Source: an optimization exercise on an open RTL-to-GDS flow (aim: small area). Production flows keep margins and buffers that such runs may drop.
At most, simulation tests tie the RTL to the original design; equivalence was not proved.
Some runs may be left out. An edit can pass the tests and still lose a function that they never use.
Only the layout flow was run in runs 2 to 4; the RTL was not checked for function there.

`flow/design.v`:
```
module cordic_pipeline_rtl( clock, reset, ce, angle_in, sin_out, cos_out, valid_out );
input clock, reset, ce;
input signed [11:0] angle_in;
output signed [11:0] sin_out, cos_out;
output valid_out;
reg [3:0] valid_cnt;
always @(posedge clock)
  if (reset == 1'b0) valid_cnt <= 4'd15;
  else if (ce && valid_cnt != 4'd0) valid_cnt <= valid_cnt - 4'd1;
assign valid_out = (valid_cnt == 4'd0);
wire sg_1 = angle_in[11];
wire [10:0] u_2 = angle_in[10:0] ^ {11{sg_1}};
wire e_3 = (u_2 >= 11'd804);
wire e_4 = e_3 ? (u_2 >= 11'd1279) : (u_2 >= 11'd329);
wire e_5 = e_3 ? (e_4 ? (u_2 >= 11'd1530) : (u_2 >= 11'd1028)) : (e_4 ? (u_2 >= 11'd580) : (u_2 >= 11'd78));
wire [13:0] E_6 = {sg_1, e_3, e_4, e_5, u_2[9:0]};
reg [13:0] l1_e;
wire [10:0] d_7;
reg [9:0] k_8;
always @* case ({l1_e[12],l1_e[11],l1_e[10]})
  3'd0: k_8 = 10'd177;
  3'd1: k_8 = 10'd947;
  3'd2: k_8 = 10'd699;
  3'd3: k_8 = 10'd445;
  3'd4: k_8 = 10'd251;
  3'd5: k_8 = 10'd1021;
  3'd6: k_8 = 10'd773;
  3'd7: k_8 = 10'd519;
  default: k_8 = 10'd0;
endcase
wire [9:0] w_9 = l1_e[9:0] + k_8;
wire [6:0] sv_10 = (|w_9[9:8]) ? 7'd127 : w_9[7:1];
assign d_7[0] = ~l1_e[13];
assign d_7[1] = l1_e[12] ^ l1_e[13];
assign d_7[2] = l1_e[11] ^ l1_e[13];
assign d_7[3] = l1_e[10] ^ l1_e[13];
assign d_7[4] = sv_10[6] ^ l1_e[13];
assign d_7[5] = sv_10[5] ^ l1_e[13];
assign d_7[6] = sv_10[4] ^ l1_e[13];
assign d_7[7] = sv_10[3] ^ l1_e[13];
assign d_7[8] = sv_10[2] ^ l1_e[13];
assign d_7[9] = sv_10[1] ^ l1_e[13];
assign d_7[10] = sv_10[0] ^ l1_e[13];
reg [10:0] l2_d;
reg [10:0] l3_d;
reg [10:0] l4_d;
reg [10:0] l5_d;
reg [10:0] l6_d;
reg [10:0] l7_d;
reg [10:0] l8_d;
reg [10:0] l9_d;
reg [10:0] l10_d;
reg [10:0] l11_d;
reg signed [11:0] x_11, y_12;
always @* case (l11_d[4:0])
  5'd0: begin x_11 = 12'hf47; y_12 = 12'h975; end
  5'd1: begin x_11 = 12'h68b; y_12 = 12'hf47; end
  5'd2: begin x_11 = 12'h4cd; y_12 = 12'hb7f; end
  5'd3: begin x_11 = 12'h481; y_12 = 12'h4cd; end
  5'd4: begin x_11 = 12'h271; y_12 = 12'h9e3; end
  5'd5: begin x_11 = 12'h61d; y_12 = 12'h271; end
  5'd6: begin x_11 = 12'h65b; y_12 = 12'he49; end
  5'd7: begin x_11 = 12'h1b7; y_12 = 12'h65b; end
  5'd8: begin x_11 = 12'h0e9; y_12 = 12'h97b; end
  5'd9: begin x_11 = 12'h685; y_12 = 12'h0e9; end
  5'd10: begin x_11 = 12'h5c3; y_12 = 12'hcd1; end
  5'd11: begin x_11 = 12'h32f; y_12 = 12'h5c3; end
  5'd12: begin x_11 = 12'h3df; y_12 = 12'haad; end
  5'd13: begin x_11 = 12'h553; y_12 = 12'h3df; end
  5'd14: begin x_11 = 12'h695; y_12 = 12'hfe7; end
  5'd15: begin x_11 = 12'h019; y_12 = 12'h695; end
  5'd16: begin x_11 = 12'h019; y_12 = 12'h96b; end
  5'd17: begin x_11 = 12'h695; y_12 = 12'h019; end
  5'd18: begin x_11 = 12'h553; y_12 = 12'hc21; end
  5'd19: begin x_11 = 12'h3df; y_12 = 12'h553; end
  5'd20: begin x_11 = 12'h32f; y_12 = 12'ha3d; end
  5'd21: begin x_11 = 12'h5c3; y_12 = 12'h32f; end
  5'd22: begin x_11 = 12'h685; y_12 = 12'hf17; end
  5'd23: begin x_11 = 12'h0e9; y_12 = 12'h685; end
  5'd24: begin x_11 = 12'h1b7; y_12 = 12'h9a5; end
  5'd25: begin x_11 = 12'h65b; y_12 = 12'h1b7; end
  5'd26: begin x_11 = 12'h61d; y_12 = 12'hd8f; end
  5'd27: begin x_11 = 12'h271; y_12 = 12'h61d; end
  5'd28: begin x_11 = 12'h481; y_12 = 12'hb33; end
  5'd29: begin x_11 = 12'h4cd; y_12 = 12'h481; end
  5'd30: begin x_11 = 12'h68b; y_12 = 12'h0b9; end
  5'd31: begin x_11 = 12'hf47; y_12 = 12'h68b; end
  default: begin x_11 = 12'h000; y_12 = 12'h000; end
endcase
wire signed [11:0] sy_x_13 = y_12 >>> 5;
wire signed [11:0] sx_x_13 = x_11 >>> 5;
wire [12:0] tx_15 = {x_11, l11_d[5]} + {sy_x_13 ^ {12{l11_d[5]}}, l11_d[5]};
wire [12:0] ty_16 = {y_12, ~l11_d[5]} + {sx_x_13 ^ {12{~l11_d[5]}}, ~l11_d[5]};
wire signed [11:0] x_13 = tx_15[12:1];
wire signed [11:0] y_14 = ty_16[12:1];
wire signed [11:0] sy_x_17 = y_14 >>> 6;
wire signed [11:0] sx_x_17 = x_13 >>> 6;
wire [12:0] tx_19 = {x_13, l11_d[6]} + {sy_x_17 ^ {12{l11_d[6]}}, l11_d[6]};
wire [12:0] ty_20 = {y_14, ~l11_d[6]} + {sx_x_17 ^ {12{~l11_d[6]}}, ~l11_d[6]};
wire signed [11:0] x_17 = tx_19[12:1];
wire signed [11:0] y_18 = ty_20[12:1];
reg signed [11:0] l12_x;
reg signed [11:0] l12_y;
reg [10:7] l12_d;
wire [10:0] dw_21 = {l12_d, 7'd0};
wire signed [11:0] sy_x_22 = l12_y >>> 7;
wire signed [11:0] sx_x_22 = l12_x >>> 7;
wire [12:0] tx_24 = {l12_x, dw_21[7]} + {sy_x_22 ^ {12{dw_21[7]}}, dw_21[7]};
wire [12:0] ty_25 = {l12_y, ~dw_21[7]} + {sx_x_22 ^ {12{~dw_21[7]}}, ~dw_21[7]};
wire signed [11:0] x_22 = tx_24[12:1];
wire signed [11:0] y_23 = ty_25[12:1];
wire signed [11:0] sy_x_26 = y_23 >>> 8;
wire signed [11:0] sx_x_26 = x_22 >>> 8;
wire [12:0] tx_28 = {x_22, dw_21[8]} + {sy_x_26 ^ {12{dw_21[8]}}, dw_21[8]};
wire [12:0] ty_29 = {y_23, ~dw_21[8]} + {sx_x_26 ^ {12{~dw_21[8]}}, ~dw_21[8]};
wire signed [11:0] x_26 = tx_28[12:1];
wire signed [11:0] y_27 = ty_29[12:1];
reg signed [11:0] l13_x;
reg signed [11:0] l13_y;
reg [10:9] l13_d;
wire [10:0] dw_30 = {l13_d, 9'd0};
wire signed [11:0] sy_x_31 = l13_y >>> 9;
wire signed [11:0] sx_x_31 = l13_x >>> 9;
wire [12:0] tx_33 = {l13_x, dw_30[9]} + {sy_x_31 ^ {12{dw_30[9]}}, dw_30[9]};
wire [12:0] ty_34 = {l13_y, ~dw_30[9]} + {sx_x_31 ^ {12{~dw_30[9]}}, ~dw_30[9]};
wire signed [11:0] x_31 = tx_33[12:1];
wire signed [11:0] y_32 = ty_34[12:1];
wire signed [11:0] sy_x_35 = y_32 >>> 10;
wire signed [11:0] sx_x_35 = x_31 >>> 10;
wire [12:0] tx_37 = {x_31, dw_30[10]} + {sy_x_35 ^ {12{dw_30[10]}}, dw_30[10]};
wire [12:0] ty_38 = {y_32, ~dw_30[10]} + {sx_x_35 ^ {12{~dw_30[10]}}, ~dw_30[10]};
wire signed [11:0] x_35 = tx_37[12:1];
wire signed [11:0] y_36 = ty_38[12:1];
reg signed [11:0] l14_x;
reg signed [11:0] l14_y;
wire signed [23:0] ex_39 = l14_x;
wire signed [23:0] px_40 = ex_39 - (ex_39<<<2) + (ex_39<<<4) - (ex_39<<<5) + (ex_39<<<7) + (ex_39<<<9);
wire signed [11:0] rx_41 = px_40[21:10];
wire signed [23:0] ey_42 = l14_y;
wire signed [23:0] py_43 = ey_42 - (ey_42<<<2) + (ey_42<<<4) - (ey_42<<<5) + (ey_42<<<7) + (ey_42<<<9);
wire signed [11:0] ry_44 = py_43[21:10];
reg signed [11:0] l15_c;
reg signed [11:0] l15_s;
assign cos_out = l15_c;
assign sin_out = l15_s;
always @(posedge clock)
  if (ce) begin
    l1_e <= E_6;
    l2_d <= d_7;
    l3_d <= l2_d;
    l4_d <= l3_d;
    l5_d <= l4_d;
    l6_d <= l5_d;
    l7_d <= l6_d;
    l8_d <= l7_d;
    l9_d <= l8_d;
    l10_d <= l9_d;
    l11_d <= l10_d;
    l12_x <= x_17;
    l12_y <= y_18;
    l12_d <= l11_d[10:7];
    l13_x <= x_26;
    l13_y <= y_27;
    l13_d <= dw_21[10:9];
    l14_x <= x_35;
    l14_y <= y_36;
    l15_c <= rx_41;
    l15_s <= ry_44;
  end
endmodule
```
`flow/run.sh`:
```
#!/bin/bash
# synth_recipe.tcl (not shown) runs the flow's synth.tcl, then flattens the netlist and writes it again
# the make line also repeats each setting of config.mk as NAME=value (left out here)
make -C /OpenROAD-flow-scripts/flow DESIGN_CONFIG=/design/flow/config.mk WORK_HOME=/design/flow/orfs CLKGATE_MAP_FILE= SYNTH_SCRIPT=/design/flow/synth_recipe.tcl finish
```
`flow/config.mk`:
```
export PLATFORM = sky130hd
export DESIGN_NAME = cordic_pipeline_rtl
export DESIGN_NICKNAME = cordic_pipeline_rtl
export VERILOG_FILES = /design/flow/design.v
export SDC_FILE = /design/flow/constraint.sdc
export NUM_CORES = 4
export LEC_CHECK = 0
export ABC_AREA = 1
export CAP_MARGIN = 0
export CORE_MARGIN = 2
export CORE_UTILIZATION = 60
export GPL_TIMING_DRIVEN = 0
export SLEW_MARGIN = 0
```
`flow/constraint.sdc`:
```
create_clock -name core_clock -period 4.5 [get_ports {clock}]
set_input_delay 0.9000 -clock core_clock [delete_from_list [all_inputs] [get_ports {clock}]]
set_output_delay 0.9000 -clock core_clock [all_outputs]
set_load 0.01 [all_outputs]
```
==> results.cfg, run 1 <==
[status]
status = timing/DRC/antenna clean

[die]
die_width_um = 192
coreArea_um2 = 34600
rows = 68
die_h_um = 192
die_area_um2 = 36700
start_util_pct = 61.0

[synth]
synth_fa_ha_area_share_pct = 19.9
synthCells = 2504
yosys.area.top_type = edfxtp_1
synthXorXnorAreaFrac_pct = 8.88
ys_seq_elements = 259
yosysMostFrequentCell = nand2_1
synth_top_family_by_area = simple AND/OR/NAND/NOR gates
synth.area.top_cells = edfxtp_1, ha_1, nand2_1
ys.flop_type = edfxtp_1
yosys_warnings = 1

[placed_design]
placed_area_um2 = 22200
dp_hpwl_um = 34000

[finish]
stdcell_count = 3078
fin_util_pct = 67.6
layout_commonest_cell = nand2_1
nNetsFinal = 2902
nFillCells = 2835
final_cell_mix = nand2_1, inv_1, edfxtp_1

[clock_network]
hold_buffers = 0
cts_buffer_depth = 3
cts_inserted_buffers = 29
root_buffer = clkbuf_16

[drt]
drc = 0
route.detailed.wl_per_inst_um = 14.0

[sta]
setup_slack_ps = 161
drv_slew = 0
fin_crit_sh_pct = 96.4
worstMarginPinSlew_ps = 794
final.setup_skew_ps = 19.0
rsz0062_at_grt = false

[worst_hold_path]
hold_path_depth = 0
hold_path.class = reg -> reg

[critical_path]
critical-path-max-stage-delay_ps = 540
worst_ep_arrival_time_ps = 4670
crit_top_cell = nand2_1
crit_slowest_cell = fa_1
path_class = reg -> reg
path_depth = 18
crit_chain = buf_4, fa_1, inv_1, fa_1, inv_1, fa_1, inv_1, ha_1, a21o_1, a21boi_0, nand3_1, a21oi_2, o21ai_2, nand2_1, nand2_1, nand2_1, nand2_1, xor2_1
worst_r2r_path_depth = 18
critical_path_buf_inv_count = 4

[global_route]
use_met2_pct = 43.4
grt-ovfl-total = 0
grt_util_all_layers_pct = 23.9
met3_usage_pct = 2.41
[run 1: flip-flops by register name, indices dropped and copies added (netlist names), 12 cells and up]
signal / count
l14_y: 12
l15_c: 12
l13_y: 12
l12_x: 12
l12_y: 12
l14_x: 12
l1_e: 14
l13_x: 12
l15_s: 12
[run 1: routing by layer]
metal	vias up	routed length, µm	share of wire (%)
met5	-	0	0
met3	67	1250	2.9
li1	8362	-	-
met2	252	21400	50
met1	7493	19000	44
met4	0	1390	3.2
[run 1: area by class of cell]
type / instances / share of cell area (%)
inverter: 412 / 6.63
multi-input combinational: 1817 / 51.9
clock inverter: 12 / 0.583
tap: 455 / 2.43
clock buffer: 42 / 3.48
timing repair buffer: 65 / 2.69
sequential: 259 / 31.8
buffer: 16 / 0.465
run_1/power_grid.png
Scale: 2 px per µm. Pins as bars on the die edge. Tap cells in gray.
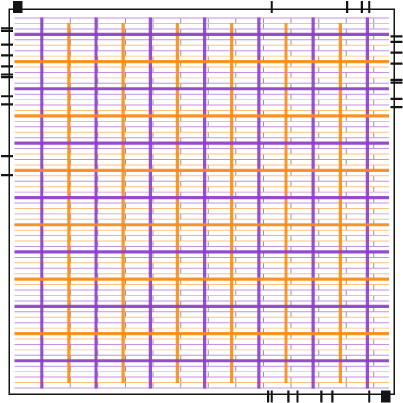
orange -> VDD
purple -> VSS
rows = 68
tap cells = 455
met4 straps = 13

run_1/placement_by_type.png
Scale: 3 px per µm. Fill, decap, tap and diode cells in gray.
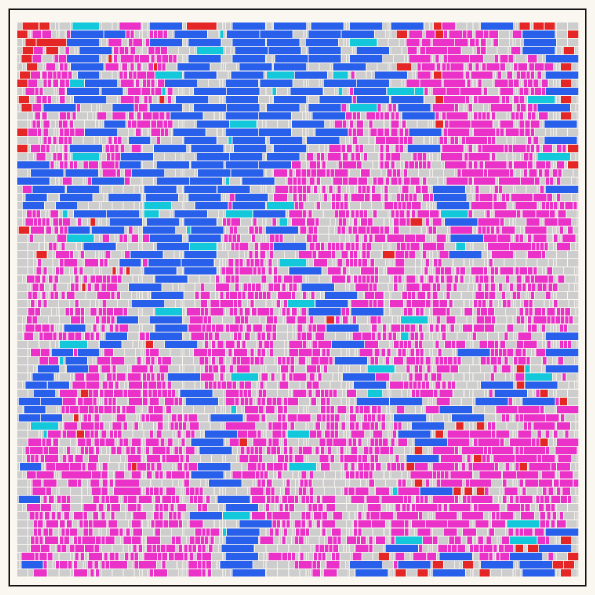
cyan -> clock drivers and dummy loads  # cells 54, share of their area 4.2%
blue -> flops  # cells 259, share of their area 33%
magenta -> combinational and other logic  # cells 2229, share of their area 60%
red -> other buffers and delay cells  # cells 81, share of their area 3.2%

run_1/clk_routes.png
Scale: 3 px per µm.
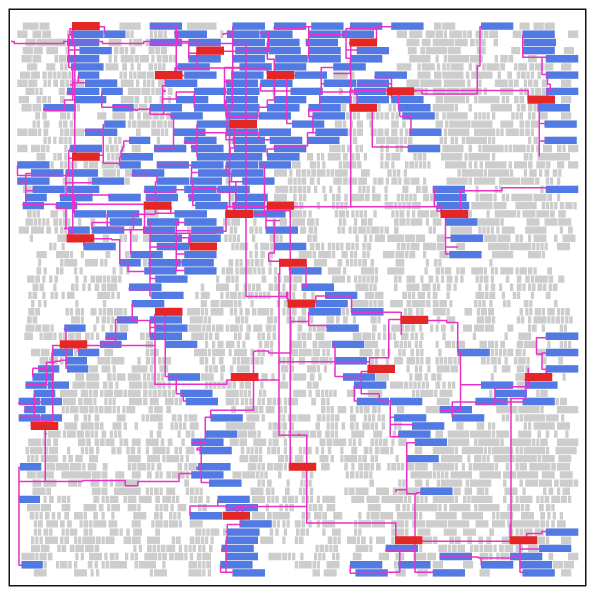
magenta -> clock wires  # length 3460 µm
blue -> flip-flops  # count 259
red -> clock drivers  # count 29
flops lie = widely spread
routed clock nets = 30

run_1/wires.png
Scale: 2 px per µm.
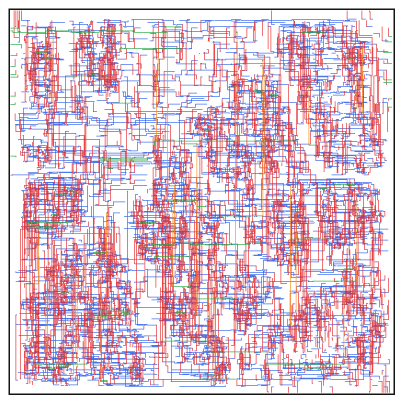
green -> metal 3  # wire length 1250 µm
red -> metal 2  # wire length 21.4 mm
orange -> metal 4  # wire length 1390 µm
blue -> metal 1  # wire length 19000 µm

==> run 2: a larger rewrite; changed files in full <==
==> flow/design.v <==
module cordic_pipeline_rtl( clock, reset, ce, angle_in, sin_out, cos_out, valid_out );
input clock, reset, ce;
input signed [11:0] angle_in;
output signed [11:0] sin_out, cos_out;
output valid_out;
reg [3:0] valid_cnt;
always @(posedge clock)
  if (reset == 1'b0) valid_cnt <= 4'd15;
  else if (ce && valid_cnt != 4'd0) valid_cnt <= valid_cnt - 4'd1;
assign valid_out = (valid_cnt == 4'd0);
wire sg_1 = angle_in[11];
wire [10:0] u_2 = angle_in[10:0] ^ {11{sg_1}};
wire e_3 = (u_2 >= 11'd804);
wire e_4 = e_3 ? (u_2 >= 11'd1279) : (u_2 >= 11'd329);
wire e_5 = e_3 ? (e_4 ? (u_2 >= 11'd1530) : (u_2 >= 11'd1028)) : (e_4 ? (u_2 >= 11'd580) : (u_2 >= 11'd78));
wire [13:0] E_6 = {sg_1, e_3, e_4, e_5, u_2[9:0]};
reg [13:0] l1_e;
wire [10:0] d_7;
reg [9:0] k_8;
always @* case ({l1_e[12],l1_e[11],l1_e[10]})
  3'd0: k_8 = 10'd177;
  3'd1: k_8 = 10'd947;
  3'd2: k_8 = 10'd699;
  3'd3: k_8 = 10'd445;
  3'd4: k_8 = 10'd251;
  3'd5: k_8 = 10'd1021;
  3'd6: k_8 = 10'd773;
  3'd7: k_8 = 10'd519;
  default: k_8 = 10'd0;
endcase
wire [9:0] w_9 = l1_e[9:0] + k_8;
wire [6:0] sv_10 = (|w_9[9:8]) ? 7'd127 : w_9[7:1];
assign d_7[0] = ~l1_e[13];
assign d_7[1] = l1_e[12] ^ l1_e[13];
assign d_7[2] = l1_e[11] ^ l1_e[13];
assign d_7[3] = l1_e[10] ^ l1_e[13];
assign d_7[4] = sv_10[6] ^ l1_e[13];
assign d_7[5] = sv_10[5] ^ l1_e[13];
assign d_7[6] = sv_10[4] ^ l1_e[13];
assign d_7[7] = sv_10[3] ^ l1_e[13];
assign d_7[8] = sv_10[2] ^ l1_e[13];
assign d_7[9] = sv_10[1] ^ l1_e[13];
assign d_7[10] = sv_10[0] ^ l1_e[13];
reg [10:0] l2_d;
reg [10:0] l3_d;
reg [10:0] l4_d;
reg [10:0] l5_d;
reg [10:0] l6_d;
reg [10:0] l7_d;
reg [10:0] l8_d;
reg [10:0] l9_d;
reg signed [11:0] x_11, y_12;
always @* case (l9_d[4:0])
  5'd0: begin x_11 = 12'hf47; y_12 = 12'h975; end
  5'd1: begin x_11 = 12'h68b; y_12 = 12'hf47; end
  5'd2: begin x_11 = 12'h4cd; y_12 = 12'hb7f; end
  5'd3: begin x_11 = 12'h481; y_12 = 12'h4cd; end
  5'd4: begin x_11 = 12'h271; y_12 = 12'h9e3; end
  5'd5: begin x_11 = 12'h61d; y_12 = 12'h271; end
  5'd6: begin x_11 = 12'h65b; y_12 = 12'he49; end
  5'd7: begin x_11 = 12'h1b7; y_12 = 12'h65b; end
  5'd8: begin x_11 = 12'h0e9; y_12 = 12'h97b; end
  5'd9: begin x_11 = 12'h685; y_12 = 12'h0e9; end
  5'd10: begin x_11 = 12'h5c3; y_12 = 12'hcd1; end
  5'd11: begin x_11 = 12'h32f; y_12 = 12'h5c3; end
  5'd12: begin x_11 = 12'h3df; y_12 = 12'haad; end
  5'd13: begin x_11 = 12'h553; y_12 = 12'h3df; end
  5'd14: begin x_11 = 12'h695; y_12 = 12'hfe7; end
  5'd15: begin x_11 = 12'h019; y_12 = 12'h695; end
  5'd16: begin x_11 = 12'h019; y_12 = 12'h96b; end
  5'd17: begin x_11 = 12'h695; y_12 = 12'h019; end
  5'd18: begin x_11 = 12'h553; y_12 = 12'hc21; end
  5'd19: begin x_11 = 12'h3df; y_12 = 12'h553; end
  5'd20: begin x_11 = 12'h32f; y_12 = 12'ha3d; end
  5'd21: begin x_11 = 12'h5c3; y_12 = 12'h32f; end
  5'd22: begin x_11 = 12'h685; y_12 = 12'hf17; end
  5'd23: begin x_11 = 12'h0e9; y_12 = 12'h685; end
  5'd24: begin x_11 = 12'h1b7; y_12 = 12'h9a5; end
  5'd25: begin x_11 = 12'h65b; y_12 = 12'h1b7; end
  5'd26: begin x_11 = 12'h61d; y_12 = 12'hd8f; end
  5'd27: begin x_11 = 12'h271; y_12 = 12'h61d; end
  5'd28: begin x_11 = 12'h481; y_12 = 12'hb33; end
  5'd29: begin x_11 = 12'h4cd; y_12 = 12'h481; end
  5'd30: begin x_11 = 12'h68b; y_12 = 12'h0b9; end
  5'd31: begin x_11 = 12'hf47; y_12 = 12'h68b; end
  default: begin x_11 = 12'h000; y_12 = 12'h000; end
endcase
wire signed [11:0] sy_x_13 = y_12 >>> 5;
wire signed [11:0] sx_x_13 = x_11 >>> 5;
wire tx_15_m = l9_d[5];
wire [6:0] tx_15_b = y_12[11:5] ^ {7{tx_15_m}};
wire [7:0] tx_15_cc;
wire [6:0] tx_15_lo;
assign tx_15_cc[0] = tx_15_m;
assign tx_15_lo = x_11[6:0] ^ tx_15_b ^ tx_15_cc[6:0];
assign tx_15_cc[7:1] = (x_11[6:0] & tx_15_b) | (x_11[6:0] & tx_15_cc[6:0]) | (tx_15_b & tx_15_cc[6:0]);
wire tx_15_sg = y_12[11] ^ tx_15_m;
wire [4:0] tx_15_hi = tx_15_sg ? (tx_15_cc[7] ? x_11[11:7] : x_11[11:7] - 1'b1) : (tx_15_cc[7] ? x_11[11:7] + 1'b1 : x_11[11:7]);
wire [12:0] tx_15 = {tx_15_hi, tx_15_lo, 1'b0};
wire ty_16_m = ~l9_d[5];
wire [6:0] ty_16_b = x_11[11:5] ^ {7{ty_16_m}};
wire [7:0] ty_16_cc;
wire [6:0] ty_16_lo;
assign ty_16_cc[0] = ty_16_m;
assign ty_16_lo = y_12[6:0] ^ ty_16_b ^ ty_16_cc[6:0];
assign ty_16_cc[7:1] = (y_12[6:0] & ty_16_b) | (y_12[6:0] & ty_16_cc[6:0]) | (ty_16_b & ty_16_cc[6:0]);
wire ty_16_sg = x_11[11] ^ ty_16_m;
wire [4:0] ty_16_hi = ty_16_sg ? (ty_16_cc[7] ? y_12[11:7] : y_12[11:7] - 1'b1) : (ty_16_cc[7] ? y_12[11:7] + 1'b1 : y_12[11:7]);
wire [12:0] ty_16 = {ty_16_hi, ty_16_lo, 1'b0};
wire signed [11:0] x_13 = tx_15[12:1];
wire signed [11:0] y_14 = ty_16[12:1];
reg signed [11:0] l10_x;
reg signed [11:0] l10_y;
reg [10:6] l10_d;
wire [10:0] dw_17 = {l10_d, 6'd0};
wire signed [11:0] sy_x_18 = l10_y >>> 6;
wire signed [11:0] sx_x_18 = l10_x >>> 6;
wire tx_20_m = dw_17[6];
wire [5:0] tx_20_b = l10_y[11:6] ^ {6{tx_20_m}};
wire [6:0] tx_20_cc;
wire [5:0] tx_20_lo;
assign tx_20_cc[0] = tx_20_m;
assign tx_20_lo = l10_x[5:0] ^ tx_20_b ^ tx_20_cc[5:0];
assign tx_20_cc[6:1] = (l10_x[5:0] & tx_20_b) | (l10_x[5:0] & tx_20_cc[5:0]) | (tx_20_b & tx_20_cc[5:0]);
wire tx_20_sg = l10_y[11] ^ tx_20_m;
wire [5:0] tx_20_hi = tx_20_sg ? (tx_20_cc[6] ? l10_x[11:6] : l10_x[11:6] - 1'b1) : (tx_20_cc[6] ? l10_x[11:6] + 1'b1 : l10_x[11:6]);
wire [12:0] tx_20 = {tx_20_hi, tx_20_lo, 1'b0};
wire ty_21_m = ~dw_17[6];
wire [5:0] ty_21_b = l10_x[11:6] ^ {6{ty_21_m}};
wire [6:0] ty_21_cc;
wire [5:0] ty_21_lo;
assign ty_21_cc[0] = ty_21_m;
assign ty_21_lo = l10_y[5:0] ^ ty_21_b ^ ty_21_cc[5:0];
assign ty_21_cc[6:1] = (l10_y[5:0] & ty_21_b) | (l10_y[5:0] & ty_21_cc[5:0]) | (ty_21_b & ty_21_cc[5:0]);
wire ty_21_sg = l10_x[11] ^ ty_21_m;
wire [5:0] ty_21_hi = ty_21_sg ? (ty_21_cc[6] ? l10_y[11:6] : l10_y[11:6] - 1'b1) : (ty_21_cc[6] ? l10_y[11:6] + 1'b1 : l10_y[11:6]);
wire [12:0] ty_21 = {ty_21_hi, ty_21_lo, 1'b0};
wire signed [11:0] x_18 = tx_20[12:1];
wire signed [11:0] y_19 = ty_21[12:1];
reg signed [11:0] l11_x;
reg signed [11:0] l11_y;
reg [10:7] l11_d;
wire [10:0] dw_22 = {l11_d, 7'd0};
wire signed [11:0] sy_x_23 = l11_y >>> 7;
wire signed [11:0] sx_x_23 = l11_x >>> 7;
wire tx_25_m = dw_22[7];
wire [4:0] tx_25_b = l11_y[11:7] ^ {5{tx_25_m}};
wire [5:0] tx_25_cc;
wire [4:0] tx_25_lo;
assign tx_25_cc[0] = tx_25_m;
assign tx_25_lo = l11_x[4:0] ^ tx_25_b ^ tx_25_cc[4:0];
assign tx_25_cc[5:1] = (l11_x[4:0] & tx_25_b) | (l11_x[4:0] & tx_25_cc[4:0]) | (tx_25_b & tx_25_cc[4:0]);
wire tx_25_sg = l11_y[11] ^ tx_25_m;
wire [6:0] tx_25_hi = tx_25_sg ? (tx_25_cc[5] ? l11_x[11:5] : l11_x[11:5] - 1'b1) : (tx_25_cc[5] ? l11_x[11:5] + 1'b1 : l11_x[11:5]);
wire [12:0] tx_25 = {tx_25_hi, tx_25_lo, 1'b0};
wire ty_26_m = ~dw_22[7];
wire [4:0] ty_26_b = l11_x[11:7] ^ {5{ty_26_m}};
wire [5:0] ty_26_cc;
wire [4:0] ty_26_lo;
assign ty_26_cc[0] = ty_26_m;
assign ty_26_lo = l11_y[4:0] ^ ty_26_b ^ ty_26_cc[4:0];
assign ty_26_cc[5:1] = (l11_y[4:0] & ty_26_b) | (l11_y[4:0] & ty_26_cc[4:0]) | (ty_26_b & ty_26_cc[4:0]);
wire ty_26_sg = l11_x[11] ^ ty_26_m;
wire [6:0] ty_26_hi = ty_26_sg ? (ty_26_cc[5] ? l11_y[11:5] : l11_y[11:5] - 1'b1) : (ty_26_cc[5] ? l11_y[11:5] + 1'b1 : l11_y[11:5]);
wire [12:0] ty_26 = {ty_26_hi, ty_26_lo, 1'b0};
wire signed [11:0] x_23 = tx_25[12:1];
wire signed [11:0] y_24 = ty_26[12:1];
reg signed [11:0] l12_x;
reg signed [11:0] l12_y;
reg [10:8] l12_d;
wire [10:0] dw_27 = {l12_d, 8'd0};
wire signed [11:0] sy_x_28 = l12_y >>> 8;
wire signed [11:0] sx_x_28 = l12_x >>> 8;
wire tx_30_m = dw_27[8];
wire [3:0] tx_30_b = l12_y[11:8] ^ {4{tx_30_m}};
wire [4:0] tx_30_cc;
wire [3:0] tx_30_lo;
assign tx_30_cc[0] = tx_30_m;
assign tx_30_lo = l12_x[3:0] ^ tx_30_b ^ tx_30_cc[3:0];
assign tx_30_cc[4:1] = (l12_x[3:0] & tx_30_b) | (l12_x[3:0] & tx_30_cc[3:0]) | (tx_30_b & tx_30_cc[3:0]);
wire tx_30_sg = l12_y[11] ^ tx_30_m;
wire [7:0] tx_30_hi = tx_30_sg ? (tx_30_cc[4] ? l12_x[11:4] : l12_x[11:4] - 1'b1) : (tx_30_cc[4] ? l12_x[11:4] + 1'b1 : l12_x[11:4]);
wire [12:0] tx_30 = {tx_30_hi, tx_30_lo, 1'b0};
wire ty_31_m = ~dw_27[8];
wire [3:0] ty_31_b = l12_x[11:8] ^ {4{ty_31_m}};
wire [4:0] ty_31_cc;
wire [3:0] ty_31_lo;
assign ty_31_cc[0] = ty_31_m;
assign ty_31_lo = l12_y[3:0] ^ ty_31_b ^ ty_31_cc[3:0];
assign ty_31_cc[4:1] = (l12_y[3:0] & ty_31_b) | (l12_y[3:0] & ty_31_cc[3:0]) | (ty_31_b & ty_31_cc[3:0]);
wire ty_31_sg = l12_x[11] ^ ty_31_m;
wire [7:0] ty_31_hi = ty_31_sg ? (ty_31_cc[4] ? l12_y[11:4] : l12_y[11:4] - 1'b1) : (ty_31_cc[4] ? l12_y[11:4] + 1'b1 : l12_y[11:4]);
wire [12:0] ty_31 = {ty_31_hi, ty_31_lo, 1'b0};
wire signed [11:0] x_28 = tx_30[12:1];
wire signed [11:0] y_29 = ty_31[12:1];
reg signed [11:0] l13_x;
reg signed [11:0] l13_y;
reg [10:9] l13_d;
wire [10:0] dw_32 = {l13_d, 9'd0};
wire signed [11:0] sy_x_33 = l13_y >>> 9;
wire signed [11:0] sx_x_33 = l13_x >>> 9;
wire tx_35_m = dw_32[9];
wire [2:0] tx_35_b = l13_y[11:9] ^ {3{tx_35_m}};
wire [3:0] tx_35_cc;
wire [2:0] tx_35_lo;
assign tx_35_cc[0] = tx_35_m;
assign tx_35_lo = l13_x[2:0] ^ tx_35_b ^ tx_35_cc[2:0];
assign tx_35_cc[3:1] = (l13_x[2:0] & tx_35_b) | (l13_x[2:0] & tx_35_cc[2:0]) | (tx_35_b & tx_35_cc[2:0]);
wire tx_35_sg = l13_y[11] ^ tx_35_m;
wire [8:0] tx_35_hi = tx_35_sg ? (tx_35_cc[3] ? l13_x[11:3] : l13_x[11:3] - 1'b1) : (tx_35_cc[3] ? l13_x[11:3] + 1'b1 : l13_x[11:3]);
wire [12:0] tx_35 = {tx_35_hi, tx_35_lo, 1'b0};
wire ty_36_m = ~dw_32[9];
wire [2:0] ty_36_b = l13_x[11:9] ^ {3{ty_36_m}};
wire [3:0] ty_36_cc;
wire [2:0] ty_36_lo;
assign ty_36_cc[0] = ty_36_m;
assign ty_36_lo = l13_y[2:0] ^ ty_36_b ^ ty_36_cc[2:0];
assign ty_36_cc[3:1] = (l13_y[2:0] & ty_36_b) | (l13_y[2:0] & ty_36_cc[2:0]) | (ty_36_b & ty_36_cc[2:0]);
wire ty_36_sg = l13_x[11] ^ ty_36_m;
wire [8:0] ty_36_hi = ty_36_sg ? (ty_36_cc[3] ? l13_y[11:3] : l13_y[11:3] - 1'b1) : (ty_36_cc[3] ? l13_y[11:3] + 1'b1 : l13_y[11:3]);
wire [12:0] ty_36 = {ty_36_hi, ty_36_lo, 1'b0};
wire signed [11:0] x_33 = tx_35[12:1];
wire signed [11:0] y_34 = ty_36[12:1];
wire signed [11:0] sy_x_37 = y_34 >>> 10;
wire signed [11:0] sx_x_37 = x_33 >>> 10;
wire tx_39_m = dw_32[10];
wire [1:0] tx_39_b = y_34[11:10] ^ {2{tx_39_m}};
wire [2:0] tx_39_cc;
wire [1:0] tx_39_lo;
assign tx_39_cc[0] = tx_39_m;
assign tx_39_lo = x_33[1:0] ^ tx_39_b ^ tx_39_cc[1:0];
assign tx_39_cc[2:1] = (x_33[1:0] & tx_39_b) | (x_33[1:0] & tx_39_cc[1:0]) | (tx_39_b & tx_39_cc[1:0]);
wire tx_39_sg = y_34[11] ^ tx_39_m;
wire [9:0] tx_39_hi = tx_39_sg ? (tx_39_cc[2] ? x_33[11:2] : x_33[11:2] - 1'b1) : (tx_39_cc[2] ? x_33[11:2] + 1'b1 : x_33[11:2]);
wire [12:0] tx_39 = {tx_39_hi, tx_39_lo, 1'b0};
wire ty_40_m = ~dw_32[10];
wire [1:0] ty_40_b = x_33[11:10] ^ {2{ty_40_m}};
wire [2:0] ty_40_cc;
wire [1:0] ty_40_lo;
assign ty_40_cc[0] = ty_40_m;
assign ty_40_lo = y_34[1:0] ^ ty_40_b ^ ty_40_cc[1:0];
assign ty_40_cc[2:1] = (y_34[1:0] & ty_40_b) | (y_34[1:0] & ty_40_cc[1:0]) | (ty_40_b & ty_40_cc[1:0]);
wire ty_40_sg = x_33[11] ^ ty_40_m;
wire [9:0] ty_40_hi = ty_40_sg ? (ty_40_cc[2] ? y_34[11:2] : y_34[11:2] - 1'b1) : (ty_40_cc[2] ? y_34[11:2] + 1'b1 : y_34[11:2]);
wire [12:0] ty_40 = {ty_40_hi, ty_40_lo, 1'b0};
wire signed [11:0] x_37 = tx_39[12:1];
wire signed [11:0] y_38 = ty_40[12:1];
reg signed [11:0] l14_x;
reg signed [11:0] l14_y;
wire signed [23:0] ex_41 = l14_x;
wire signed [23:0] px_42 = ex_41 - (ex_41<<<2) + (ex_41<<<4) - (ex_41<<<5) + (ex_41<<<7) + (ex_41<<<9);
wire signed [11:0] rx_43 = px_42[21:10];
wire signed [23:0] ey_44 = l14_y;
wire signed [23:0] py_45 = ey_44 - (ey_44<<<2) + (ey_44<<<4) - (ey_44<<<5) + (ey_44<<<7) + (ey_44<<<9);
wire signed [11:0] ry_46 = py_45[21:10];
reg signed [11:0] l15_c;
reg signed [11:0] l15_s;
assign cos_out = l15_c;
assign sin_out = l15_s;
always @(posedge clock)
  if (ce) begin
    l1_e <= E_6;
    l2_d <= d_7;
    l3_d <= l2_d;
    l4_d <= l3_d;
    l5_d <= l4_d;
    l6_d <= l5_d;
    l7_d <= l6_d;
    l8_d <= l7_d;
    l9_d <= l8_d;
    l10_x <= x_13;
    l10_y <= y_14;
    l10_d <= l9_d[10:6];
    l11_x <= x_18;
    l11_y <= y_19;
    l11_d <= dw_17[10:7];
    l12_x <= x_23;
    l12_y <= y_24;
    l12_d <= dw_22[10:8];
    l13_x <= x_28;
    l13_y <= y_29;
    l13_d <= dw_27[10:9];
    l14_x <= x_37;
    l14_y <= y_38;
    l15_c <= rx_43;
    l15_s <= ry_46;
  end
endmodule
run_2/clk_routes.png
Scale: 4 px per µm.
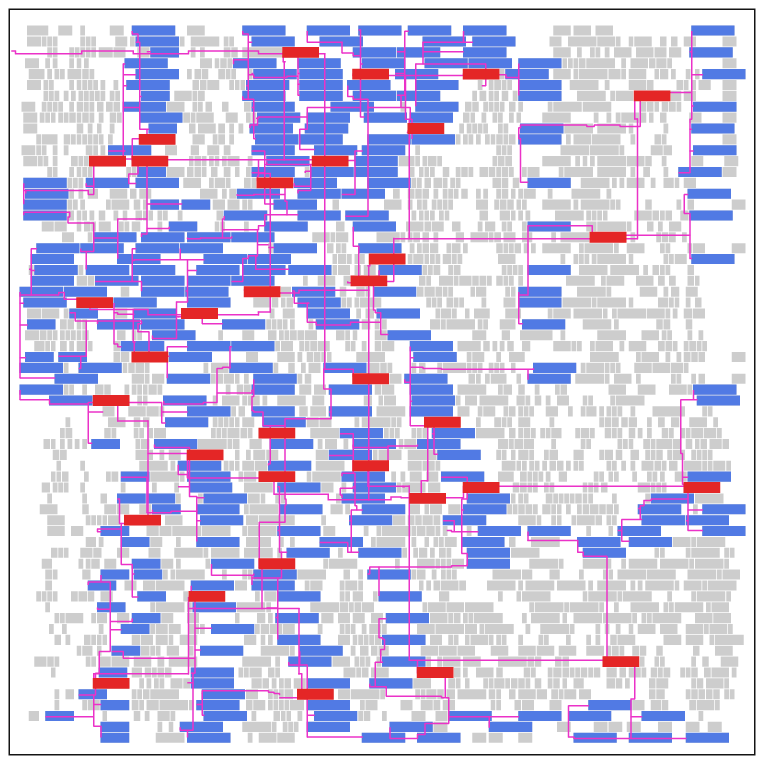
red -> clock drivers  # count 34
blue -> flip-flops  # count 293
magenta -> clock wires  # length 3570 µm
routed clock nets = 35

run_2/routing.png
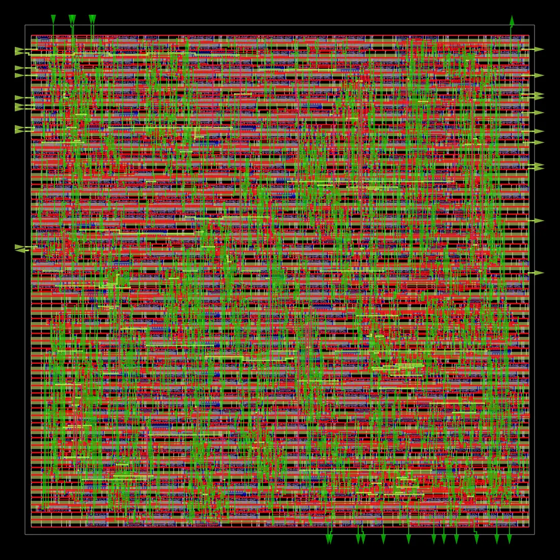
gr usage total: 21.6%
DRT met1 WL: 14900 µm
Vias: 13500
met3 WL post-DR: 1060 µm
Routed wire per std cell: 13.6 µm

==> results.cfg, run 2 <==
[status]
status = timing/DRC/antenna clean

[critical_path]
path_depth = 14
path_class = reg -> reg
critical_path_buf_inv_count = 4
worst_r2r_path_depth = 14
crit_top_cell = fa_1
crit_chain = clkbuf_4, xnor2_1, fa_1, fa_1, inv_1, fa_1, fa_1, fa_1, fa_1, inv_1, nand2_1, o41ai_1, xor2_1, inv_1
worst_ep_arrival_time_ps = 4550
crit_slowest_cell = edfxtp_1

[synth]
yosys_warnings = 1
synthCells = 2089
ys_seq_elements = 293
synthXorXnorAreaFrac_pct = 7.07
ys.flop_type = edfxtp_1
synth_fa_ha_area_share_pct = 19.4
yosysMostFrequentCell = nand2_1
synth_top_family_by_area = adder cells
yosys.area.top_type = edfxtp_1

[finish]
nFlopsAndLatches = 293
nNetsFinal = 2418
top_area_cell_class = multi-input gates
fin_util_pct = 67.3
nClkBuffers = 41
seq_area_share_pct = 38.6
num-nonclk-buffers = 74
clk_share_pct = 4.67
nFillCells = 2552
inv_count = 411
final_cell_mix = nand2_1, inv_1, edfxtp_1
largest_register_ffs = 14
layout_commonest_cell = nand2_1
stdcell_count = 2635

[clock_network]
root_buffer = clkbuf_16
cts_inserted_buffers = 34
cts_buffer_depth = 3
hold_buffers = 0

[sta]
rsz0062_at_grt = true
drv_slew = 0
final.setup_skew_ps = 14.5
fin_crit_sh_pct = 95.3

[worst_hold_path]
hold_path.class = reg -> reg
hold_path_depth = 0

[drt]
topRoutingLayerUsed = met4
dr_wl_met2_um = 19100

[die]
rows = 66
die_area_um2 = 34600
start_util_pct = 60.9
coreArea_um2 = 32600
taps = 442
die_h_um = 186
die_width_um = 186

[placed_design]
dp_hpwl_um = 27400

[global_route]
use_met2_pct = 41.5
run_2/wires.png
Scale: 2 px per µm.
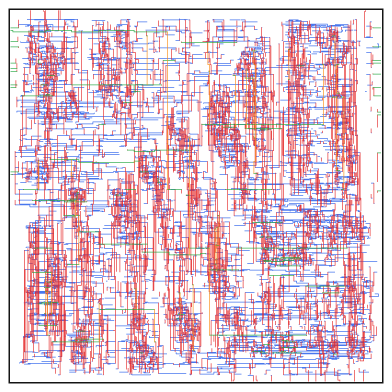
Routed WL: 35900 µm

## run 2: worst reg2reg max path, cell delays in order, from the launching register on
cell and delay, ps:
edfxtp_1 480, clkbuf_4 300, xnor2_1 250, fa_1 230, fa_1 190, inv_1 60
fa_1 380, fa_1 420, fa_1 390, fa_1 440, inv_1 160, nand2_1 100
o41ai_1 430, xor2_1 170, inv_1 50
## run 2: final timing paths
check | start | end | slack [ps]
worst min-delay path | l6_d[0]$_DFFE_PP_ | l7_d[0]$_DFFE_PP_ | 410
worst max register to register | l9_d[5]$_DFFE_PP_ | l10_y[10]$_DFFE_PP_ | 210
worst min register to register | l6_d[0]$_DFFE_PP_ | l7_d[0]$_DFFE_PP_ | 410
worst max-delay path | l9_d[5]$_DFFE_PP_ | l10_y[10]$_DFFE_PP_ | 210
==> run 3, diff against run 2 <==
--- a/flow/config.mk
+++ b/flow/config.mk
@@ -5,7 +5,6 @@
 export SDC_FILE = /design/flow/constraint.sdc
 export NUM_CORES = 4
 export LEC_CHECK = 0
-export ABC_AREA = 1
 export CAP_MARGIN = 0
 export CORE_MARGIN = 2
 export CORE_UTILIZATION = 60
run_3/power_grid.png
Scale: 2 px per µm. Pins as bars on the die edge. Tap cells in gray.
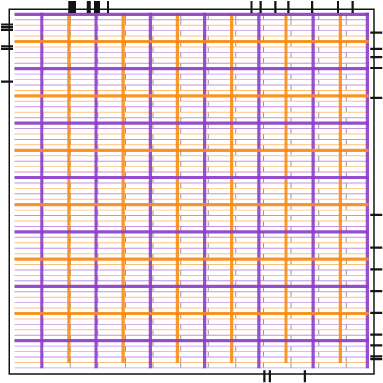
purple -> VSS
orange -> VDD
met1 rails = 66
signal pins = 40

run_3/worst_path.png
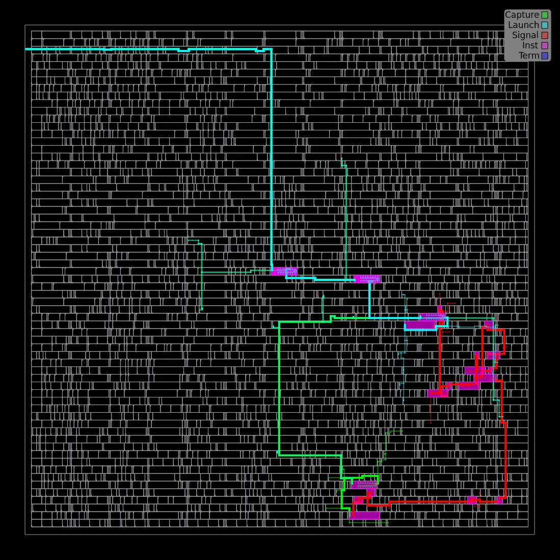
Post-Layout Cell Count: 2159
Worst Slack Setup Final: 206 ps
fin crit period: 4290 ps

==> results.cfg, run 3 <==
[status]
status = timing/DRC/antenna clean

[critical_path]
worstReg2RegStart = l14_x[3]$_DFFE_PP_
path_class = reg -> reg
critical_path_buf_inv_count = 4
critical-path-max-stage-delay_ps = 560
crit_top_cell = inv_1
reg2reg_slack_ps = 210
crit_slowest_cell = fa_1
crit_chain = inv_1, fa_1, inv_1, fa_1, inv_1, fa_1, inv_1, ha_1, a211o_1, o31ai_4, a21oi_1, a21oi_2, o21bai_1, xor2_1
worst_ep_arrival_time_ps = 4540
crit_start = l14_x[3]$_DFFE_PP_

[worst_hold_path]
holdCritStartpoint = l8_d[7]$_DFFE_PP_
hold_path.class = reg -> reg

[drt]
topRoutingLayerUsed = met4
num_vias = 11500
wl_um = 31400
dr_wl_met2_um = 16800
route.detailed.wl_per_inst_um = 14.5

[synth]
synthCells = 1646
yosys_warnings = 1
yosysMostFrequentCell = edfxtp_1
synth.area.top_cells = edfxtp_1, fa_1, ha_1
synthXorXnorAreaFrac_pct = 9.57
synth_fa_ha_area_share_pct = 20.5
yosys.area.top_type = edfxtp_1
synth_top_family_by_area = adder cells

[die]
die_width_um = 182
die_h_um = 182
coreArea_um2 = 31300
die_area_um2 = 33000
start_util_pct = 60.5

[global_route]
use_met2_pct = 37.7

[placed_design]
dp_hpwl_um = 23200
placed_area_um2 = 19900

[finish]
largest-register = l1_e
fin_util_pct = 67.8
final_cell_mix = edfxtp_1, inv_1, xnor2_1
largest_register_ffs = 14

[sta]
drv_slew = 0
fin_crit_sh_pct = 95.4
worstMarginPinSlew_ps = 1030
rsz0062_at_grt = false
final.setup_skew_ps = 7.94

[clock_network]
hold_buffers = 0
root_buffer = clkbuf_16
cts_inserted_buffers = 34
cts_buffer_depth = 3
run_3/routing.png
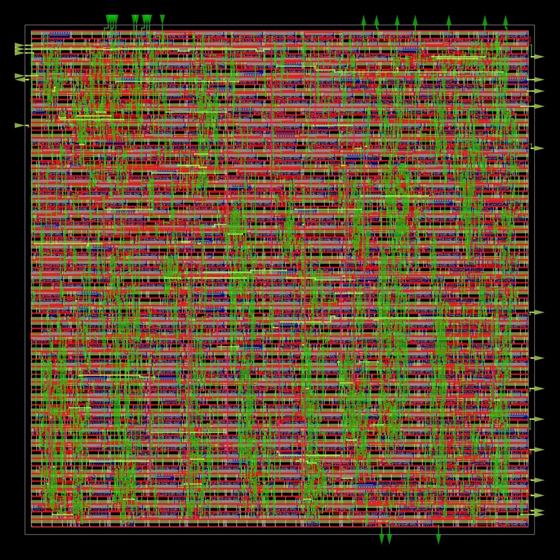
gr usage total: 19.6%
met3 WL post-DR: 879 µm

run 3: path summary, 6_finish.rpt:
path | to | cells past startpoint
min | l9_d[7]$_DFFE_PP_ | 0
max | l15_c[10]$_DFFE_PP_ | 14
min reg2reg | l9_d[7]$_DFFE_PP_ | 0
max reg2reg | l15_c[10]$_DFFE_PP_ | 14
run 3: layout make-up:
type / instances / area, µm² / share of cell area, %
Clock buffer: 47 / 952 / 4.48
Clock inverter: 14 / 149 / 0.701
Sequential cell: 293 / 8470 / 39.9
Tap cell: 402 / 503 / 2.37
Inverter: 260 / 978 / 4.61
Timing Repair Buffer: 56 / 556 / 2.62
Multi-Input combinational cell: 1040 / 9420 / 44.4
Buffer: 47 / 208 / 0.978
run 3: what timing repair did:
action / 4_1_cts / 5_1_grt
pin swaps: 4 / 3
buffers inserted: 5 / 13
resized for setup: 15 / 17
setup endpoints to repair: 25 / 22
==> run 4, diff against run 3 <==
--- a/flow/design.v
+++ b/flow/design.v
@@ -16,18 +16,7 @@
 wire [13:0] E_6 = {sg_1, e_3, e_4, e_5, u_2[9:0]};
 reg [13:0] l1_e;
 wire [10:0] d_7;
-reg [9:0] k_8;
-always @* case ({l1_e[12],l1_e[11],l1_e[10]})
-  3'd0: k_8 = 10'd177;
-  3'd1: k_8 = 10'd947;
-  3'd2: k_8 = 10'd699;
-  3'd3: k_8 = 10'd445;
-  3'd4: k_8 = 10'd251;
-  3'd5: k_8 = 10'd1021;
-  3'd6: k_8 = 10'd773;
-  3'd7: k_8 = 10'd519;
-  default: k_8 = 10'd0;
-endcase
+wire [9:0] k_8 = (l1_e[12] ? (l1_e[11] ? (l1_e[10] ? 10'h207 : 10'h305) : (l1_e[10] ? 10'h3fd : 10'hfb)) : (l1_e[11] ? (l1_e[10] ? 10'h1bd : 10'h2bb) : (l1_e[10] ? 10'h3b3 : 10'hb1)));
 wire [9:0] w_9 = l1_e[9:0] + k_8;
 wire [6:0] sv_10 = (|w_9[9:8]) ? 7'd127 : w_9[7:1];
 assign d_7[0] = ~l1_e[13];
@@ -49,42 +38,8 @@
 reg [10:0] l7_d;
 reg [10:0] l8_d;
 reg [10:0] l9_d;
-reg signed [11:0] x_11, y_12;
-always @* case (l9_d[4:0])
-  5'd0: begin x_11 = 12'hf47; y_12 = 12'h975; end
-  5'd1: begin x_11 = 12'h68b; y_12 = 12'hf47; end
-  5'd2: begin x_11 = 12'h4cd; y_12 = 12'hb7f; end
-  5'd3: begin x_11 = 12'h481; y_12 = 12'h4cd; end
-  5'd4: begin x_11 = 12'h271; y_12 = 12'h9e3; end
-  5'd5: begin x_11 = 12'h61d; y_12 = 12'h271; end
-  5'd6: begin x_11 = 12'h65b; y_12 = 12'he49; end
-  5'd7: begin x_11 = 12'h1b7; y_12 = 12'h65b; end
-  5'd8: begin x_11 = 12'h0e9; y_12 = 12'h97b; end
-  5'd9: begin x_11 = 12'h685; y_12 = 12'h0e9; end
-  5'd10: begin x_11 = 12'h5c3; y_12 = 12'hcd1; end
-  5'd11: begin x_11 = 12'h32f; y_12 = 12'h5c3; end
-  5'd12: begin x_11 = 12'h3df; y_12 = 12'haad; end
-  5'd13: begin x_11 = 12'h553; y_12 = 12'h3df; end
-  5'd14: begin x_11 = 12'h695; y_12 = 12'hfe7; end
-  5'd15: begin x_11 = 12'h019; y_12 = 12'h695; end
-  5'd16: begin x_11 = 12'h019; y_12 = 12'h96b; end
-  5'd17: begin x_11 = 12'h695; y_12 = 12'h019; end
-  5'd18: begin x_11 = 12'h553; y_12 = 12'hc21; end
-  5'd19: begin x_11 = 12'h3df; y_12 = 12'h553; end
-  5'd20: begin x_11 = 12'h32f; y_12 = 12'ha3d; end
-  5'd21: begin x_11 = 12'h5c3; y_12 = 12'h32f; end
-  5'd22: begin x_11 = 12'h685; y_12 = 12'hf17; end
-  5'd23: begin x_11 = 12'h0e9; y_12 = 12'h685; end
-  5'd24: begin x_11 = 12'h1b7; y_12 = 12'h9a5; end
-  5'd25: begin x_11 = 12'h65b; y_12 = 12'h1b7; end
-  5'd26: begin x_11 = 12'h61d; y_12 = 12'hd8f; end
-  5'd27: begin x_11 = 12'h271; y_12 = 12'h61d; end
-  5'd28: begin x_11 = 12'h481; y_12 = 12'hb33; end
-  5'd29: begin x_11 = 12'h4cd; y_12 = 12'h481; end
-  5'd30: begin x_11 = 12'h68b; y_12 = 12'h0b9; end
-  5'd31: begin x_11 = 12'hf47; y_12 = 12'h68b; end
-  default: begin x_11 = 12'h000; y_12 = 12'h000; end
-endcase
+wire signed [11:0] x_11 = (l9_d[4] ? (l9_d[3] ? (l9_d[2] ? (l9_d[1] ? (l9_d[0] ? 12'hf47 : 12'h68b) : (l9_d[0] ? 12'h4cd : 12'h481)) : (l9_d[1] ? (l9_d[0] ? 12'h271 : 12'h61d) : (l9_d[0] ? 12'h65b : 12'h1b7))) : (l9_d[2] ? (l9_d[1] ? (l9_d[0] ? 12'he9 : 12'h685) : (l9_d[0] ? 12'h5c3 : 12'h32f)) : (l9_d[1] ? (l9_d[0] ? 12'h3df : 12'h553) : (l9_d[0] ? 12'h695 : 12'h19)))) : (l9_d[3] ? (l9_d[2] ? (l9_d[1] ? (l9_d[0] ? 12'h19 : 12'h695) : (l9_d[0] ? 12'h553 : 12'h3df)) : (l9_d[1] ? (l9_d[0] ? 12'h32f : 12'h5c3) : (l9_d[0] ? 12'h685 : 12'he9))) : (l9_d[2] ? (l9_d[1] ? (l9_d[0] ? 12'h1b7 : 12'h65b) : (l9_d[0] ? 12'h61d : 12'h271)) : (l9_d[1] ? (l9_d[0] ? 12'h481 : 12'h4cd) : (l9_d[0] ? 12'h68b : 12'hf47)))));
+wire signed [11:0] y_12 = (l9_d[4] ? (l9_d[3] ? (l9_d[2] ? (l9_d[1] ? (l9_d[0] ? 12'h68b : 12'hb9) : (l9_d[0] ? 12'h481 : 12'hb33)) : (l9_d[1] ? (l9_d[0] ? 12'h61d : 12'hd8f) : (l9_d[0] ? 12'h1b7 : 12'h9a5))) : (l9_d[2] ? (l9_d[1] ? (l9_d[0] ? 12'h685 : 12'hf17) : (l9_d[0] ? 12'h32f : 12'ha3d)) : (l9_d[1] ? (l9_d[0] ? 12'h553 : 12'hc21) : (l9_d[0] ? 12'h19 : 12'h96b)))) : (l9_d[3] ? (l9_d[2] ? (l9_d[1] ? (l9_d[0] ? 12'h695 : 12'hfe7) : (l9_d[0] ? 12'h3df : 12'haad)) : (l9_d[1] ? (l9_d[0] ? 12'h5c3 : 12'hcd1) : (l9_d[0] ? 12'he9 : 12'h97b))) : (l9_d[2] ? (l9_d[1] ? (l9_d[0] ? 12'h65b : 12'he49) : (l9_d[0] ? 12'h271 : 12'h9e3)) : (l9_d[1] ? (l9_d[0] ? 12'h4cd : 12'hb7f) : (l9_d[0] ? 12'hf47 : 12'h975)))));
 wire signed [11:0] sy_x_13 = y_12 >>> 5;
 wire signed [11:0] sx_x_13 = x_11 >>> 5;
 wire tx_15_m = l9_d[5];
run_4/routing.png
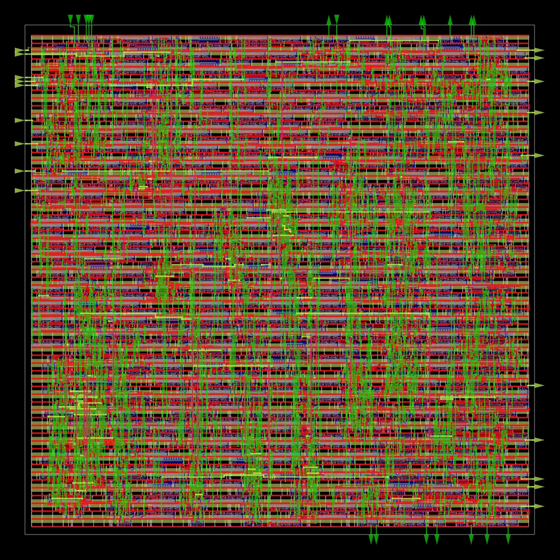
Routed WL: 30600 µm
met3 WL post-DR: 857 µm
top routing layer in use: met4
DRT met1 WL: 12700 µm
Vias: 11200

run_4/power_grid.png
Scale: 3 px per µm. Pins as bars on the die edge. Tap cells in gray.
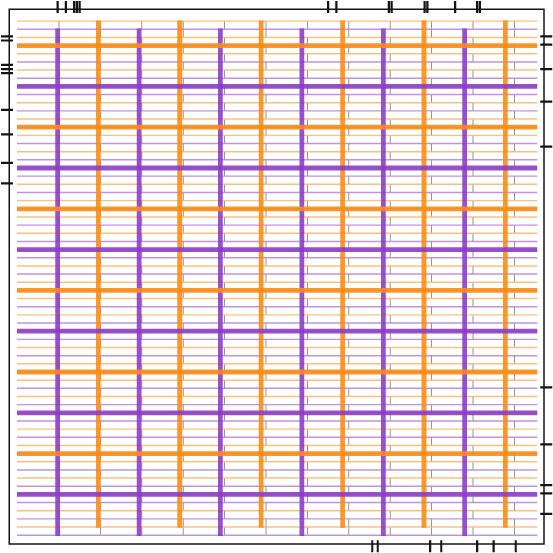
Die H: 178 µm
core area: 29700 µm²
die width: 178 µm

==> results.cfg, run 4 <==
[finish]
nFlopsAndLatches = 264
num-nonclk-buffers = 119
bufAreaShareNonClock_pct = 4.58
multi_input_cells = 1034
multiInputGateArea_um2 = 9640
inv_count = 175
nFillCells = 2205
stdcell_count = 2034
nNetsFinal = 1878
multi_input_area_share_pct = 46.9
largest_register_ffs = 14
top_area_cell_class = multi-input gates
clk_share_pct = 4.45
nClkBuffers = 31
final_cell_mix = edfxtp_1, inv_1, xnor2_1

[sta]
final.setup_skew_ps = 19.8
finalSetupViolCount = 1
setup_slack_ps = -3.60

[synth]
synth.area.top_cells = edfxtp_1, fa_1, ha_1
synthCells = 1521
ys_seq_elements = 264
ys.flop_type = edfxtp_1

[global_route]
use_met2_pct = 37.0
grt_util_all_layers_pct = 19.9

[status]
failed_checks = negative setup slack
status = finished with violations

[critical_path]
worstReg2RegEnd = l14_y[10]$_DFFE_PP_
critical-path-max-stage-delay_ps = 590
path_class = reg -> reg
crit_slowest_cell = or4b_4

[die]
die_area_um2 = 31600
rows = 63
start_util_pct = 61.0

[clock_network]
hold_buffers = 0
cts_resized = 42
postCtsSetupRepairBufs = 11
cts_buffer_depth = 3

[drt]
route.detailed.wl_per_inst_um = 15.1
drc = 0

[placed_design]
dp_hpwl_um = 22500

[worst_hold_path]
holdPathEnd = l11_d[9]$_DFFE_PP_
run_4/worst_path.png
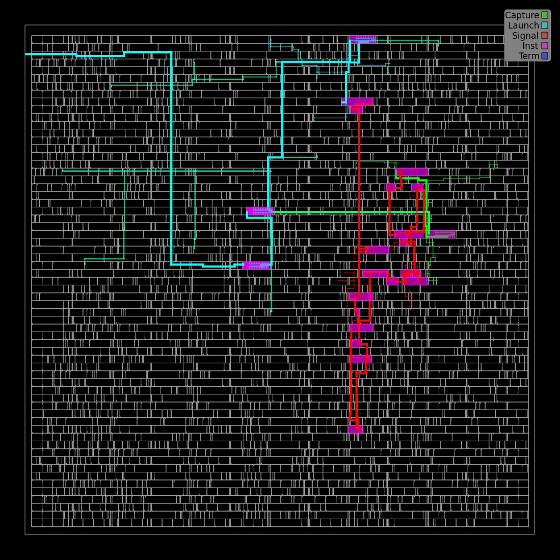
final core utilization: 69.2%
fin crit period: 4500 ps

==> run 4: how the worst max path moves through the flow <==
stage | slack (ps) | endpoint | from | cells after the start
floorplan | 30 | l14_y[10]$_DFFE_PP_ | l13_d[9]$_DFFE_PP_ | 17
global placement | -6800 | valid_cnt[3]$_SDFFE_PN1P_ | ce | 5
detailed placement | -760 | l10_x[11]$_DFFE_PP_ | l9_d[0]$_DFFE_PP_ | 18
CTS | -20 | l14_y[10]$_DFFE_PP_ | l13_d[9]$_DFFE_PP_ | 17
global route | -180 | l14_y[10]$_DFFE_PP_ | l13_y[9]$_DFFE_PP_ | 17
finish | -4 | l14_y[10]$_DFFE_PP_ | l13_d[9]$_DFFE_PP_ | 17
==> run 4: through the flow <==
step	utilization (%)	hold slack, ps
finish	69.2	415
global route	69.2	421
CTS	67.8	416
detailed placement	64.0	405
global placement	63.8	403
floorplan	-	400
==> run 4: cell families after synthesis <==
logic type	count (synthesis)	share of synthesized area (%)
AO/OA/AOI/OAI	230	8.65
buffers and inverters	223	4.87
adder cells (fa/ha/maj)	246	22.0
flip-flops	264	43.5
AND/OR/NAND/NOR	334	9.51
multiplexers	18	1.16
XOR/XNOR	206	10.3
--- run 5: outline of the changes from run 4 ---
flow/design.v: 243 -> 433 lines; modules unchanged: 0
  cordic_pipeline_rtl: edited, 243 -> 433 lines
--- a/flow/config.mk
+++ b/flow/config.mk
@@ -8,5 +8,8 @@
 export CAP_MARGIN = 0
 export CORE_MARGIN = 2
-export CORE_UTILIZATION = 60
+export CORE_UTILIZATION = 70
+export CTS_CLUSTER_DIAMETER = 60
+export CTS_CLUSTER_SIZE = 36
 export GPL_TIMING_DRIVEN = 0
+export PLACE_DENSITY = 0.75
 export SLEW_MARGIN = 0
run_5/wires.png
Scale: 3 px per µm.
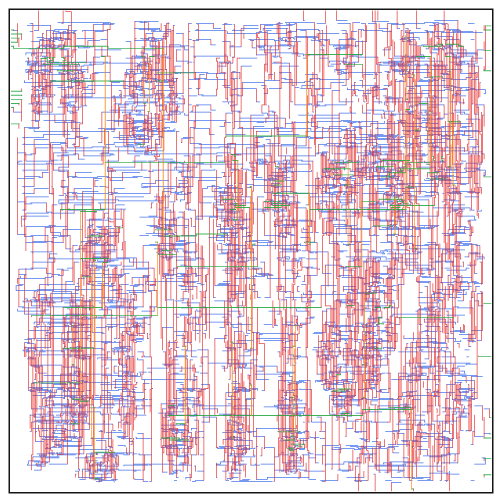
red -> metal 2  # wire length 18200 µm
blue -> metal 1  # wire length 12200 µm
orange -> metal 4  # wire length 968 µm
green -> metal 3  # wire length 981 µm

run_5/placement_by_type.png
Scale: 4 px per µm. Fill, decap, tap and diode cells in gray.
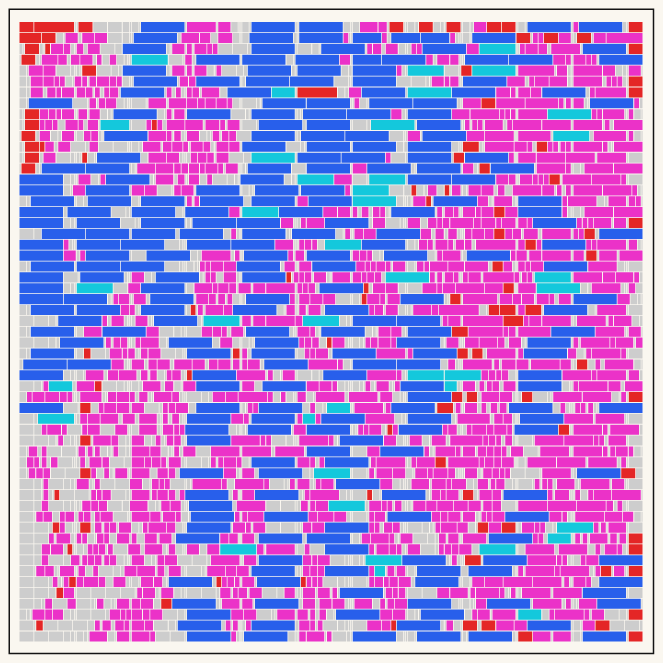
cyan -> clock drivers and dummy loads  # cells 39, share of their area 4.8%
magenta -> combinational and other logic  # cells 1174, share of their area 49%
blue -> flops  # cells 264, share of their area 41%
red -> other buffers and delay cells  # cells 105, share of their area 4.6%

==> results.cfg, run 5 <==
[sta]
finalSetupViolCount = 0
fin_crit_ps = 4410
worstMarginPinSlew_ps = 1010
setup_slack_ps = 91.2
drv_slew = 0

[clock_network]
postCtsSetupRepairBufs = 16
hold_buffers = 0
cts_inserted_buffers = 22
cts_buffer_depth = 3
cts_resized = 33

[status]
status = timing/DRC/antenna clean

[drt]
num_vias = 11000
wl_met3_um = 980
topRoutingLayerUsed = met4
dr_wl_met2_um = 18200
drc = 0
route.detailed.wl_per_inst_um = 17.0

[finish]
nClkBuffers = 22
multiInputGateArea_um2 = 8570
final_cell_mix = edfxtp_1, inv_1, xnor2_1
layout_commonest_cell = edfxtp_1
largest_register_ffs = 14
top_area_cell_class = multi-input gates
fin_util_pct = 80.4
bufAreaShareNonClock_pct = 4.46

[die]
die_h_um = 161
rows = 57
die_area_um2 = 25800
die_width_um = 161
taps = 324

[global_route]
grt_util_all_layers_pct = 25.0

[synth]
synth.area.top_cells = edfxtp_1, fa_1, xnor2_1
ys_seq_elements = 264
yosys.area.top_type = edfxtp_1
ys.flop_type = edfxtp_1

[placed_design]
placed_area_um2 = 18000
dp_hpwl_um = 21900
run_5/power_grid.png
Scale: 3 px per µm. Pins as bars on the die edge. Tap cells in gray.
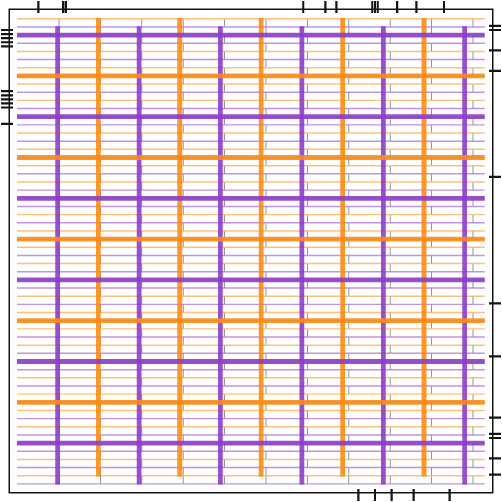
orange -> VDD
purple -> VSS
signal pins = 40
tap cells = 324

==> run 5: path summary, 6_finish.rpt <==
| path | start | endpoint | slack [ps] | cells past startpoint |
|---|---|---|---|---|
| min | l2_d[0]$_DFFE_PP_ | l3_d[0]$_DFFE_PP_ | 380 | 0 |
| max reg2reg | l14_x[8]$_DFFE_PP_ | l15_c[10]$_DFFE_PP_ | 90 | 15 |
| max | l14_x[8]$_DFFE_PP_ | l15_c[10]$_DFFE_PP_ | 90 | 15 |
| min reg2reg | l2_d[0]$_DFFE_PP_ | l3_d[0]$_DFFE_PP_ | 380 | 0 |
==> run 5: kinds of logic after synthesis <==
family	after synthesis	synth area share [%]
compound gates	195	7.43
xor+xnor	215	11.3
fa+ha+maj	197	19.1
buf+inv	245	5.51
flops	264	45.9
mux	10	0.612
simple gates	349	10.2
==> run 5: worst max-delay path: stages (launching register included) <==
cell	delay (ps)
edfxtp_1	410
buf_4	170
fa_1	540
inv_1	50
fa_1	480
inv_1	50
fa_1	370
inv_1	110
fa_2	230
fa_2	460
nand3b_1	230
nor4_4	270
nor3_2	100
o21ba_2	230
or3_1	330
xnor2_1	140
==> run 6, diff against run 5 <==
--- a/flow/config.mk
+++ b/flow/config.mk
@@ -8,8 +8,8 @@
 export CAP_MARGIN = 0
 export CORE_MARGIN = 2
 export CORE_UTILIZATION = 70
-export CTS_CLUSTER_DIAMETER = 60
-export CTS_CLUSTER_SIZE = 36
+export CTS_CLUSTER_DIAMETER = 100
+export CTS_CLUSTER_SIZE = 30
 export GPL_TIMING_DRIVEN = 0
 export PLACE_DENSITY = 0.75
 export SLEW_MARGIN = 0
run_6/wires.png
Scale: 3 px per µm.
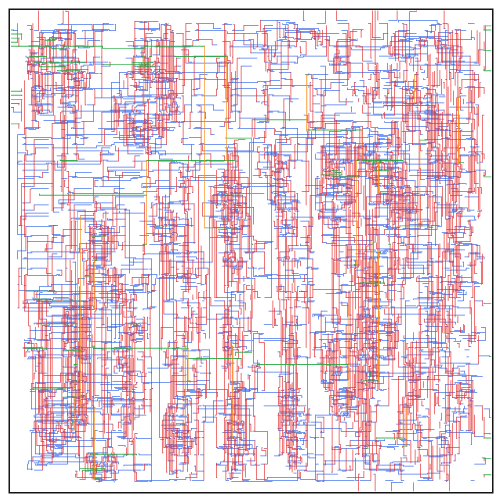
red -> metal 2  # wire length 16800 µm
orange -> metal 4  # wire length 887 µm
blue -> metal 1  # wire length 11700 µm
green -> metal 3  # wire length 769 µm

run_6/placement_by_type.png
Scale: 4 px per µm. Fill, decap, tap and diode cells in gray.
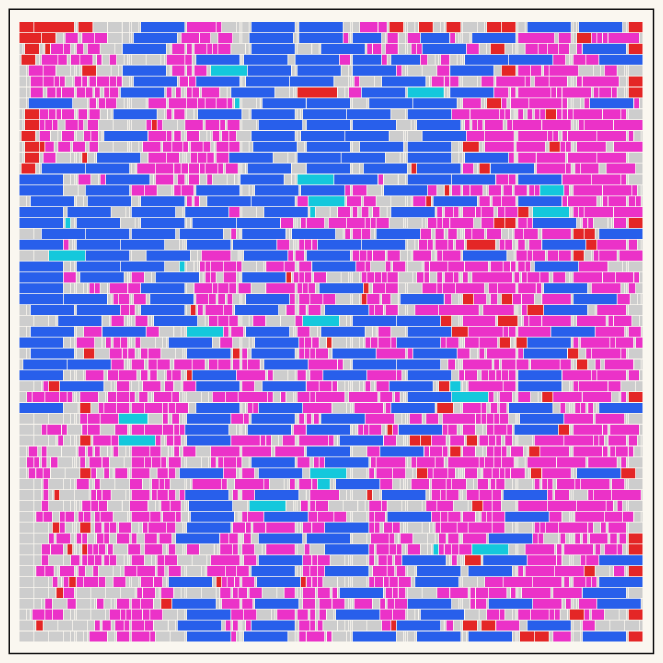
blue -> flops  # cells 264, share of their area 43%
red -> other buffers and delay cells  # cells 110, share of their area 4.9%
magenta -> combinational and other logic  # cells 1174, share of their area 50%
cyan -> clock drivers and dummy loads  # cells 22, share of their area 2.1%

==> results.cfg, run 6 <==
[status]
status = timing/DRC/antenna clean

[critical_path]
path_class = reg -> reg
critical-path-max-stage-delay_ps = 560
crit_chain = buf_6, xnor2_1, fa_1, inv_1, fa_1, or4_1, nor2_1, a21oi_1, xnor2_2, mux2i_1, fa_1, nor2_1, nand3_1, o22ai_1, xor2_1
crit_top_cell = fa_1
critical_path_buf_inv_count = 2

[die]
rows = 57
start_util_pct = 71.1
taps = 324

[finish]
multi_input_cells = 966
clk_share_pct = 2.10
nFillCells = 1459
nNetsFinal = 1770
inv_count = 208
seq_area_share_pct = 41.7
multi_input_area_share_pct = 45.1

[clock_network]
hold_buffers = 0
cts_resized = 24
root_buffer = clkbuf_16

[synth]
synth-compound-area-share_pct = 7.43
synth_top_family_by_area = adder cells
synth.area.mux_share_pct = 0.612

[placed_design]
placed_area_um2 = 18000

[global_route]
grt-ovfl-total = 0

[sta]
finalSetupViolCount = 0
drv_slew = 0

[worst_hold_path]
hold_path_depth = 0
run_6/routing.png
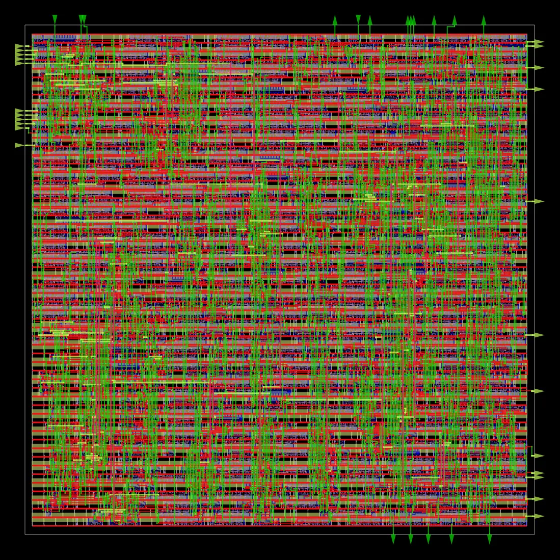
DRT met1 WL: 11700 µm
DR WL met2: 16800 µm
Routed WL: 30200 µm
Routed wire per std cell: 15.9 µm
Vias: 10700

-- run 6: cells by family (layout without fill, tap and decap cells) --
family / count (synthesis) / after routing
xor+xnor: 215 / 215
mux: 10 / 10
simple gates: 349 / 349
fa+ha+maj: 197 / 197
buf+inv: 245 / 340
flops: 264 / 264
compound gates: 195 / 195
-- run 6: layer usage --
layer  vias up  part of all wire (%)  track usage [%]
met5         -                     0                0
met2       206                    56             45.9
met3        70                   2.5             2.04
met1      5167                    39             27.2
met4         0                   2.9             8.07
li1       5237                     -                -
-- run 6: worst max-delay path by stage --
stage | start | end | cells past startpoint
2_1_floorplan | l13_d[9]$_DFFE_PP_ | l14_x[11]$_DFFE_PP_ | 17
3_3_place_gp | ce | valid_cnt[3]$_SDFFE_PN1P_ | 5
3_5_place_dp | l14_y[5]$_DFFE_PP_ | l15_s[11]$_DFFE_PP_ | 14
4_1_cts | l14_x[7]$_DFFE_PP_ | l15_c[10]$_DFFE_PP_ | 14
5_1_grt | l14_x[9]$_DFFE_PP_ | l15_c[10]$_DFFE_PP_ | 16
6_report | l13_d[9]$_DFFE_PP_ | l14_y[10]$_DFFE_PP_ | 15
==> run 7, diff against run 6 <==
--- a/flow/config.mk
+++ b/flow/config.mk
@@ -7,9 +7,6 @@
 export LEC_CHECK = 0
 export CAP_MARGIN = 0
 export CORE_MARGIN = 2
-export CORE_UTILIZATION = 70
-export CTS_CLUSTER_DIAMETER = 100
-export CTS_CLUSTER_SIZE = 30
+export CORE_UTILIZATION = 60
 export GPL_TIMING_DRIVEN = 0
-export PLACE_DENSITY = 0.75
 export SLEW_MARGIN = 0
run_7/clk_routes.png
Scale: 4 px per µm.
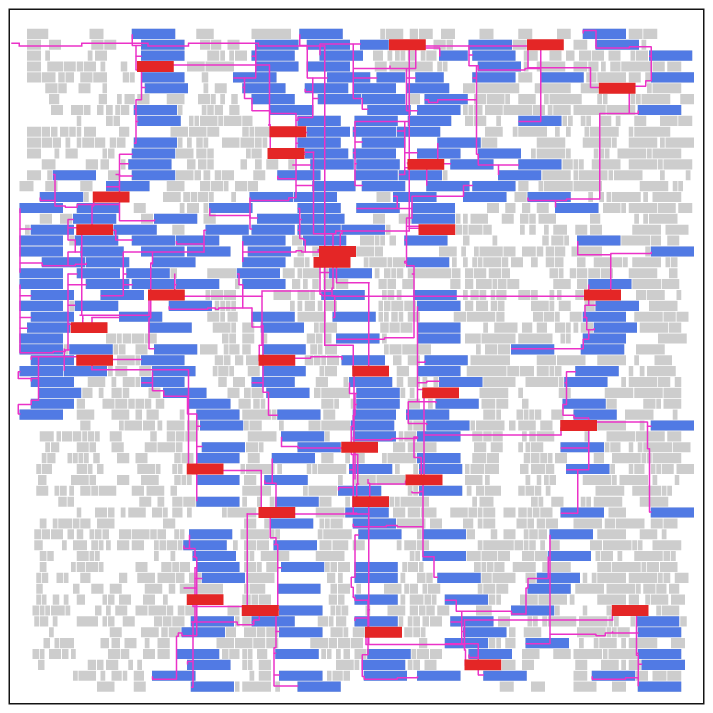
Setup Skew: 25.4 ps

run_7/worst_path.png
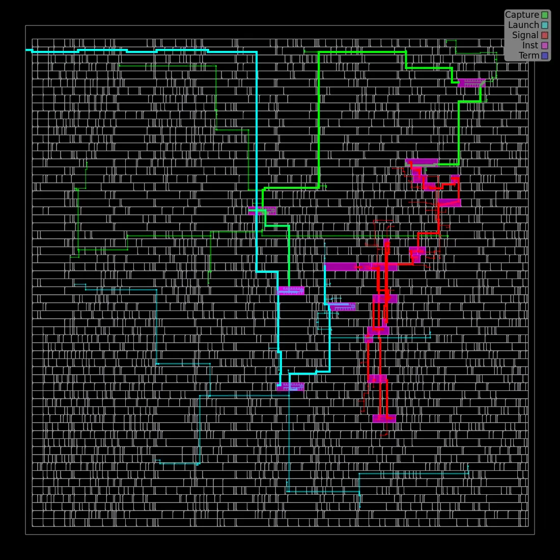
Worst Slack Setup Final: 184 ps
Post-Layout Cell Count: 1964
final core utilization: 69.3%
Setup TNS: 0 ps
fin crit period: 4320 ps

==> results.cfg, run 7 <==
[critical_path]
crit_start = l13_x[9]$_DFFE_PP_
path_class = reg -> reg
worstReg2RegStart = l13_x[9]$_DFFE_PP_

[synth]
yosysMostFrequentCell = edfxtp_1
synth-compound-area-share_pct = 7.43
synthSimpleGateAreaFrac_pct = 10.2
synthXorXnorAreaFrac_pct = 11.3
yosys_warnings = 1
yosys.area.top_type = edfxtp_1
synth.area.mux_share_pct = 0.612

[die]
rows = 61
die_width_um = 173
start_util_pct = 61.4
die_area_um2 = 30000
coreArea_um2 = 28000

[drt]
num_vias = 10600
wl_met3_um = 915
topRoutingLayerUsed = met4
drc = 0

[worst_hold_path]
holdCritStartpoint = l11_d[10]$_DFFE_PP_
hold_path.class = reg -> reg

[global_route]
grt_util_met1_pct = 22.6
grt_util_all_layers_pct = 19.5
grt-ovfl-total = 0
met3_usage_pct = 2.54

[finish]
multi_input_cells = 966
nClkBuffers = 34
layout_commonest_cell = edfxtp_1
nNetsFinal = 1773
num-nonclk-buffers = 96
final_cell_mix = edfxtp_1, inv_1, xnor2_1
multi_input_area_share_pct = 43.9
regArea_um2 = 7890
top_area_cell_class = multi-input gates
seq_area_share_pct = 40.6

[clock_network]
cts_buffer_depth = 3
cts_inserted_buffers = 30
hold_buffers = 0

[sta]
finalSetupViolCount = 0
worstMarginPinSlew_ps = 999
holdWs_ps = 414

[status]
status = timing/DRC/antenna clean
run_7/wires.png
Scale: 3 px per µm.
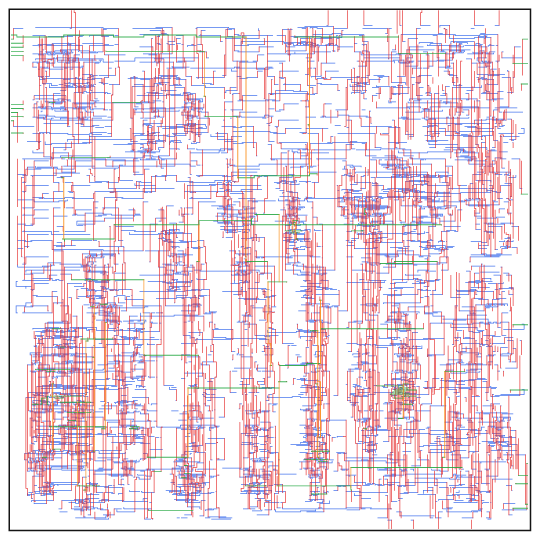
orange -> metal 4  # wire length 644 µm
blue -> metal 1  # wire length 11600 µm
green -> metal 3  # wire length 916 µm
red -> metal 2  # wire length 15600 µm

-- run 7: critical path, stage by stage (launching register included) --
cell      delay, ps
edfxtp_1        370
buf_6           150
nand2_1          70
o21ai_0         130
fa_2            370
fa_1            350
clkbuf_4        170
nand2b_1        150
or4_4           450
a22oi_4         250
xnor3_2         310
buf_4           150
buf_4           160
buf_4           160
nor4_4          310
buf_4           170
nand3_2          80
a22oi_2         200
xor2_1           80
-- run 7: path summary, 6_finish.rpt --
| kind | to | slack, ps | depth (start not counted) |
|---|---|---|---|
| hold / removal | l12_d[10]$_DFFE_PP_ | 410 | 0 |
| hold reg to reg | l12_d[10]$_DFFE_PP_ | 410 | 0 |
| setup / recovery | l14_x[10]$_DFFE_PP_ | 180 | 18 |
| setup reg to reg | l14_x[10]$_DFFE_PP_ | 180 | 18 |
==> run 8: too many edits to list; what changed since run 7 <==
flow/design.v: 433 -> 409 lines; modules unchanged: 0
  cordic_pipeline_rtl: edited, 433 -> 409 lines
--- a/flow/config.mk
+++ b/flow/config.mk
@@ -8,5 +8,8 @@
 export CAP_MARGIN = 0
 export CORE_MARGIN = 2
-export CORE_UTILIZATION = 60
+export CORE_UTILIZATION = 70
+export CTS_CLUSTER_DIAMETER = 100
+export CTS_CLUSTER_SIZE = 30
 export GPL_TIMING_DRIVEN = 0
+export PLACE_DENSITY = 0.75
 export SLEW_MARGIN = 0
run_8/power_grid.png
Scale: 3 px per µm. Pins as bars on the die edge. Tap cells in gray.
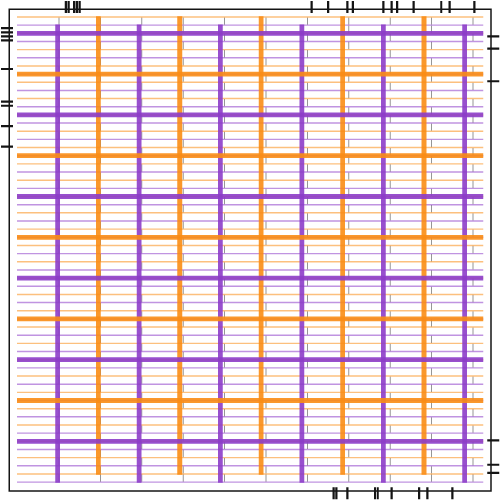
orange -> VDD
purple -> VSS
met4 straps = 11
tap cells = 324
met5 straps = 11

run_8/routing.png
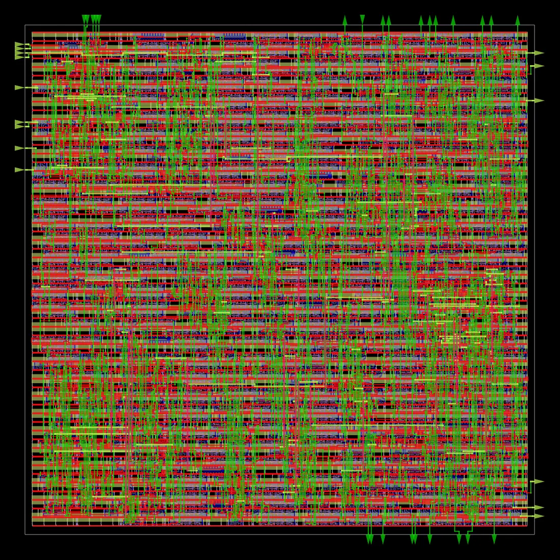
Routed WL: 30900 µm
DRT met1 WL: 12600 µm

==> results.cfg, run 8 <==
[status]
status = timing/DRC/antenna clean

[synth]
synth_top_family_by_area = adder cells
synth-compound-area-share_pct = 8.54
yosys.area.top_type = edfxtp_1
ys_seq_elements = 264
ys.flop_type = edfxtp_1
synthSimpleGateAreaFrac_pct = 10.3
synth_fa_ha_area_share_pct = 17.0
synth.area.top_cells = edfxtp_1, fa_1, ha_1
yosys_warnings = 1
yosysMostFrequentCell = edfxtp_1

[finish]
layout_commonest_cell = edfxtp_1
largest_register_ffs = 14
largest-register = l1_e
final_cell_mix = edfxtp_1, inv_1, xnor2_1
nFillCells = 1568
stdcell_count = 1884
nNetsFinal = 1747

[global_route]
met3_usage_pct = 2.94
grt-ovfl-total = 0
grt_util_met1_pct = 29.3
grt_util_all_layers_pct = 23.8
use_met2_pct = 44.1

[worst_hold_path]
holdPathEnd = l4_d[0]$_DFFE_PP_
hold_path_depth = 0
holdCritStartpoint = l3_d[0]$_DFFE_PP_
hold_path.class = reg -> reg

[sta]
holdWs_ps = 421
fin_crit_sh_pct = 98.1
final.setup.tns_ps = 0
drv_slew = 0

[die]
rows = 57
die_h_um = 160
start_util_pct = 70.8
die_area_um2 = 25600

[drt]
route.detailed.wl_per_inst_um = 16.4
num_vias = 10900
topRoutingLayerUsed = met4
drc = 0
wl_met3_um = 987

[critical_path]
worstReg2RegStart = l13_d[9]$_DFFE_PP_
reg2reg_slack_ps = 80
worst_r2r_path_depth = 14
crit_chain = buf_4, xnor2_1, clkinv_2, fa_1, or4b_4, nor4b_2, a31oi_2, xor3_2, buf_6, fa_2, nor3_4, nand4_1, o2bb2ai_1, xnor2_1
path_depth = 14
crit_top_cell = xnor2_1
crit_family = simple AND/OR/NAND/NOR gates
worstReg2RegEnd = l14_y[11]$_DFFE_PP_
critical-path-max-stage-delay_ps = 530
crit_start = l13_d[9]$_DFFE_PP_
worst_ep_arrival_time_ps = 4650
crit_slowest_cell = or4b_4

[clock_network]
root_buffer = clkbuf_16
cts_resized = 16
cts_buffer_depth = 3
postCtsSetupRepairBufs = 4

[placed_design]
placed_area_um2 = 17900
run_8/clk_routes.png
Scale: 4 px per µm.
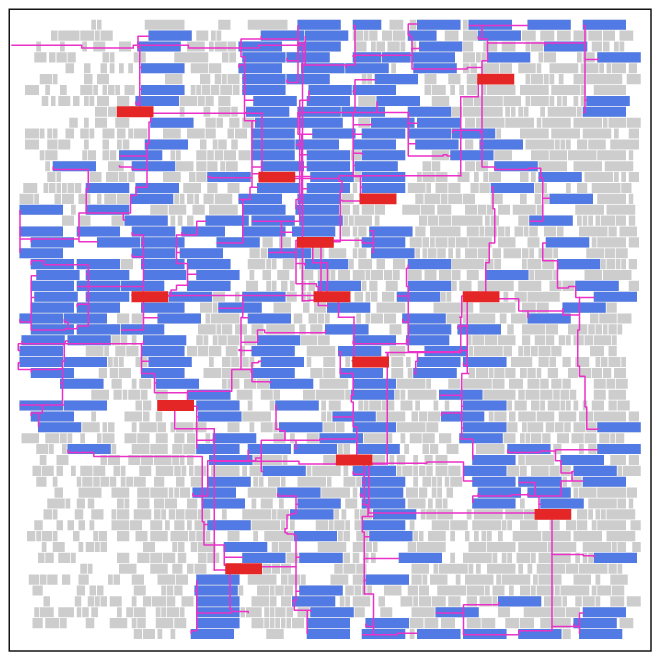
blue -> flip-flops  # count 264
magenta -> clock wires  # length 2670 µm
red -> clock drivers  # count 13
flops lie = widely spread

-- run 8: cell count changes in the layout (fill, tap and decap cells not counted), moves of 7 or more --
cell | previous run | this run
fa_1 | 106 | 82
nand2_1 | 86 | 66
nand3_1 | 27 | 17
xor2_1 | 68 | 88
buf_4 | 25 | 36
o22ai_1 | 9 | 16
clkbuf_16 | 30 | 13
xnor2_1 | 140 | 117
nor4_1 | 16 | 9
-- run 8: cell type report --
class | instances | area, µm² | share of cell area, %
multi-input cells | 963 | 8410 | 45.0
flip-flops and latches | 264 | 7890 | 42.2
inverters | 202 | 761 | 4.07
repair buffers | 69 | 646 | 3.46
well taps | 324 | 405 | 2.17
clock buffers | 13 | 325 | 1.74
plain buffers | 44 | 199 | 1.06
clock inverters | 5 | 48.8 | 0.261
-- run 8: kinds of logic (layout without fill, tap and decap cells) --
family / Yosys count / after routing
simple gates: 336 / 336
xor+xnor: 211 / 211
flops: 264 / 264
compound gates: 219 / 219
buf+inv: 250 / 333
mux: 17 / 17
fa+ha+maj: 180 / 180
==> run 9, diff against run 8 <==
--- a/flow/design.v
+++ b/flow/design.v
@@ -68,7 +68,16 @@
 assign tx_20_lo = l10_x[5:0] ^ tx_20_b ^ tx_20_cc[5:0];
 assign tx_20_cc[6:1] = (l10_x[5:0] & tx_20_b) | (l10_x[5:0] & tx_20_cc[5:0]) | (tx_20_b & tx_20_cc[5:0]);
 wire tx_20_sg = l10_y[11] ^ tx_20_m;
-wire [5:0] tx_20_hi = tx_20_sg ? (tx_20_cc[6] ? l10_x[11:6] : l10_x[11:6] - 1'b1) : (tx_20_cc[6] ? l10_x[11:6] + 1'b1 : l10_x[11:6]);
+wire tx_20_hi_inc = tx_20_cc[6] & ~tx_20_sg;
+wire tx_20_hi_dec = ~tx_20_cc[6] & tx_20_sg;
+wire [5:0] tx_20_hi_pa, tx_20_hi_pz;
+assign tx_20_hi_pa[0] = 1'b1; assign tx_20_hi_pz[0] = 1'b1;
+assign tx_20_hi_pa[1] = tx_20_hi_pa[0] & l10_x[6]; assign tx_20_hi_pz[1] = tx_20_hi_pz[0] & ~l10_x[6];
+assign tx_20_hi_pa[2] = tx_20_hi_pa[1] & l10_x[7]; assign tx_20_hi_pz[2] = tx_20_hi_pz[1] & ~l10_x[7];
+assign tx_20_hi_pa[3] = tx_20_hi_pa[2] & l10_x[8]; assign tx_20_hi_pz[3] = tx_20_hi_pz[2] & ~l10_x[8];
+assign tx_20_hi_pa[4] = tx_20_hi_pa[3] & l10_x[9]; assign tx_20_hi_pz[4] = tx_20_hi_pz[3] & ~l10_x[9];
+assign tx_20_hi_pa[5] = tx_20_hi_pa[4] & l10_x[10]; assign tx_20_hi_pz[5] = tx_20_hi_pz[4] & ~l10_x[10];
+wire [5:0] tx_20_hi = l10_x[11:6] ^ (({6{tx_20_hi_inc}} & tx_20_hi_pa) | ({6{tx_20_hi_dec}} & tx_20_hi_pz));
 wire [12:0] tx_20 = {tx_20_hi, tx_20_lo, 1'b0};
 wire ty_21_m = ~dw_17[6];
 wire [5:0] ty_21_b = l10_x[11:6] ^ {6{ty_21_m}};
@@ -78,7 +87,16 @@
 assign ty_21_lo = l10_y[5:0] ^ ty_21_b ^ ty_21_cc[5:0];
 assign ty_21_cc[6:1] = (l10_y[5:0] & ty_21_b) | (l10_y[5:0] & ty_21_cc[5:0]) | (ty_21_b & ty_21_cc[5:0]);
 wire ty_21_sg = l10_x[11] ^ ty_21_m;
-wire [5:0] ty_21_hi = ty_21_sg ? (ty_21_cc[6] ? l10_y[11:6] : l10_y[11:6] - 1'b1) : (ty_21_cc[6] ? l10_y[11:6] + 1'b1 : l10_y[11:6]);
+wire ty_21_hi_inc = ty_21_cc[6] & ~ty_21_sg;
+wire ty_21_hi_dec = ~ty_21_cc[6] & ty_21_sg;
+wire [5:0] ty_21_hi_pa, ty_21_hi_pz;
+assign ty_21_hi_pa[0] = 1'b1; assign ty_21_hi_pz[0] = 1'b1;
+assign ty_21_hi_pa[1] = ty_21_hi_pa[0] & l10_y[6]; assign ty_21_hi_pz[1] = ty_21_hi_pz[0] & ~l10_y[6];
+assign ty_21_hi_pa[2] = ty_21_hi_pa[1] & l10_y[7]; assign ty_21_hi_pz[2] = ty_21_hi_pz[1] & ~l10_y[7];
+assign ty_21_hi_pa[3] = ty_21_hi_pa[2] & l10_y[8]; assign ty_21_hi_pz[3] = ty_21_hi_pz[2] & ~l10_y[8];
+assign ty_21_hi_pa[4] = ty_21_hi_pa[3] & l10_y[9]; assign ty_21_hi_pz[4] = ty_21_hi_pz[3] & ~l10_y[9];
+assign ty_21_hi_pa[5] = ty_21_hi_pa[4] & l10_y[10]; assign ty_21_hi_pz[5] = ty_21_hi_pz[4] & ~l10_y[10];
+wire [5:0] ty_21_hi = l10_y[11:6] ^ (({6{ty_21_hi_inc}} & ty_21_hi_pa) | ({6{ty_21_hi_dec}} & ty_21_hi_pz));
 wire [12:0] ty_21 = {ty_21_hi, ty_21_lo, 1'b0};
 wire signed [11:0] x_18 = tx_20[12:1];
 wire signed [11:0] y_19 = ty_21[12:1];
@@ -96,7 +114,17 @@
 assign tx_25_lo = l11_x[4:0] ^ tx_25_b ^ tx_25_cc[4:0];
 assign tx_25_cc[5:1] = (l11_x[4:0] & tx_25_b) | (l11_x[4:0] & tx_25_cc[4:0]) | (tx_25_b & tx_25_cc[4:0]);
 wire tx_25_sg = l11_y[11] ^ tx_25_m;
-wire [6:0] tx_25_hi = tx_25_sg ? (tx_25_cc[5] ? l11_x[11:5] : l11_x[11:5] - 1'b1) : (tx_25_cc[5] ? l11_x[11:5] + 1'b1 : l11_x[11:5]);
+wire tx_25_hi_inc = tx_25_cc[5] & ~tx_25_sg;
+wire tx_25_hi_dec = ~tx_25_cc[5] & tx_25_sg;
+wire [6:0] tx_25_hi_pa, tx_25_hi_pz;
+assign tx_25_hi_pa[0] = 1'b1; assign tx_25_hi_pz[0] = 1'b1;
+assign tx_25_hi_pa[1] = tx_25_hi_pa[0] & l11_x[5]; assign tx_25_hi_pz[1] = tx_25_hi_pz[0] & ~l11_x[5];
+assign tx_25_hi_pa[2] = tx_25_hi_pa[1] & l11_x[6]; assign tx_25_hi_pz[2] = tx_25_hi_pz[1] & ~l11_x[6];
+assign tx_25_hi_pa[3] = tx_25_hi_pa[2] & l11_x[7]; assign tx_25_hi_pz[3] = tx_25_hi_pz[2] & ~l11_x[7];
+assign tx_25_hi_pa[4] = tx_25_hi_pa[3] & l11_x[8]; assign tx_25_hi_pz[4] = tx_25_hi_pz[3] & ~l11_x[8];
+assign tx_25_hi_pa[5] = tx_25_hi_pa[4] & l11_x[9]; assign tx_25_hi_pz[5] = tx_25_hi_pz[4] & ~l11_x[9];
+assign tx_25_hi_pa[6] = tx_25_hi_pa[5] & l11_x[10]; assign tx_25_hi_pz[6] = tx_25_hi_pz[5] & ~l11_x[10];
+wire [6:0] tx_25_hi = l11_x[11:5] ^ (({7{tx_25_hi_inc}} & tx_25_hi_pa) | ({7{tx_25_hi_dec}} & tx_25_hi_pz));
 wire [12:0] tx_25 = {tx_25_hi, tx_25_lo, 1'b0};
 wire ty_26_m = ~dw_22[7];
 wire [4:0] ty_26_b = l11_x[11:7] ^ {5{ty_26_m}};
@@ -106,7 +134,17 @@
 assign ty_26_lo = l11_y[4:0] ^ ty_26_b ^ ty_26_cc[4:0];
 assign ty_26_cc[5:1] = (l11_y[4:0] & ty_26_b) | (l11_y[4:0] & ty_26_cc[4:0]) | (ty_26_b & ty_26_cc[4:0]);
 wire ty_26_sg = l11_x[11] ^ ty_26_m;
-wire [6:0] ty_26_hi = ty_26_sg ? (ty_26_cc[5] ? l11_y[11:5] : l11_y[11:5] - 1'b1) : (ty_26_cc[5] ? l11_y[11:5] + 1'b1 : l11_y[11:5]);
+wire ty_26_hi_inc = ty_26_cc[5] & ~ty_26_sg;
+wire ty_26_hi_dec = ~ty_26_cc[5] & ty_26_sg;
+wire [6:0] ty_26_hi_pa, ty_26_hi_pz;
+assign ty_26_hi_pa[0] = 1'b1; assign ty_26_hi_pz[0] = 1'b1;
+assign ty_26_hi_pa[1] = ty_26_hi_pa[0] & l11_y[5]; assign ty_26_hi_pz[1] = ty_26_hi_pz[0] & ~l11_y[5];
+assign ty_26_hi_pa[2] = ty_26_hi_pa[1] & l11_y[6]; assign ty_26_hi_pz[2] = ty_26_hi_pz[1] & ~l11_y[6];
+assign ty_26_hi_pa[3] = ty_26_hi_pa[2] & l11_y[7]; assign ty_26_hi_pz[3] = ty_26_hi_pz[2] & ~l11_y[7];
+assign ty_26_hi_pa[4] = ty_26_hi_pa[3] & l11_y[8]; assign ty_26_hi_pz[4] = ty_26_hi_pz[3] & ~l11_y[8];
+assign ty_26_hi_pa[5] = ty_26_hi_pa[4] & l11_y[9]; assign ty_26_hi_pz[5] = ty_26_hi_pz[4] & ~l11_y[9];
+assign ty_26_hi_pa[6] = ty_26_hi_pa[5] & l11_y[10]; assign ty_26_hi_pz[6] = ty_26_hi_pz[5] & ~l11_y[10];
+wire [6:0] ty_26_hi = l11_y[11:5] ^ (({7{ty_26_hi_inc}} & ty_26_hi_pa) | ({7{ty_26_hi_dec}} & ty_26_hi_pz));
 wire [12:0] ty_26 = {ty_26_hi, ty_26_lo, 1'b0};
 wire signed [11:0] x_23 = tx_25[12:1];
 wire signed [11:0] y_24 = ty_26[12:1];
@@ -124,7 +162,18 @@
 assign tx_30_lo = l12_x[3:0] ^ tx_30_b ^ tx_30_cc[3:0];
 assign tx_30_cc[4:1] = (l12_x[3:0] & tx_30_b) | (l12_x[3:0] & tx_30_cc[3:0]) | (tx_30_b & tx_30_cc[3:0]);
 wire tx_30_sg = l12_y[11] ^ tx_30_m;
-wire [7:0] tx_30_hi = tx_30_sg ? (tx_30_cc[4] ? l12_x[11:4] : l12_x[11:4] - 1'b1) : (tx_30_cc[4] ? l12_x[11:4] + 1'b1 : l12_x[11:4]);
+wire tx_30_hi_inc = tx_30_cc[4] & ~tx_30_sg;
+wire tx_30_hi_dec = ~tx_30_cc[4] & tx_30_sg;
+wire [7:0] tx_30_hi_pa, tx_30_hi_pz;
+assign tx_30_hi_pa[0] = 1'b1; assign tx_30_hi_pz[0] = 1'b1;
+assign tx_30_hi_pa[1] = tx_30_hi_pa[0] & l12_x[4]; assign tx_30_hi_pz[1] = tx_30_hi_pz[0] & ~l12_x[4];
+assign tx_30_hi_pa[2] = tx_30_hi_pa[1] & l12_x[5]; assign tx_30_hi_pz[2] = tx_30_hi_pz[1] & ~l12_x[5];
+assign tx_30_hi_pa[3] = tx_30_hi_pa[2] & l12_x[6]; assign tx_30_hi_pz[3] = tx_30_hi_pz[2] & ~l12_x[6];
+assign tx_30_hi_pa[4] = tx_30_hi_pa[3] & l12_x[7]; assign tx_30_hi_pz[4] = tx_30_hi_pz[3] & ~l12_x[7];
+assign tx_30_hi_pa[5] = tx_30_hi_pa[4] & l12_x[8]; assign tx_30_hi_pz[5] = tx_30_hi_pz[4] & ~l12_x[8];
+assign tx_30_hi_pa[6] = tx_30_hi_pa[5] & l12_x[9]; assign tx_30_hi_pz[6] = tx_30_hi_pz[5] & ~l12_x[9];
+assign tx_30_hi_pa[7] = tx_30_hi_pa[6] & l12_x[10]; assign tx_30_hi_pz[7] = tx_30_hi_pz[6] & ~l12_x[10];
+wire [7:0] tx_30_hi = l12_x[11:4] ^ (({8{tx_30_hi_inc}} & tx_30_hi_pa) | ({8{tx_30_hi_dec}} & tx_30_hi_pz));
 wire [12:0] tx_30 = {tx_30_hi, tx_30_lo, 1'b0};
 wire ty_31_m = ~dw_27[8];
 wire [3:0] ty_31_b = l12_x[11:8] ^ {4{ty_31_m}};
@@ -134,7 +183,18 @@
 assign ty_31_lo = l12_y[3:0] ^ ty_31_b ^ ty_31_cc[3:0];
 assign ty_31_cc[4:1] = (l12_y[3:0] & ty_31_b) | (l12_y[3:0] & ty_31_cc[3:0]) | (ty_31_b & ty_31_cc[3:0]);
 wire ty_31_sg = l12_x[11] ^ ty_31_m;
-wire [7:0] ty_31_hi = ty_31_sg ? (ty_31_cc[4] ? l12_y[11:4] : l12_y[11:4] - 1'b1) : (ty_31_cc[4] ? l12_y[11:4] + 1'b1 : l12_y[11:4]);
+wire ty_31_hi_inc = ty_31_cc[4] & ~ty_31_sg;
+wire ty_31_hi_dec = ~ty_31_cc[4] & ty_31_sg;
+wire [7:0] ty_31_hi_pa, ty_31_hi_pz;
+assign ty_31_hi_pa[0] = 1'b1; assign ty_31_hi_pz[0] = 1'b1;
+assign ty_31_hi_pa[1] = ty_31_hi_pa[0] & l12_y[4]; assign ty_31_hi_pz[1] = ty_31_hi_pz[0] & ~l12_y[4];
+assign ty_31_hi_pa[2] = ty_31_hi_pa[1] & l12_y[5]; assign ty_31_hi_pz[2] = ty_31_hi_pz[1] & ~l12_y[5];
+assign ty_31_hi_pa[3] = ty_31_hi_pa[2] & l12_y[6]; assign ty_31_hi_pz[3] = ty_31_hi_pz[2] & ~l12_y[6];
+assign ty_31_hi_pa[4] = ty_31_hi_pa[3] & l12_y[7]; assign ty_31_hi_pz[4] = ty_31_hi_pz[3] & ~l12_y[7];
+assign ty_31_hi_pa[5] = ty_31_hi_pa[4] & l12_y[8]; assign ty_31_hi_pz[5] = ty_31_hi_pz[4] & ~l12_y[8];
+assign ty_31_hi_pa[6] = ty_31_hi_pa[5] & l12_y[9]; assign ty_31_hi_pz[6] = ty_31_hi_pz[5] & ~l12_y[9];
+assign ty_31_hi_pa[7] = ty_31_hi_pa[6] & l12_y[10]; assign ty_31_hi_pz[7] = ty_31_hi_pz[6] & ~l12_y[10];
+wire [7:0] ty_31_hi = l12_y[11:4] ^ (({8{ty_31_hi_inc}} & ty_31_hi_pa) | ({8{ty_31_hi_dec}} & ty_31_hi_pz));
 wire [12:0] ty_31 = {ty_31_hi, ty_31_lo, 1'b0};
 wire signed [11:0] x_28 = tx_30[12:1];
 wire signed [11:0] y_29 = ty_31[12:1];
--- a/flow/config.mk
+++ b/flow/config.mk
@@ -7,9 +7,9 @@
 export LEC_CHECK = 0
 export CAP_MARGIN = 0
 export CORE_MARGIN = 2
-export CORE_UTILIZATION = 70
+export CORE_UTILIZATION = 80
 export CTS_CLUSTER_DIAMETER = 100
 export CTS_CLUSTER_SIZE = 30
-export GPL_TIMING_DRIVEN = 0
-export PLACE_DENSITY = 0.75
+export GPL_TIMING_DRIVEN = 1
+export PLACE_DENSITY = 0.85
 export SLEW_MARGIN = 0
run_9/clk_routes.png
Scale: 4 px per µm.
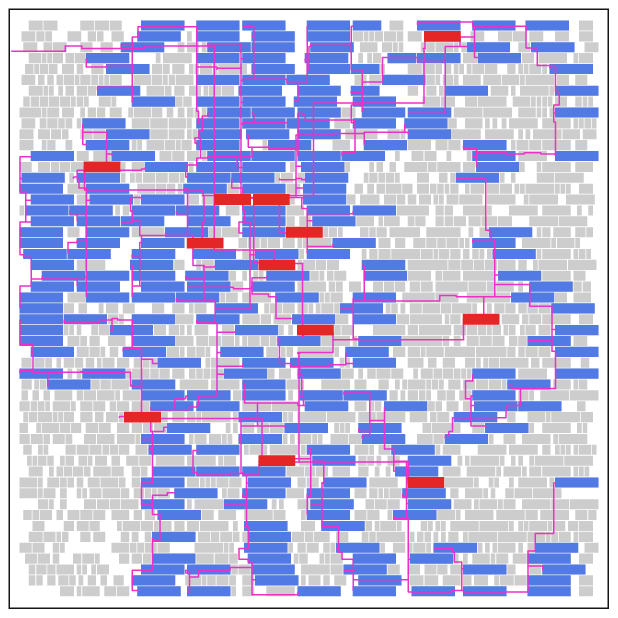
worst skew pair latency: 480 ps

run_9/placement_by_type.png
Scale: 4 px per µm. Fill, decap, tap and diode cells in gray.
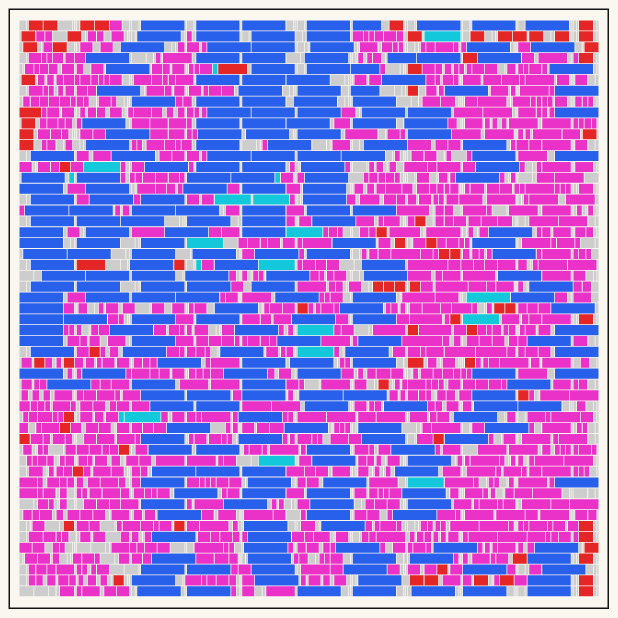
blue -> flops  # cells 264, share of their area 44%
magenta -> combinational and other logic  # cells 1117, share of their area 50%
cyan -> clock drivers and dummy loads  # cells 19, share of their area 2.1%
red -> other buffers and delay cells  # cells 77, share of their area 4.0%

==> results.cfg, run 9 <==
[status]
status = timing/DRC/antenna clean

[synth]
yosys_warnings = 1
ys_seq_elements = 264
yosys.area.top_type = edfxtp_1
yosysMostFrequentCell = edfxtp_1
synth.area.top_cells = edfxtp_1, fa_1, xnor2_1

[die]
rows = 53
die_width_um = 149
die_h_um = 149

[critical_path]
critical_path_buf_inv_count = 2
path_class = reg -> reg
path_depth = 14
critical-path-max-stage-delay_ps = 610
reg2reg_slack_ps = 150
crit_end = l15_s[11]$_DFFE_PP_
worst_ep_arrival_time_ps = 4580
crit_top_cell = fa_1
crit_slowest_cell = fa_1

[placed_design]
placed_area_um2 = 17700

[drt]
drc = 0
wl_um = 32000

[finish]
final_cell_mix = edfxtp_1, inv_1, xnor2_1
regArea_um2 = 7890
multiInputGateArea_um2 = 8210
fin_util_pct = 87.2
layout_commonest_cell = edfxtp_1

[sta]
fin_crit_ps = 4350
final.setup_skew_ps = 14.0
holdWs_ps = 422
drv_slew = 0
final.setup.tns_ps = 0

[worst_hold_path]
holdPathEnd = l5_d[5]$_DFFE_PP_

[clock_network]
hold_buffers = 0
run_9/routing.png
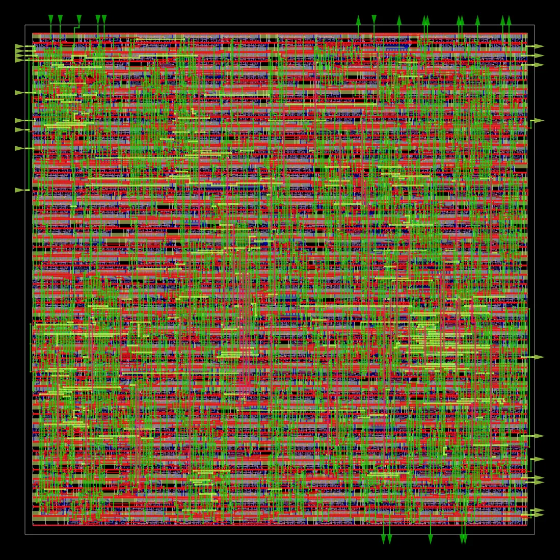
gr usage total: 29.3%
met3 WL post-DR: 1480 µm
Routed wire per std cell: 18.3 µm

## run 9: cell types whose count changed in the layout (fill, tap and decap cells not counted), sizes merged, moves of 8 or more
cell	change
clkbuf	-27
nand2	+8
o22ai	-11
xnor2	+15
inv	-20
xor2	-10
buf	-11
## run 9: final cells by class
cell class | count | area share, %
clock inverters | 2 | 0.186
clock buffers | 17 | 1.87
flip-flops and latches | 264 | 43.3
repair buffers | 77 | 3.90
well taps | 275 | 1.89
multi-input cells | 935 | 45.1
inverters | 182 | 3.78
## run 9: cell families (layout without fill, tap and decap cells)
| family | after synthesis | after routing | share of synthesized area, % |
|---|---|---|---|
| AND/OR/NAND/NOR | 319 | 319 | 9.63 |
| AO/OA/AOI/OAI | 201 | 201 | 8.04 |
| buffers and inverters | 234 | 278 | 5.43 |
| XOR/XNOR | 217 | 217 | 11.9 |
| adder cells (fa/ha/maj) | 176 | 176 | 17.0 |
| flip-flops | 264 | 264 | 46.6 |
| multiplexers | 22 | 22 | 1.43 |
## run 9: layer usage
metal	track usage (%)	up-vias	wire, µm
li1	-	5009	-
met1	33.8	5282	11800
met4	11.5	0	1220
met2	55.6	392	17500
met3	3.18	100	1480
met5	0	-	0
==> run 10, diff against run 9 <==
--- a/flow/config.mk
+++ b/flow/config.mk
@@ -7,9 +7,9 @@
 export LEC_CHECK = 0
 export CAP_MARGIN = 0
 export CORE_MARGIN = 2
-export CORE_UTILIZATION = 80
+export CORE_UTILIZATION = 70
 export CTS_CLUSTER_DIAMETER = 100
 export CTS_CLUSTER_SIZE = 30
 export GPL_TIMING_DRIVEN = 1
-export PLACE_DENSITY = 0.85
+export PLACE_DENSITY = 0.75
 export SLEW_MARGIN = 0
run_10/worst_path.png
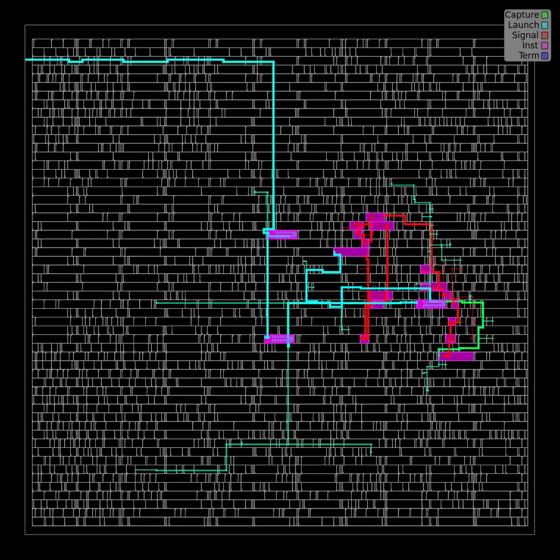
Post-Layout Cell Count: 1791
Worst Slack Setup Final: 210 ps
final core utilization: 76.8%

run_10/power_grid.png
Scale: 3 px per µm. Pins as bars on the die edge. Tap cells in gray.
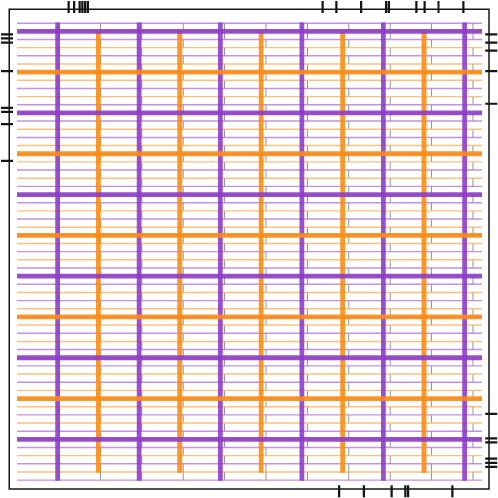
core area: 23600 µm²

==> results.cfg, run 10 <==
[synth]
synth_fa_ha_area_share_pct = 17.0
synth.area.top_cells = edfxtp_1, fa_1, xnor2_1
ys_seq_elements = 264
yosysMostFrequentCell = edfxtp_1
synthSimpleGateAreaFrac_pct = 9.63

[critical_path]
worst_ep_arrival_time_ps = 4520
reg2reg_slack_ps = 210
worstReg2RegStart = l13_d[9]$_DFFE_PP_
crit_chain = buf_4, mux2i_1, fa_1, inv_1, fa_1, or4_4, nor2_2, a31oi_1, xnor2_2, mux2i_1, fa_2, or3_1, or2_1, o22ai_1, xnor2_1
crit_family = simple AND/OR/NAND/NOR gates
critical-path-max-stage-delay_ps = 530

[die]
die_h_um = 159
die_area_um2 = 25400
die_width_um = 159
rows = 56
start_util_pct = 71.6

[sta]
fin_crit_sh_pct = 95.3
worstMarginPinSlew_ps = 898
holdWs_ps = 421
final.setup_skew_ps = 16.1

[clock_network]
cts_buffer_depth = 3
cts_resized = 0

[finish]
largest-register = l1_e
multiInputGateArea_um2 = 8150
final_cell_mix = edfxtp_1, inv_1, xnor2_1

[drt]
route.detailed.wl_per_inst_um = 15.9
wl_um = 28500

[worst_hold_path]
holdPathEnd = l10_d[9]$_DFFE_PP_
hold_path_depth = 0

[placed_design]
dp_hpwl_um = 21100

[global_route]
grt_util_all_layers_pct = 23.0
grt-ovfl-total = 0

[status]
status = timing/DRC/antenna clean
run_10/routing.png
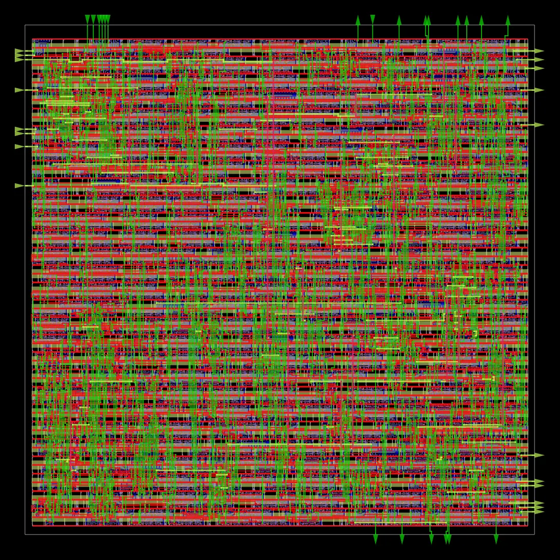
DRT met1 WL: 11700 µm
met3 WL post-DR: 1030 µm
Vias: 10200

==> run 10: cell count changes in the layout (fill, tap and decap cells not counted), sizes merged <==
cell,delta
bufinv,-1
inv,+3
buf,-7
==> run 10: final cells by class <==
cell class                 instances  share of cell area [%]
tap                              319                    2.20
sequential                       264                    43.5
timing repair buffer              70                    3.53
clock buffer                      17                    1.88
clock inverter                     4                   0.221
multi-input combinational        935                    44.9
inverter                         182                    3.79
==> run 10: worst max-delay path by stage <==
stage	startpoint	end	slack (ps)	cells after the start
finish	l13_d[9]$_DFFE_PP_	l14_y[5]$_DFFE_PP_	210	15
global route	l13_d[9]$_DFFE_PP_	l14_y[7]$_DFFE_PP_	-10	15
CTS	l13_d[9]$_DFFE_PP_	l14_x[10]$_DFFE_PP_	70	15
detailed placement	l13_d[9]$_DFFE_PP_	l14_x[10]$_DFFE_PP_	90	15
global placement	l13_d[9]$_DFFE_PP_	l14_y[7]$_DFFE_PP_	210	14
floorplan	l13_d[9]$_DFFE_PP_	l14_y[10]$_DFFE_PP_	180	18
==> run 10: layer usage <==
layer	GRT usage (%)	part of all wire, %
met1	28.3	41
met2	43.2	53
met3	2.74	3.6
met4	5.37	1.9
met5	0	0
--- run 11: outline of the changes from run 10 ---
new, not shown: flow/flow/run.sh
new, not shown: flow/flow/fixinv.py
new, not shown: flow/flow/remap.py
new, not shown: flow/flow/simcheck.py
new, not shown: flow/standard.sh
removed: flow/run.sh
run_11/clk_routes.png
Scale: 4 px per µm.
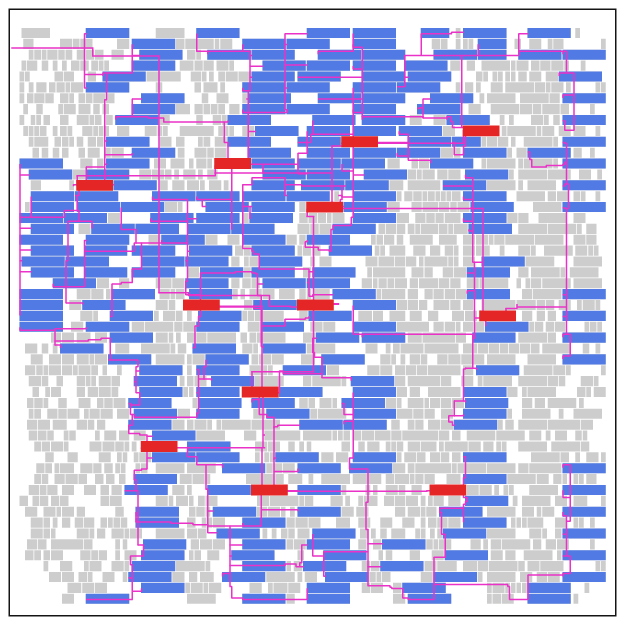
Setup Skew: 18.5 ps
worst skew pair latency: 490 ps

run_11/routing.png
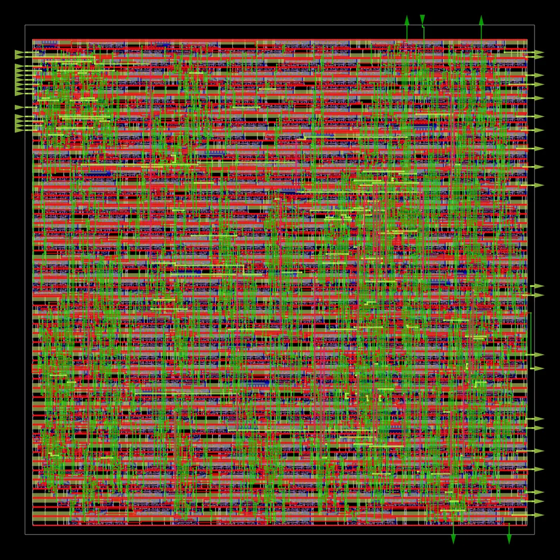
Vias: 9513
met3 WL post-DR: 895 µm

==> results.cfg, run 11 <==
[status]
status = finished with violations
failed_checks = negative setup slack

[critical_path]
crit_slowest_cell = edfxtp_1
crit_family = simple AND/OR/NAND/NOR gates
worst_ep_arrival_time_ps = 5080
critical-path-max-stage-delay_ps = 520
critical_path_buf_inv_count = 4
path_class = reg -> reg
crit_top_cell = fa_2

[finish]
stdcell_count = 1656
largest-register = l1_e
fin_util_pct = 80.6
largest_register_ffs = 14
nNetsFinal = 1480
layout_commonest_cell = edfxtp_1

[die]
coreArea_um2 = 21200
rows = 53
start_util_pct = 71.8

[sta]
finalSetupViolCount = 16
setup_slack_ps = -347
fin_crit_sh_pct = 108
drv_slew = 0
rsz0062_at_grt = true
fin_crit_ps = 4850

[worst_hold_path]
hold_path.class = reg -> reg

[clock_network]
hold_buffers = 0
cts_buffer_depth = 3

[global_route]
grt_util_all_layers_pct = 23.7
grt-ovfl-total = 0

[drt]
route.detailed.wl_per_inst_um = 16.5

[synth]
yosys_warnings = 1

[placed_design]
placed_area_um2 = 16300
run_11/wires.png
Scale: 3 px per µm.
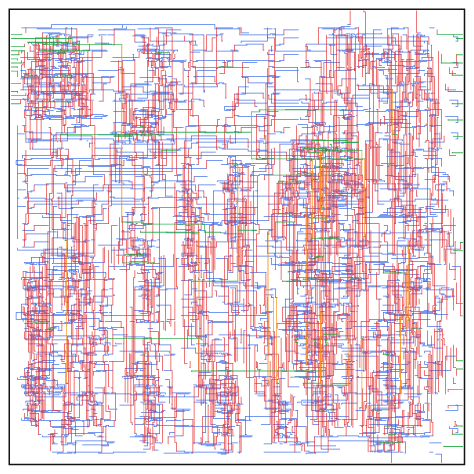
green -> metal 3  # wire length 895 µm
orange -> metal 4  # wire length 743 µm
red -> metal 2  # wire length 15100 µm
blue -> metal 1  # wire length 10600 µm

[run 11: path summary, 6_finish.rpt]
| path | start | endpoint | slack [ps] | depth (start not counted) |
|---|---|---|---|---|
| setup reg to reg | l13_d[9]$_DFFE_PP_ | l14_y[9]$_DFFE_PP_ | -350 | 19 |
| setup / recovery | l13_d[9]$_DFFE_PP_ | l14_y[9]$_DFFE_PP_ | -350 | 19 |
| hold reg to reg | l2_d[3]$_DFFE_PP_ | l3_d[3]$_DFFE_PP_ | 420 | 0 |
| hold / removal | l2_d[3]$_DFFE_PP_ | l3_d[3]$_DFFE_PP_ | 420 | 0 |
[run 11: area by class of cell]
| type | instances | area [µm²] |
|---|---|---|
| flip-flops and latches | 264 | 7890 |
| multi-input cells | 878 | 7220 |
| fillers | 1205 | 4110 |
| repair buffers | 137 | 918 |
| clock buffers | 18 | 354 |
| well taps | 275 | 344 |
| inverters | 83 | 312 |
| clock inverters | 1 | 5.00 |
[run 11: per-layer routing]
metal,up-vias,GRT usage [%],routed length [µm],part of all wire [%]
li1,4601,-,-,-
met1,4629,27.7,10600,39
met5,-,0,0,0
met2,220,46.3,15100,55
met3,63,2.50,895,3.3
met4,0,6.21,742,2.7

==> screenshots <==
The worst timing path.
(a)
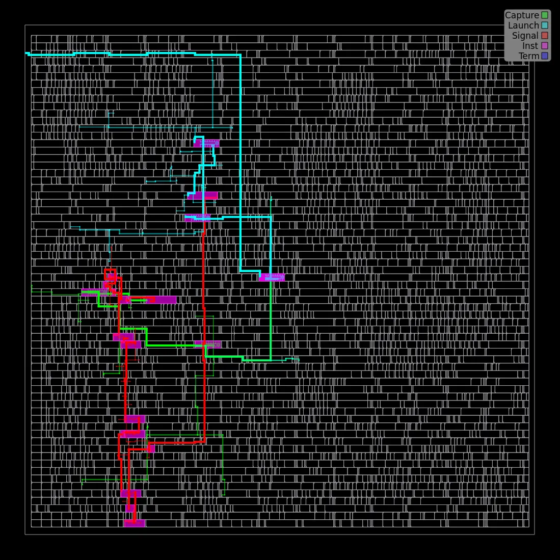
(b)
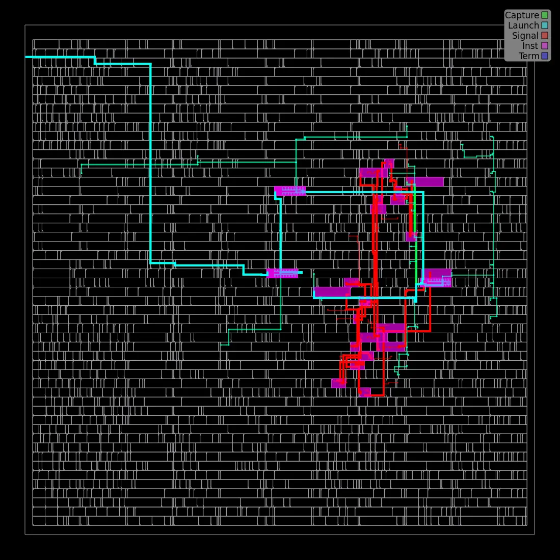
(c)
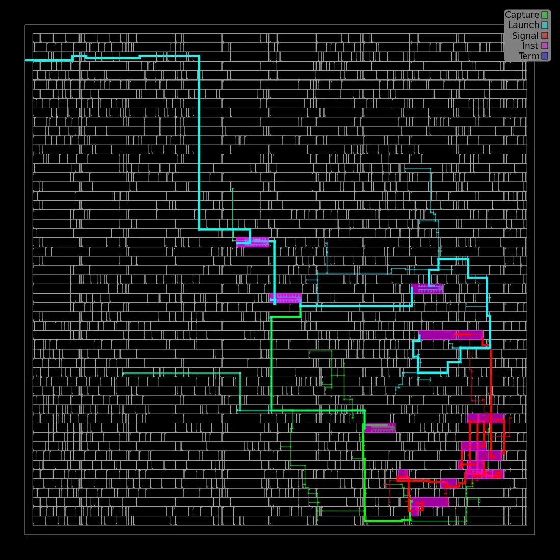
The one with the lowest utilization is (a).
The one with the most cells is (a).
(a) -> run 2
(b) -> run 11
(c) -> run 9


## Gallery

Routed clock nets over the placement.
Scale: 4 px per µm.
panel A
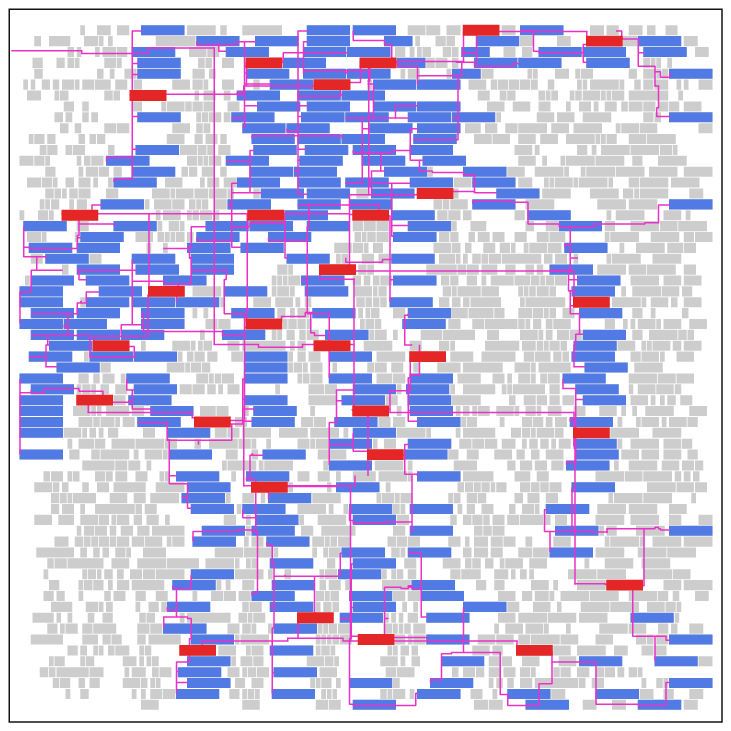
panel B
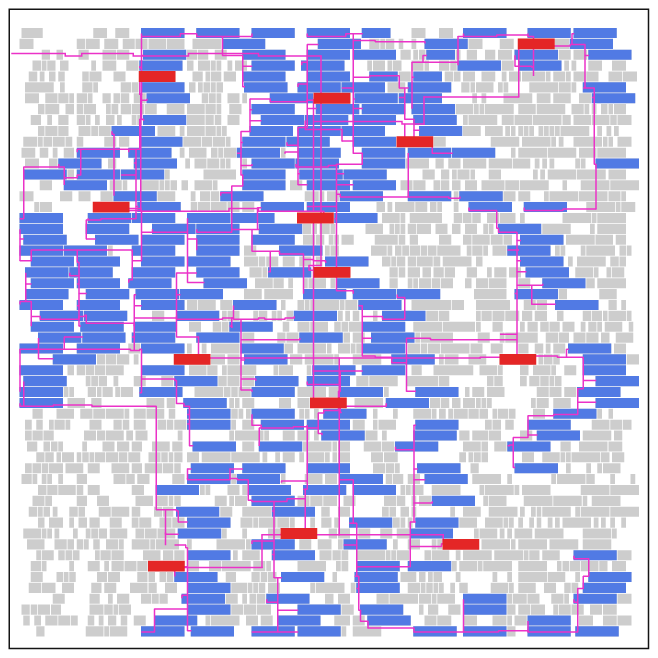
For run 4, see panel A.
For run 10, see panel B.
The one with the largest die is panel A.

==> port drivers added, routing unchanged <==
No port has a modelled driver above. Below, the same layouts with a new extraction and two added sets of constraints.
Step 1: set_driving_cell puts a clkbuf_16 on clock and a buf_2 on each other input, an assumption about the parent block.
Step 2 moves the port delays by t, midway between the first and last clock arrival at a register: inputs arrive t later, outputs are due t later. That takes back most of the time a late clock gives input paths.
Slacks: ideal ports / drivers / drivers and shift; pairs: ideal ports / drivers.
run | t, ns | slack for setup (ns) | worst slew at a driven data input, ns | pins driven straight from the clock port
run 1 | 0.624 | 0.161 / 0.161 / 0.161 | 0.05 | 1
run 2 | 0.555 | 0.210 / 0.210 / 0.210 | 0.05 | 1
run 3 | 0.544 | 0.206 / 0.206 / 0.062 | 0.06 | 1
run 4 | 0.582 | -0.004 / -0.004 / -0.004 | 0.05 | 1
run 5 | 0.581 | 0.091 / 0.091 / 0.091 | 0.05 | 1
run 6 | 0.532 | 0.065 / 0.065 / 0.065 | 0.05 | 1
run 7 | 0.597 | 0.184 / 0.184 / 0.184 | 0.05 | 1
run 8 | 0.522 | 0.085 / 0.085 / 0.085 | 0.06 | 1
run 9 | 0.516 | 0.149 / 0.149 / 0.149 | 0.06 | 1
run 10 | 0.524 | 0.210 / 0.210 / 0.210 | 0.05 | 1
run 11 | 0.524 | -0.347 / -0.347 / -0.347 | 0.04 | 1
The setup slack of run 3, which loses most, moves by 0.000 ns with the drivers and by -0.144 ns with both steps.
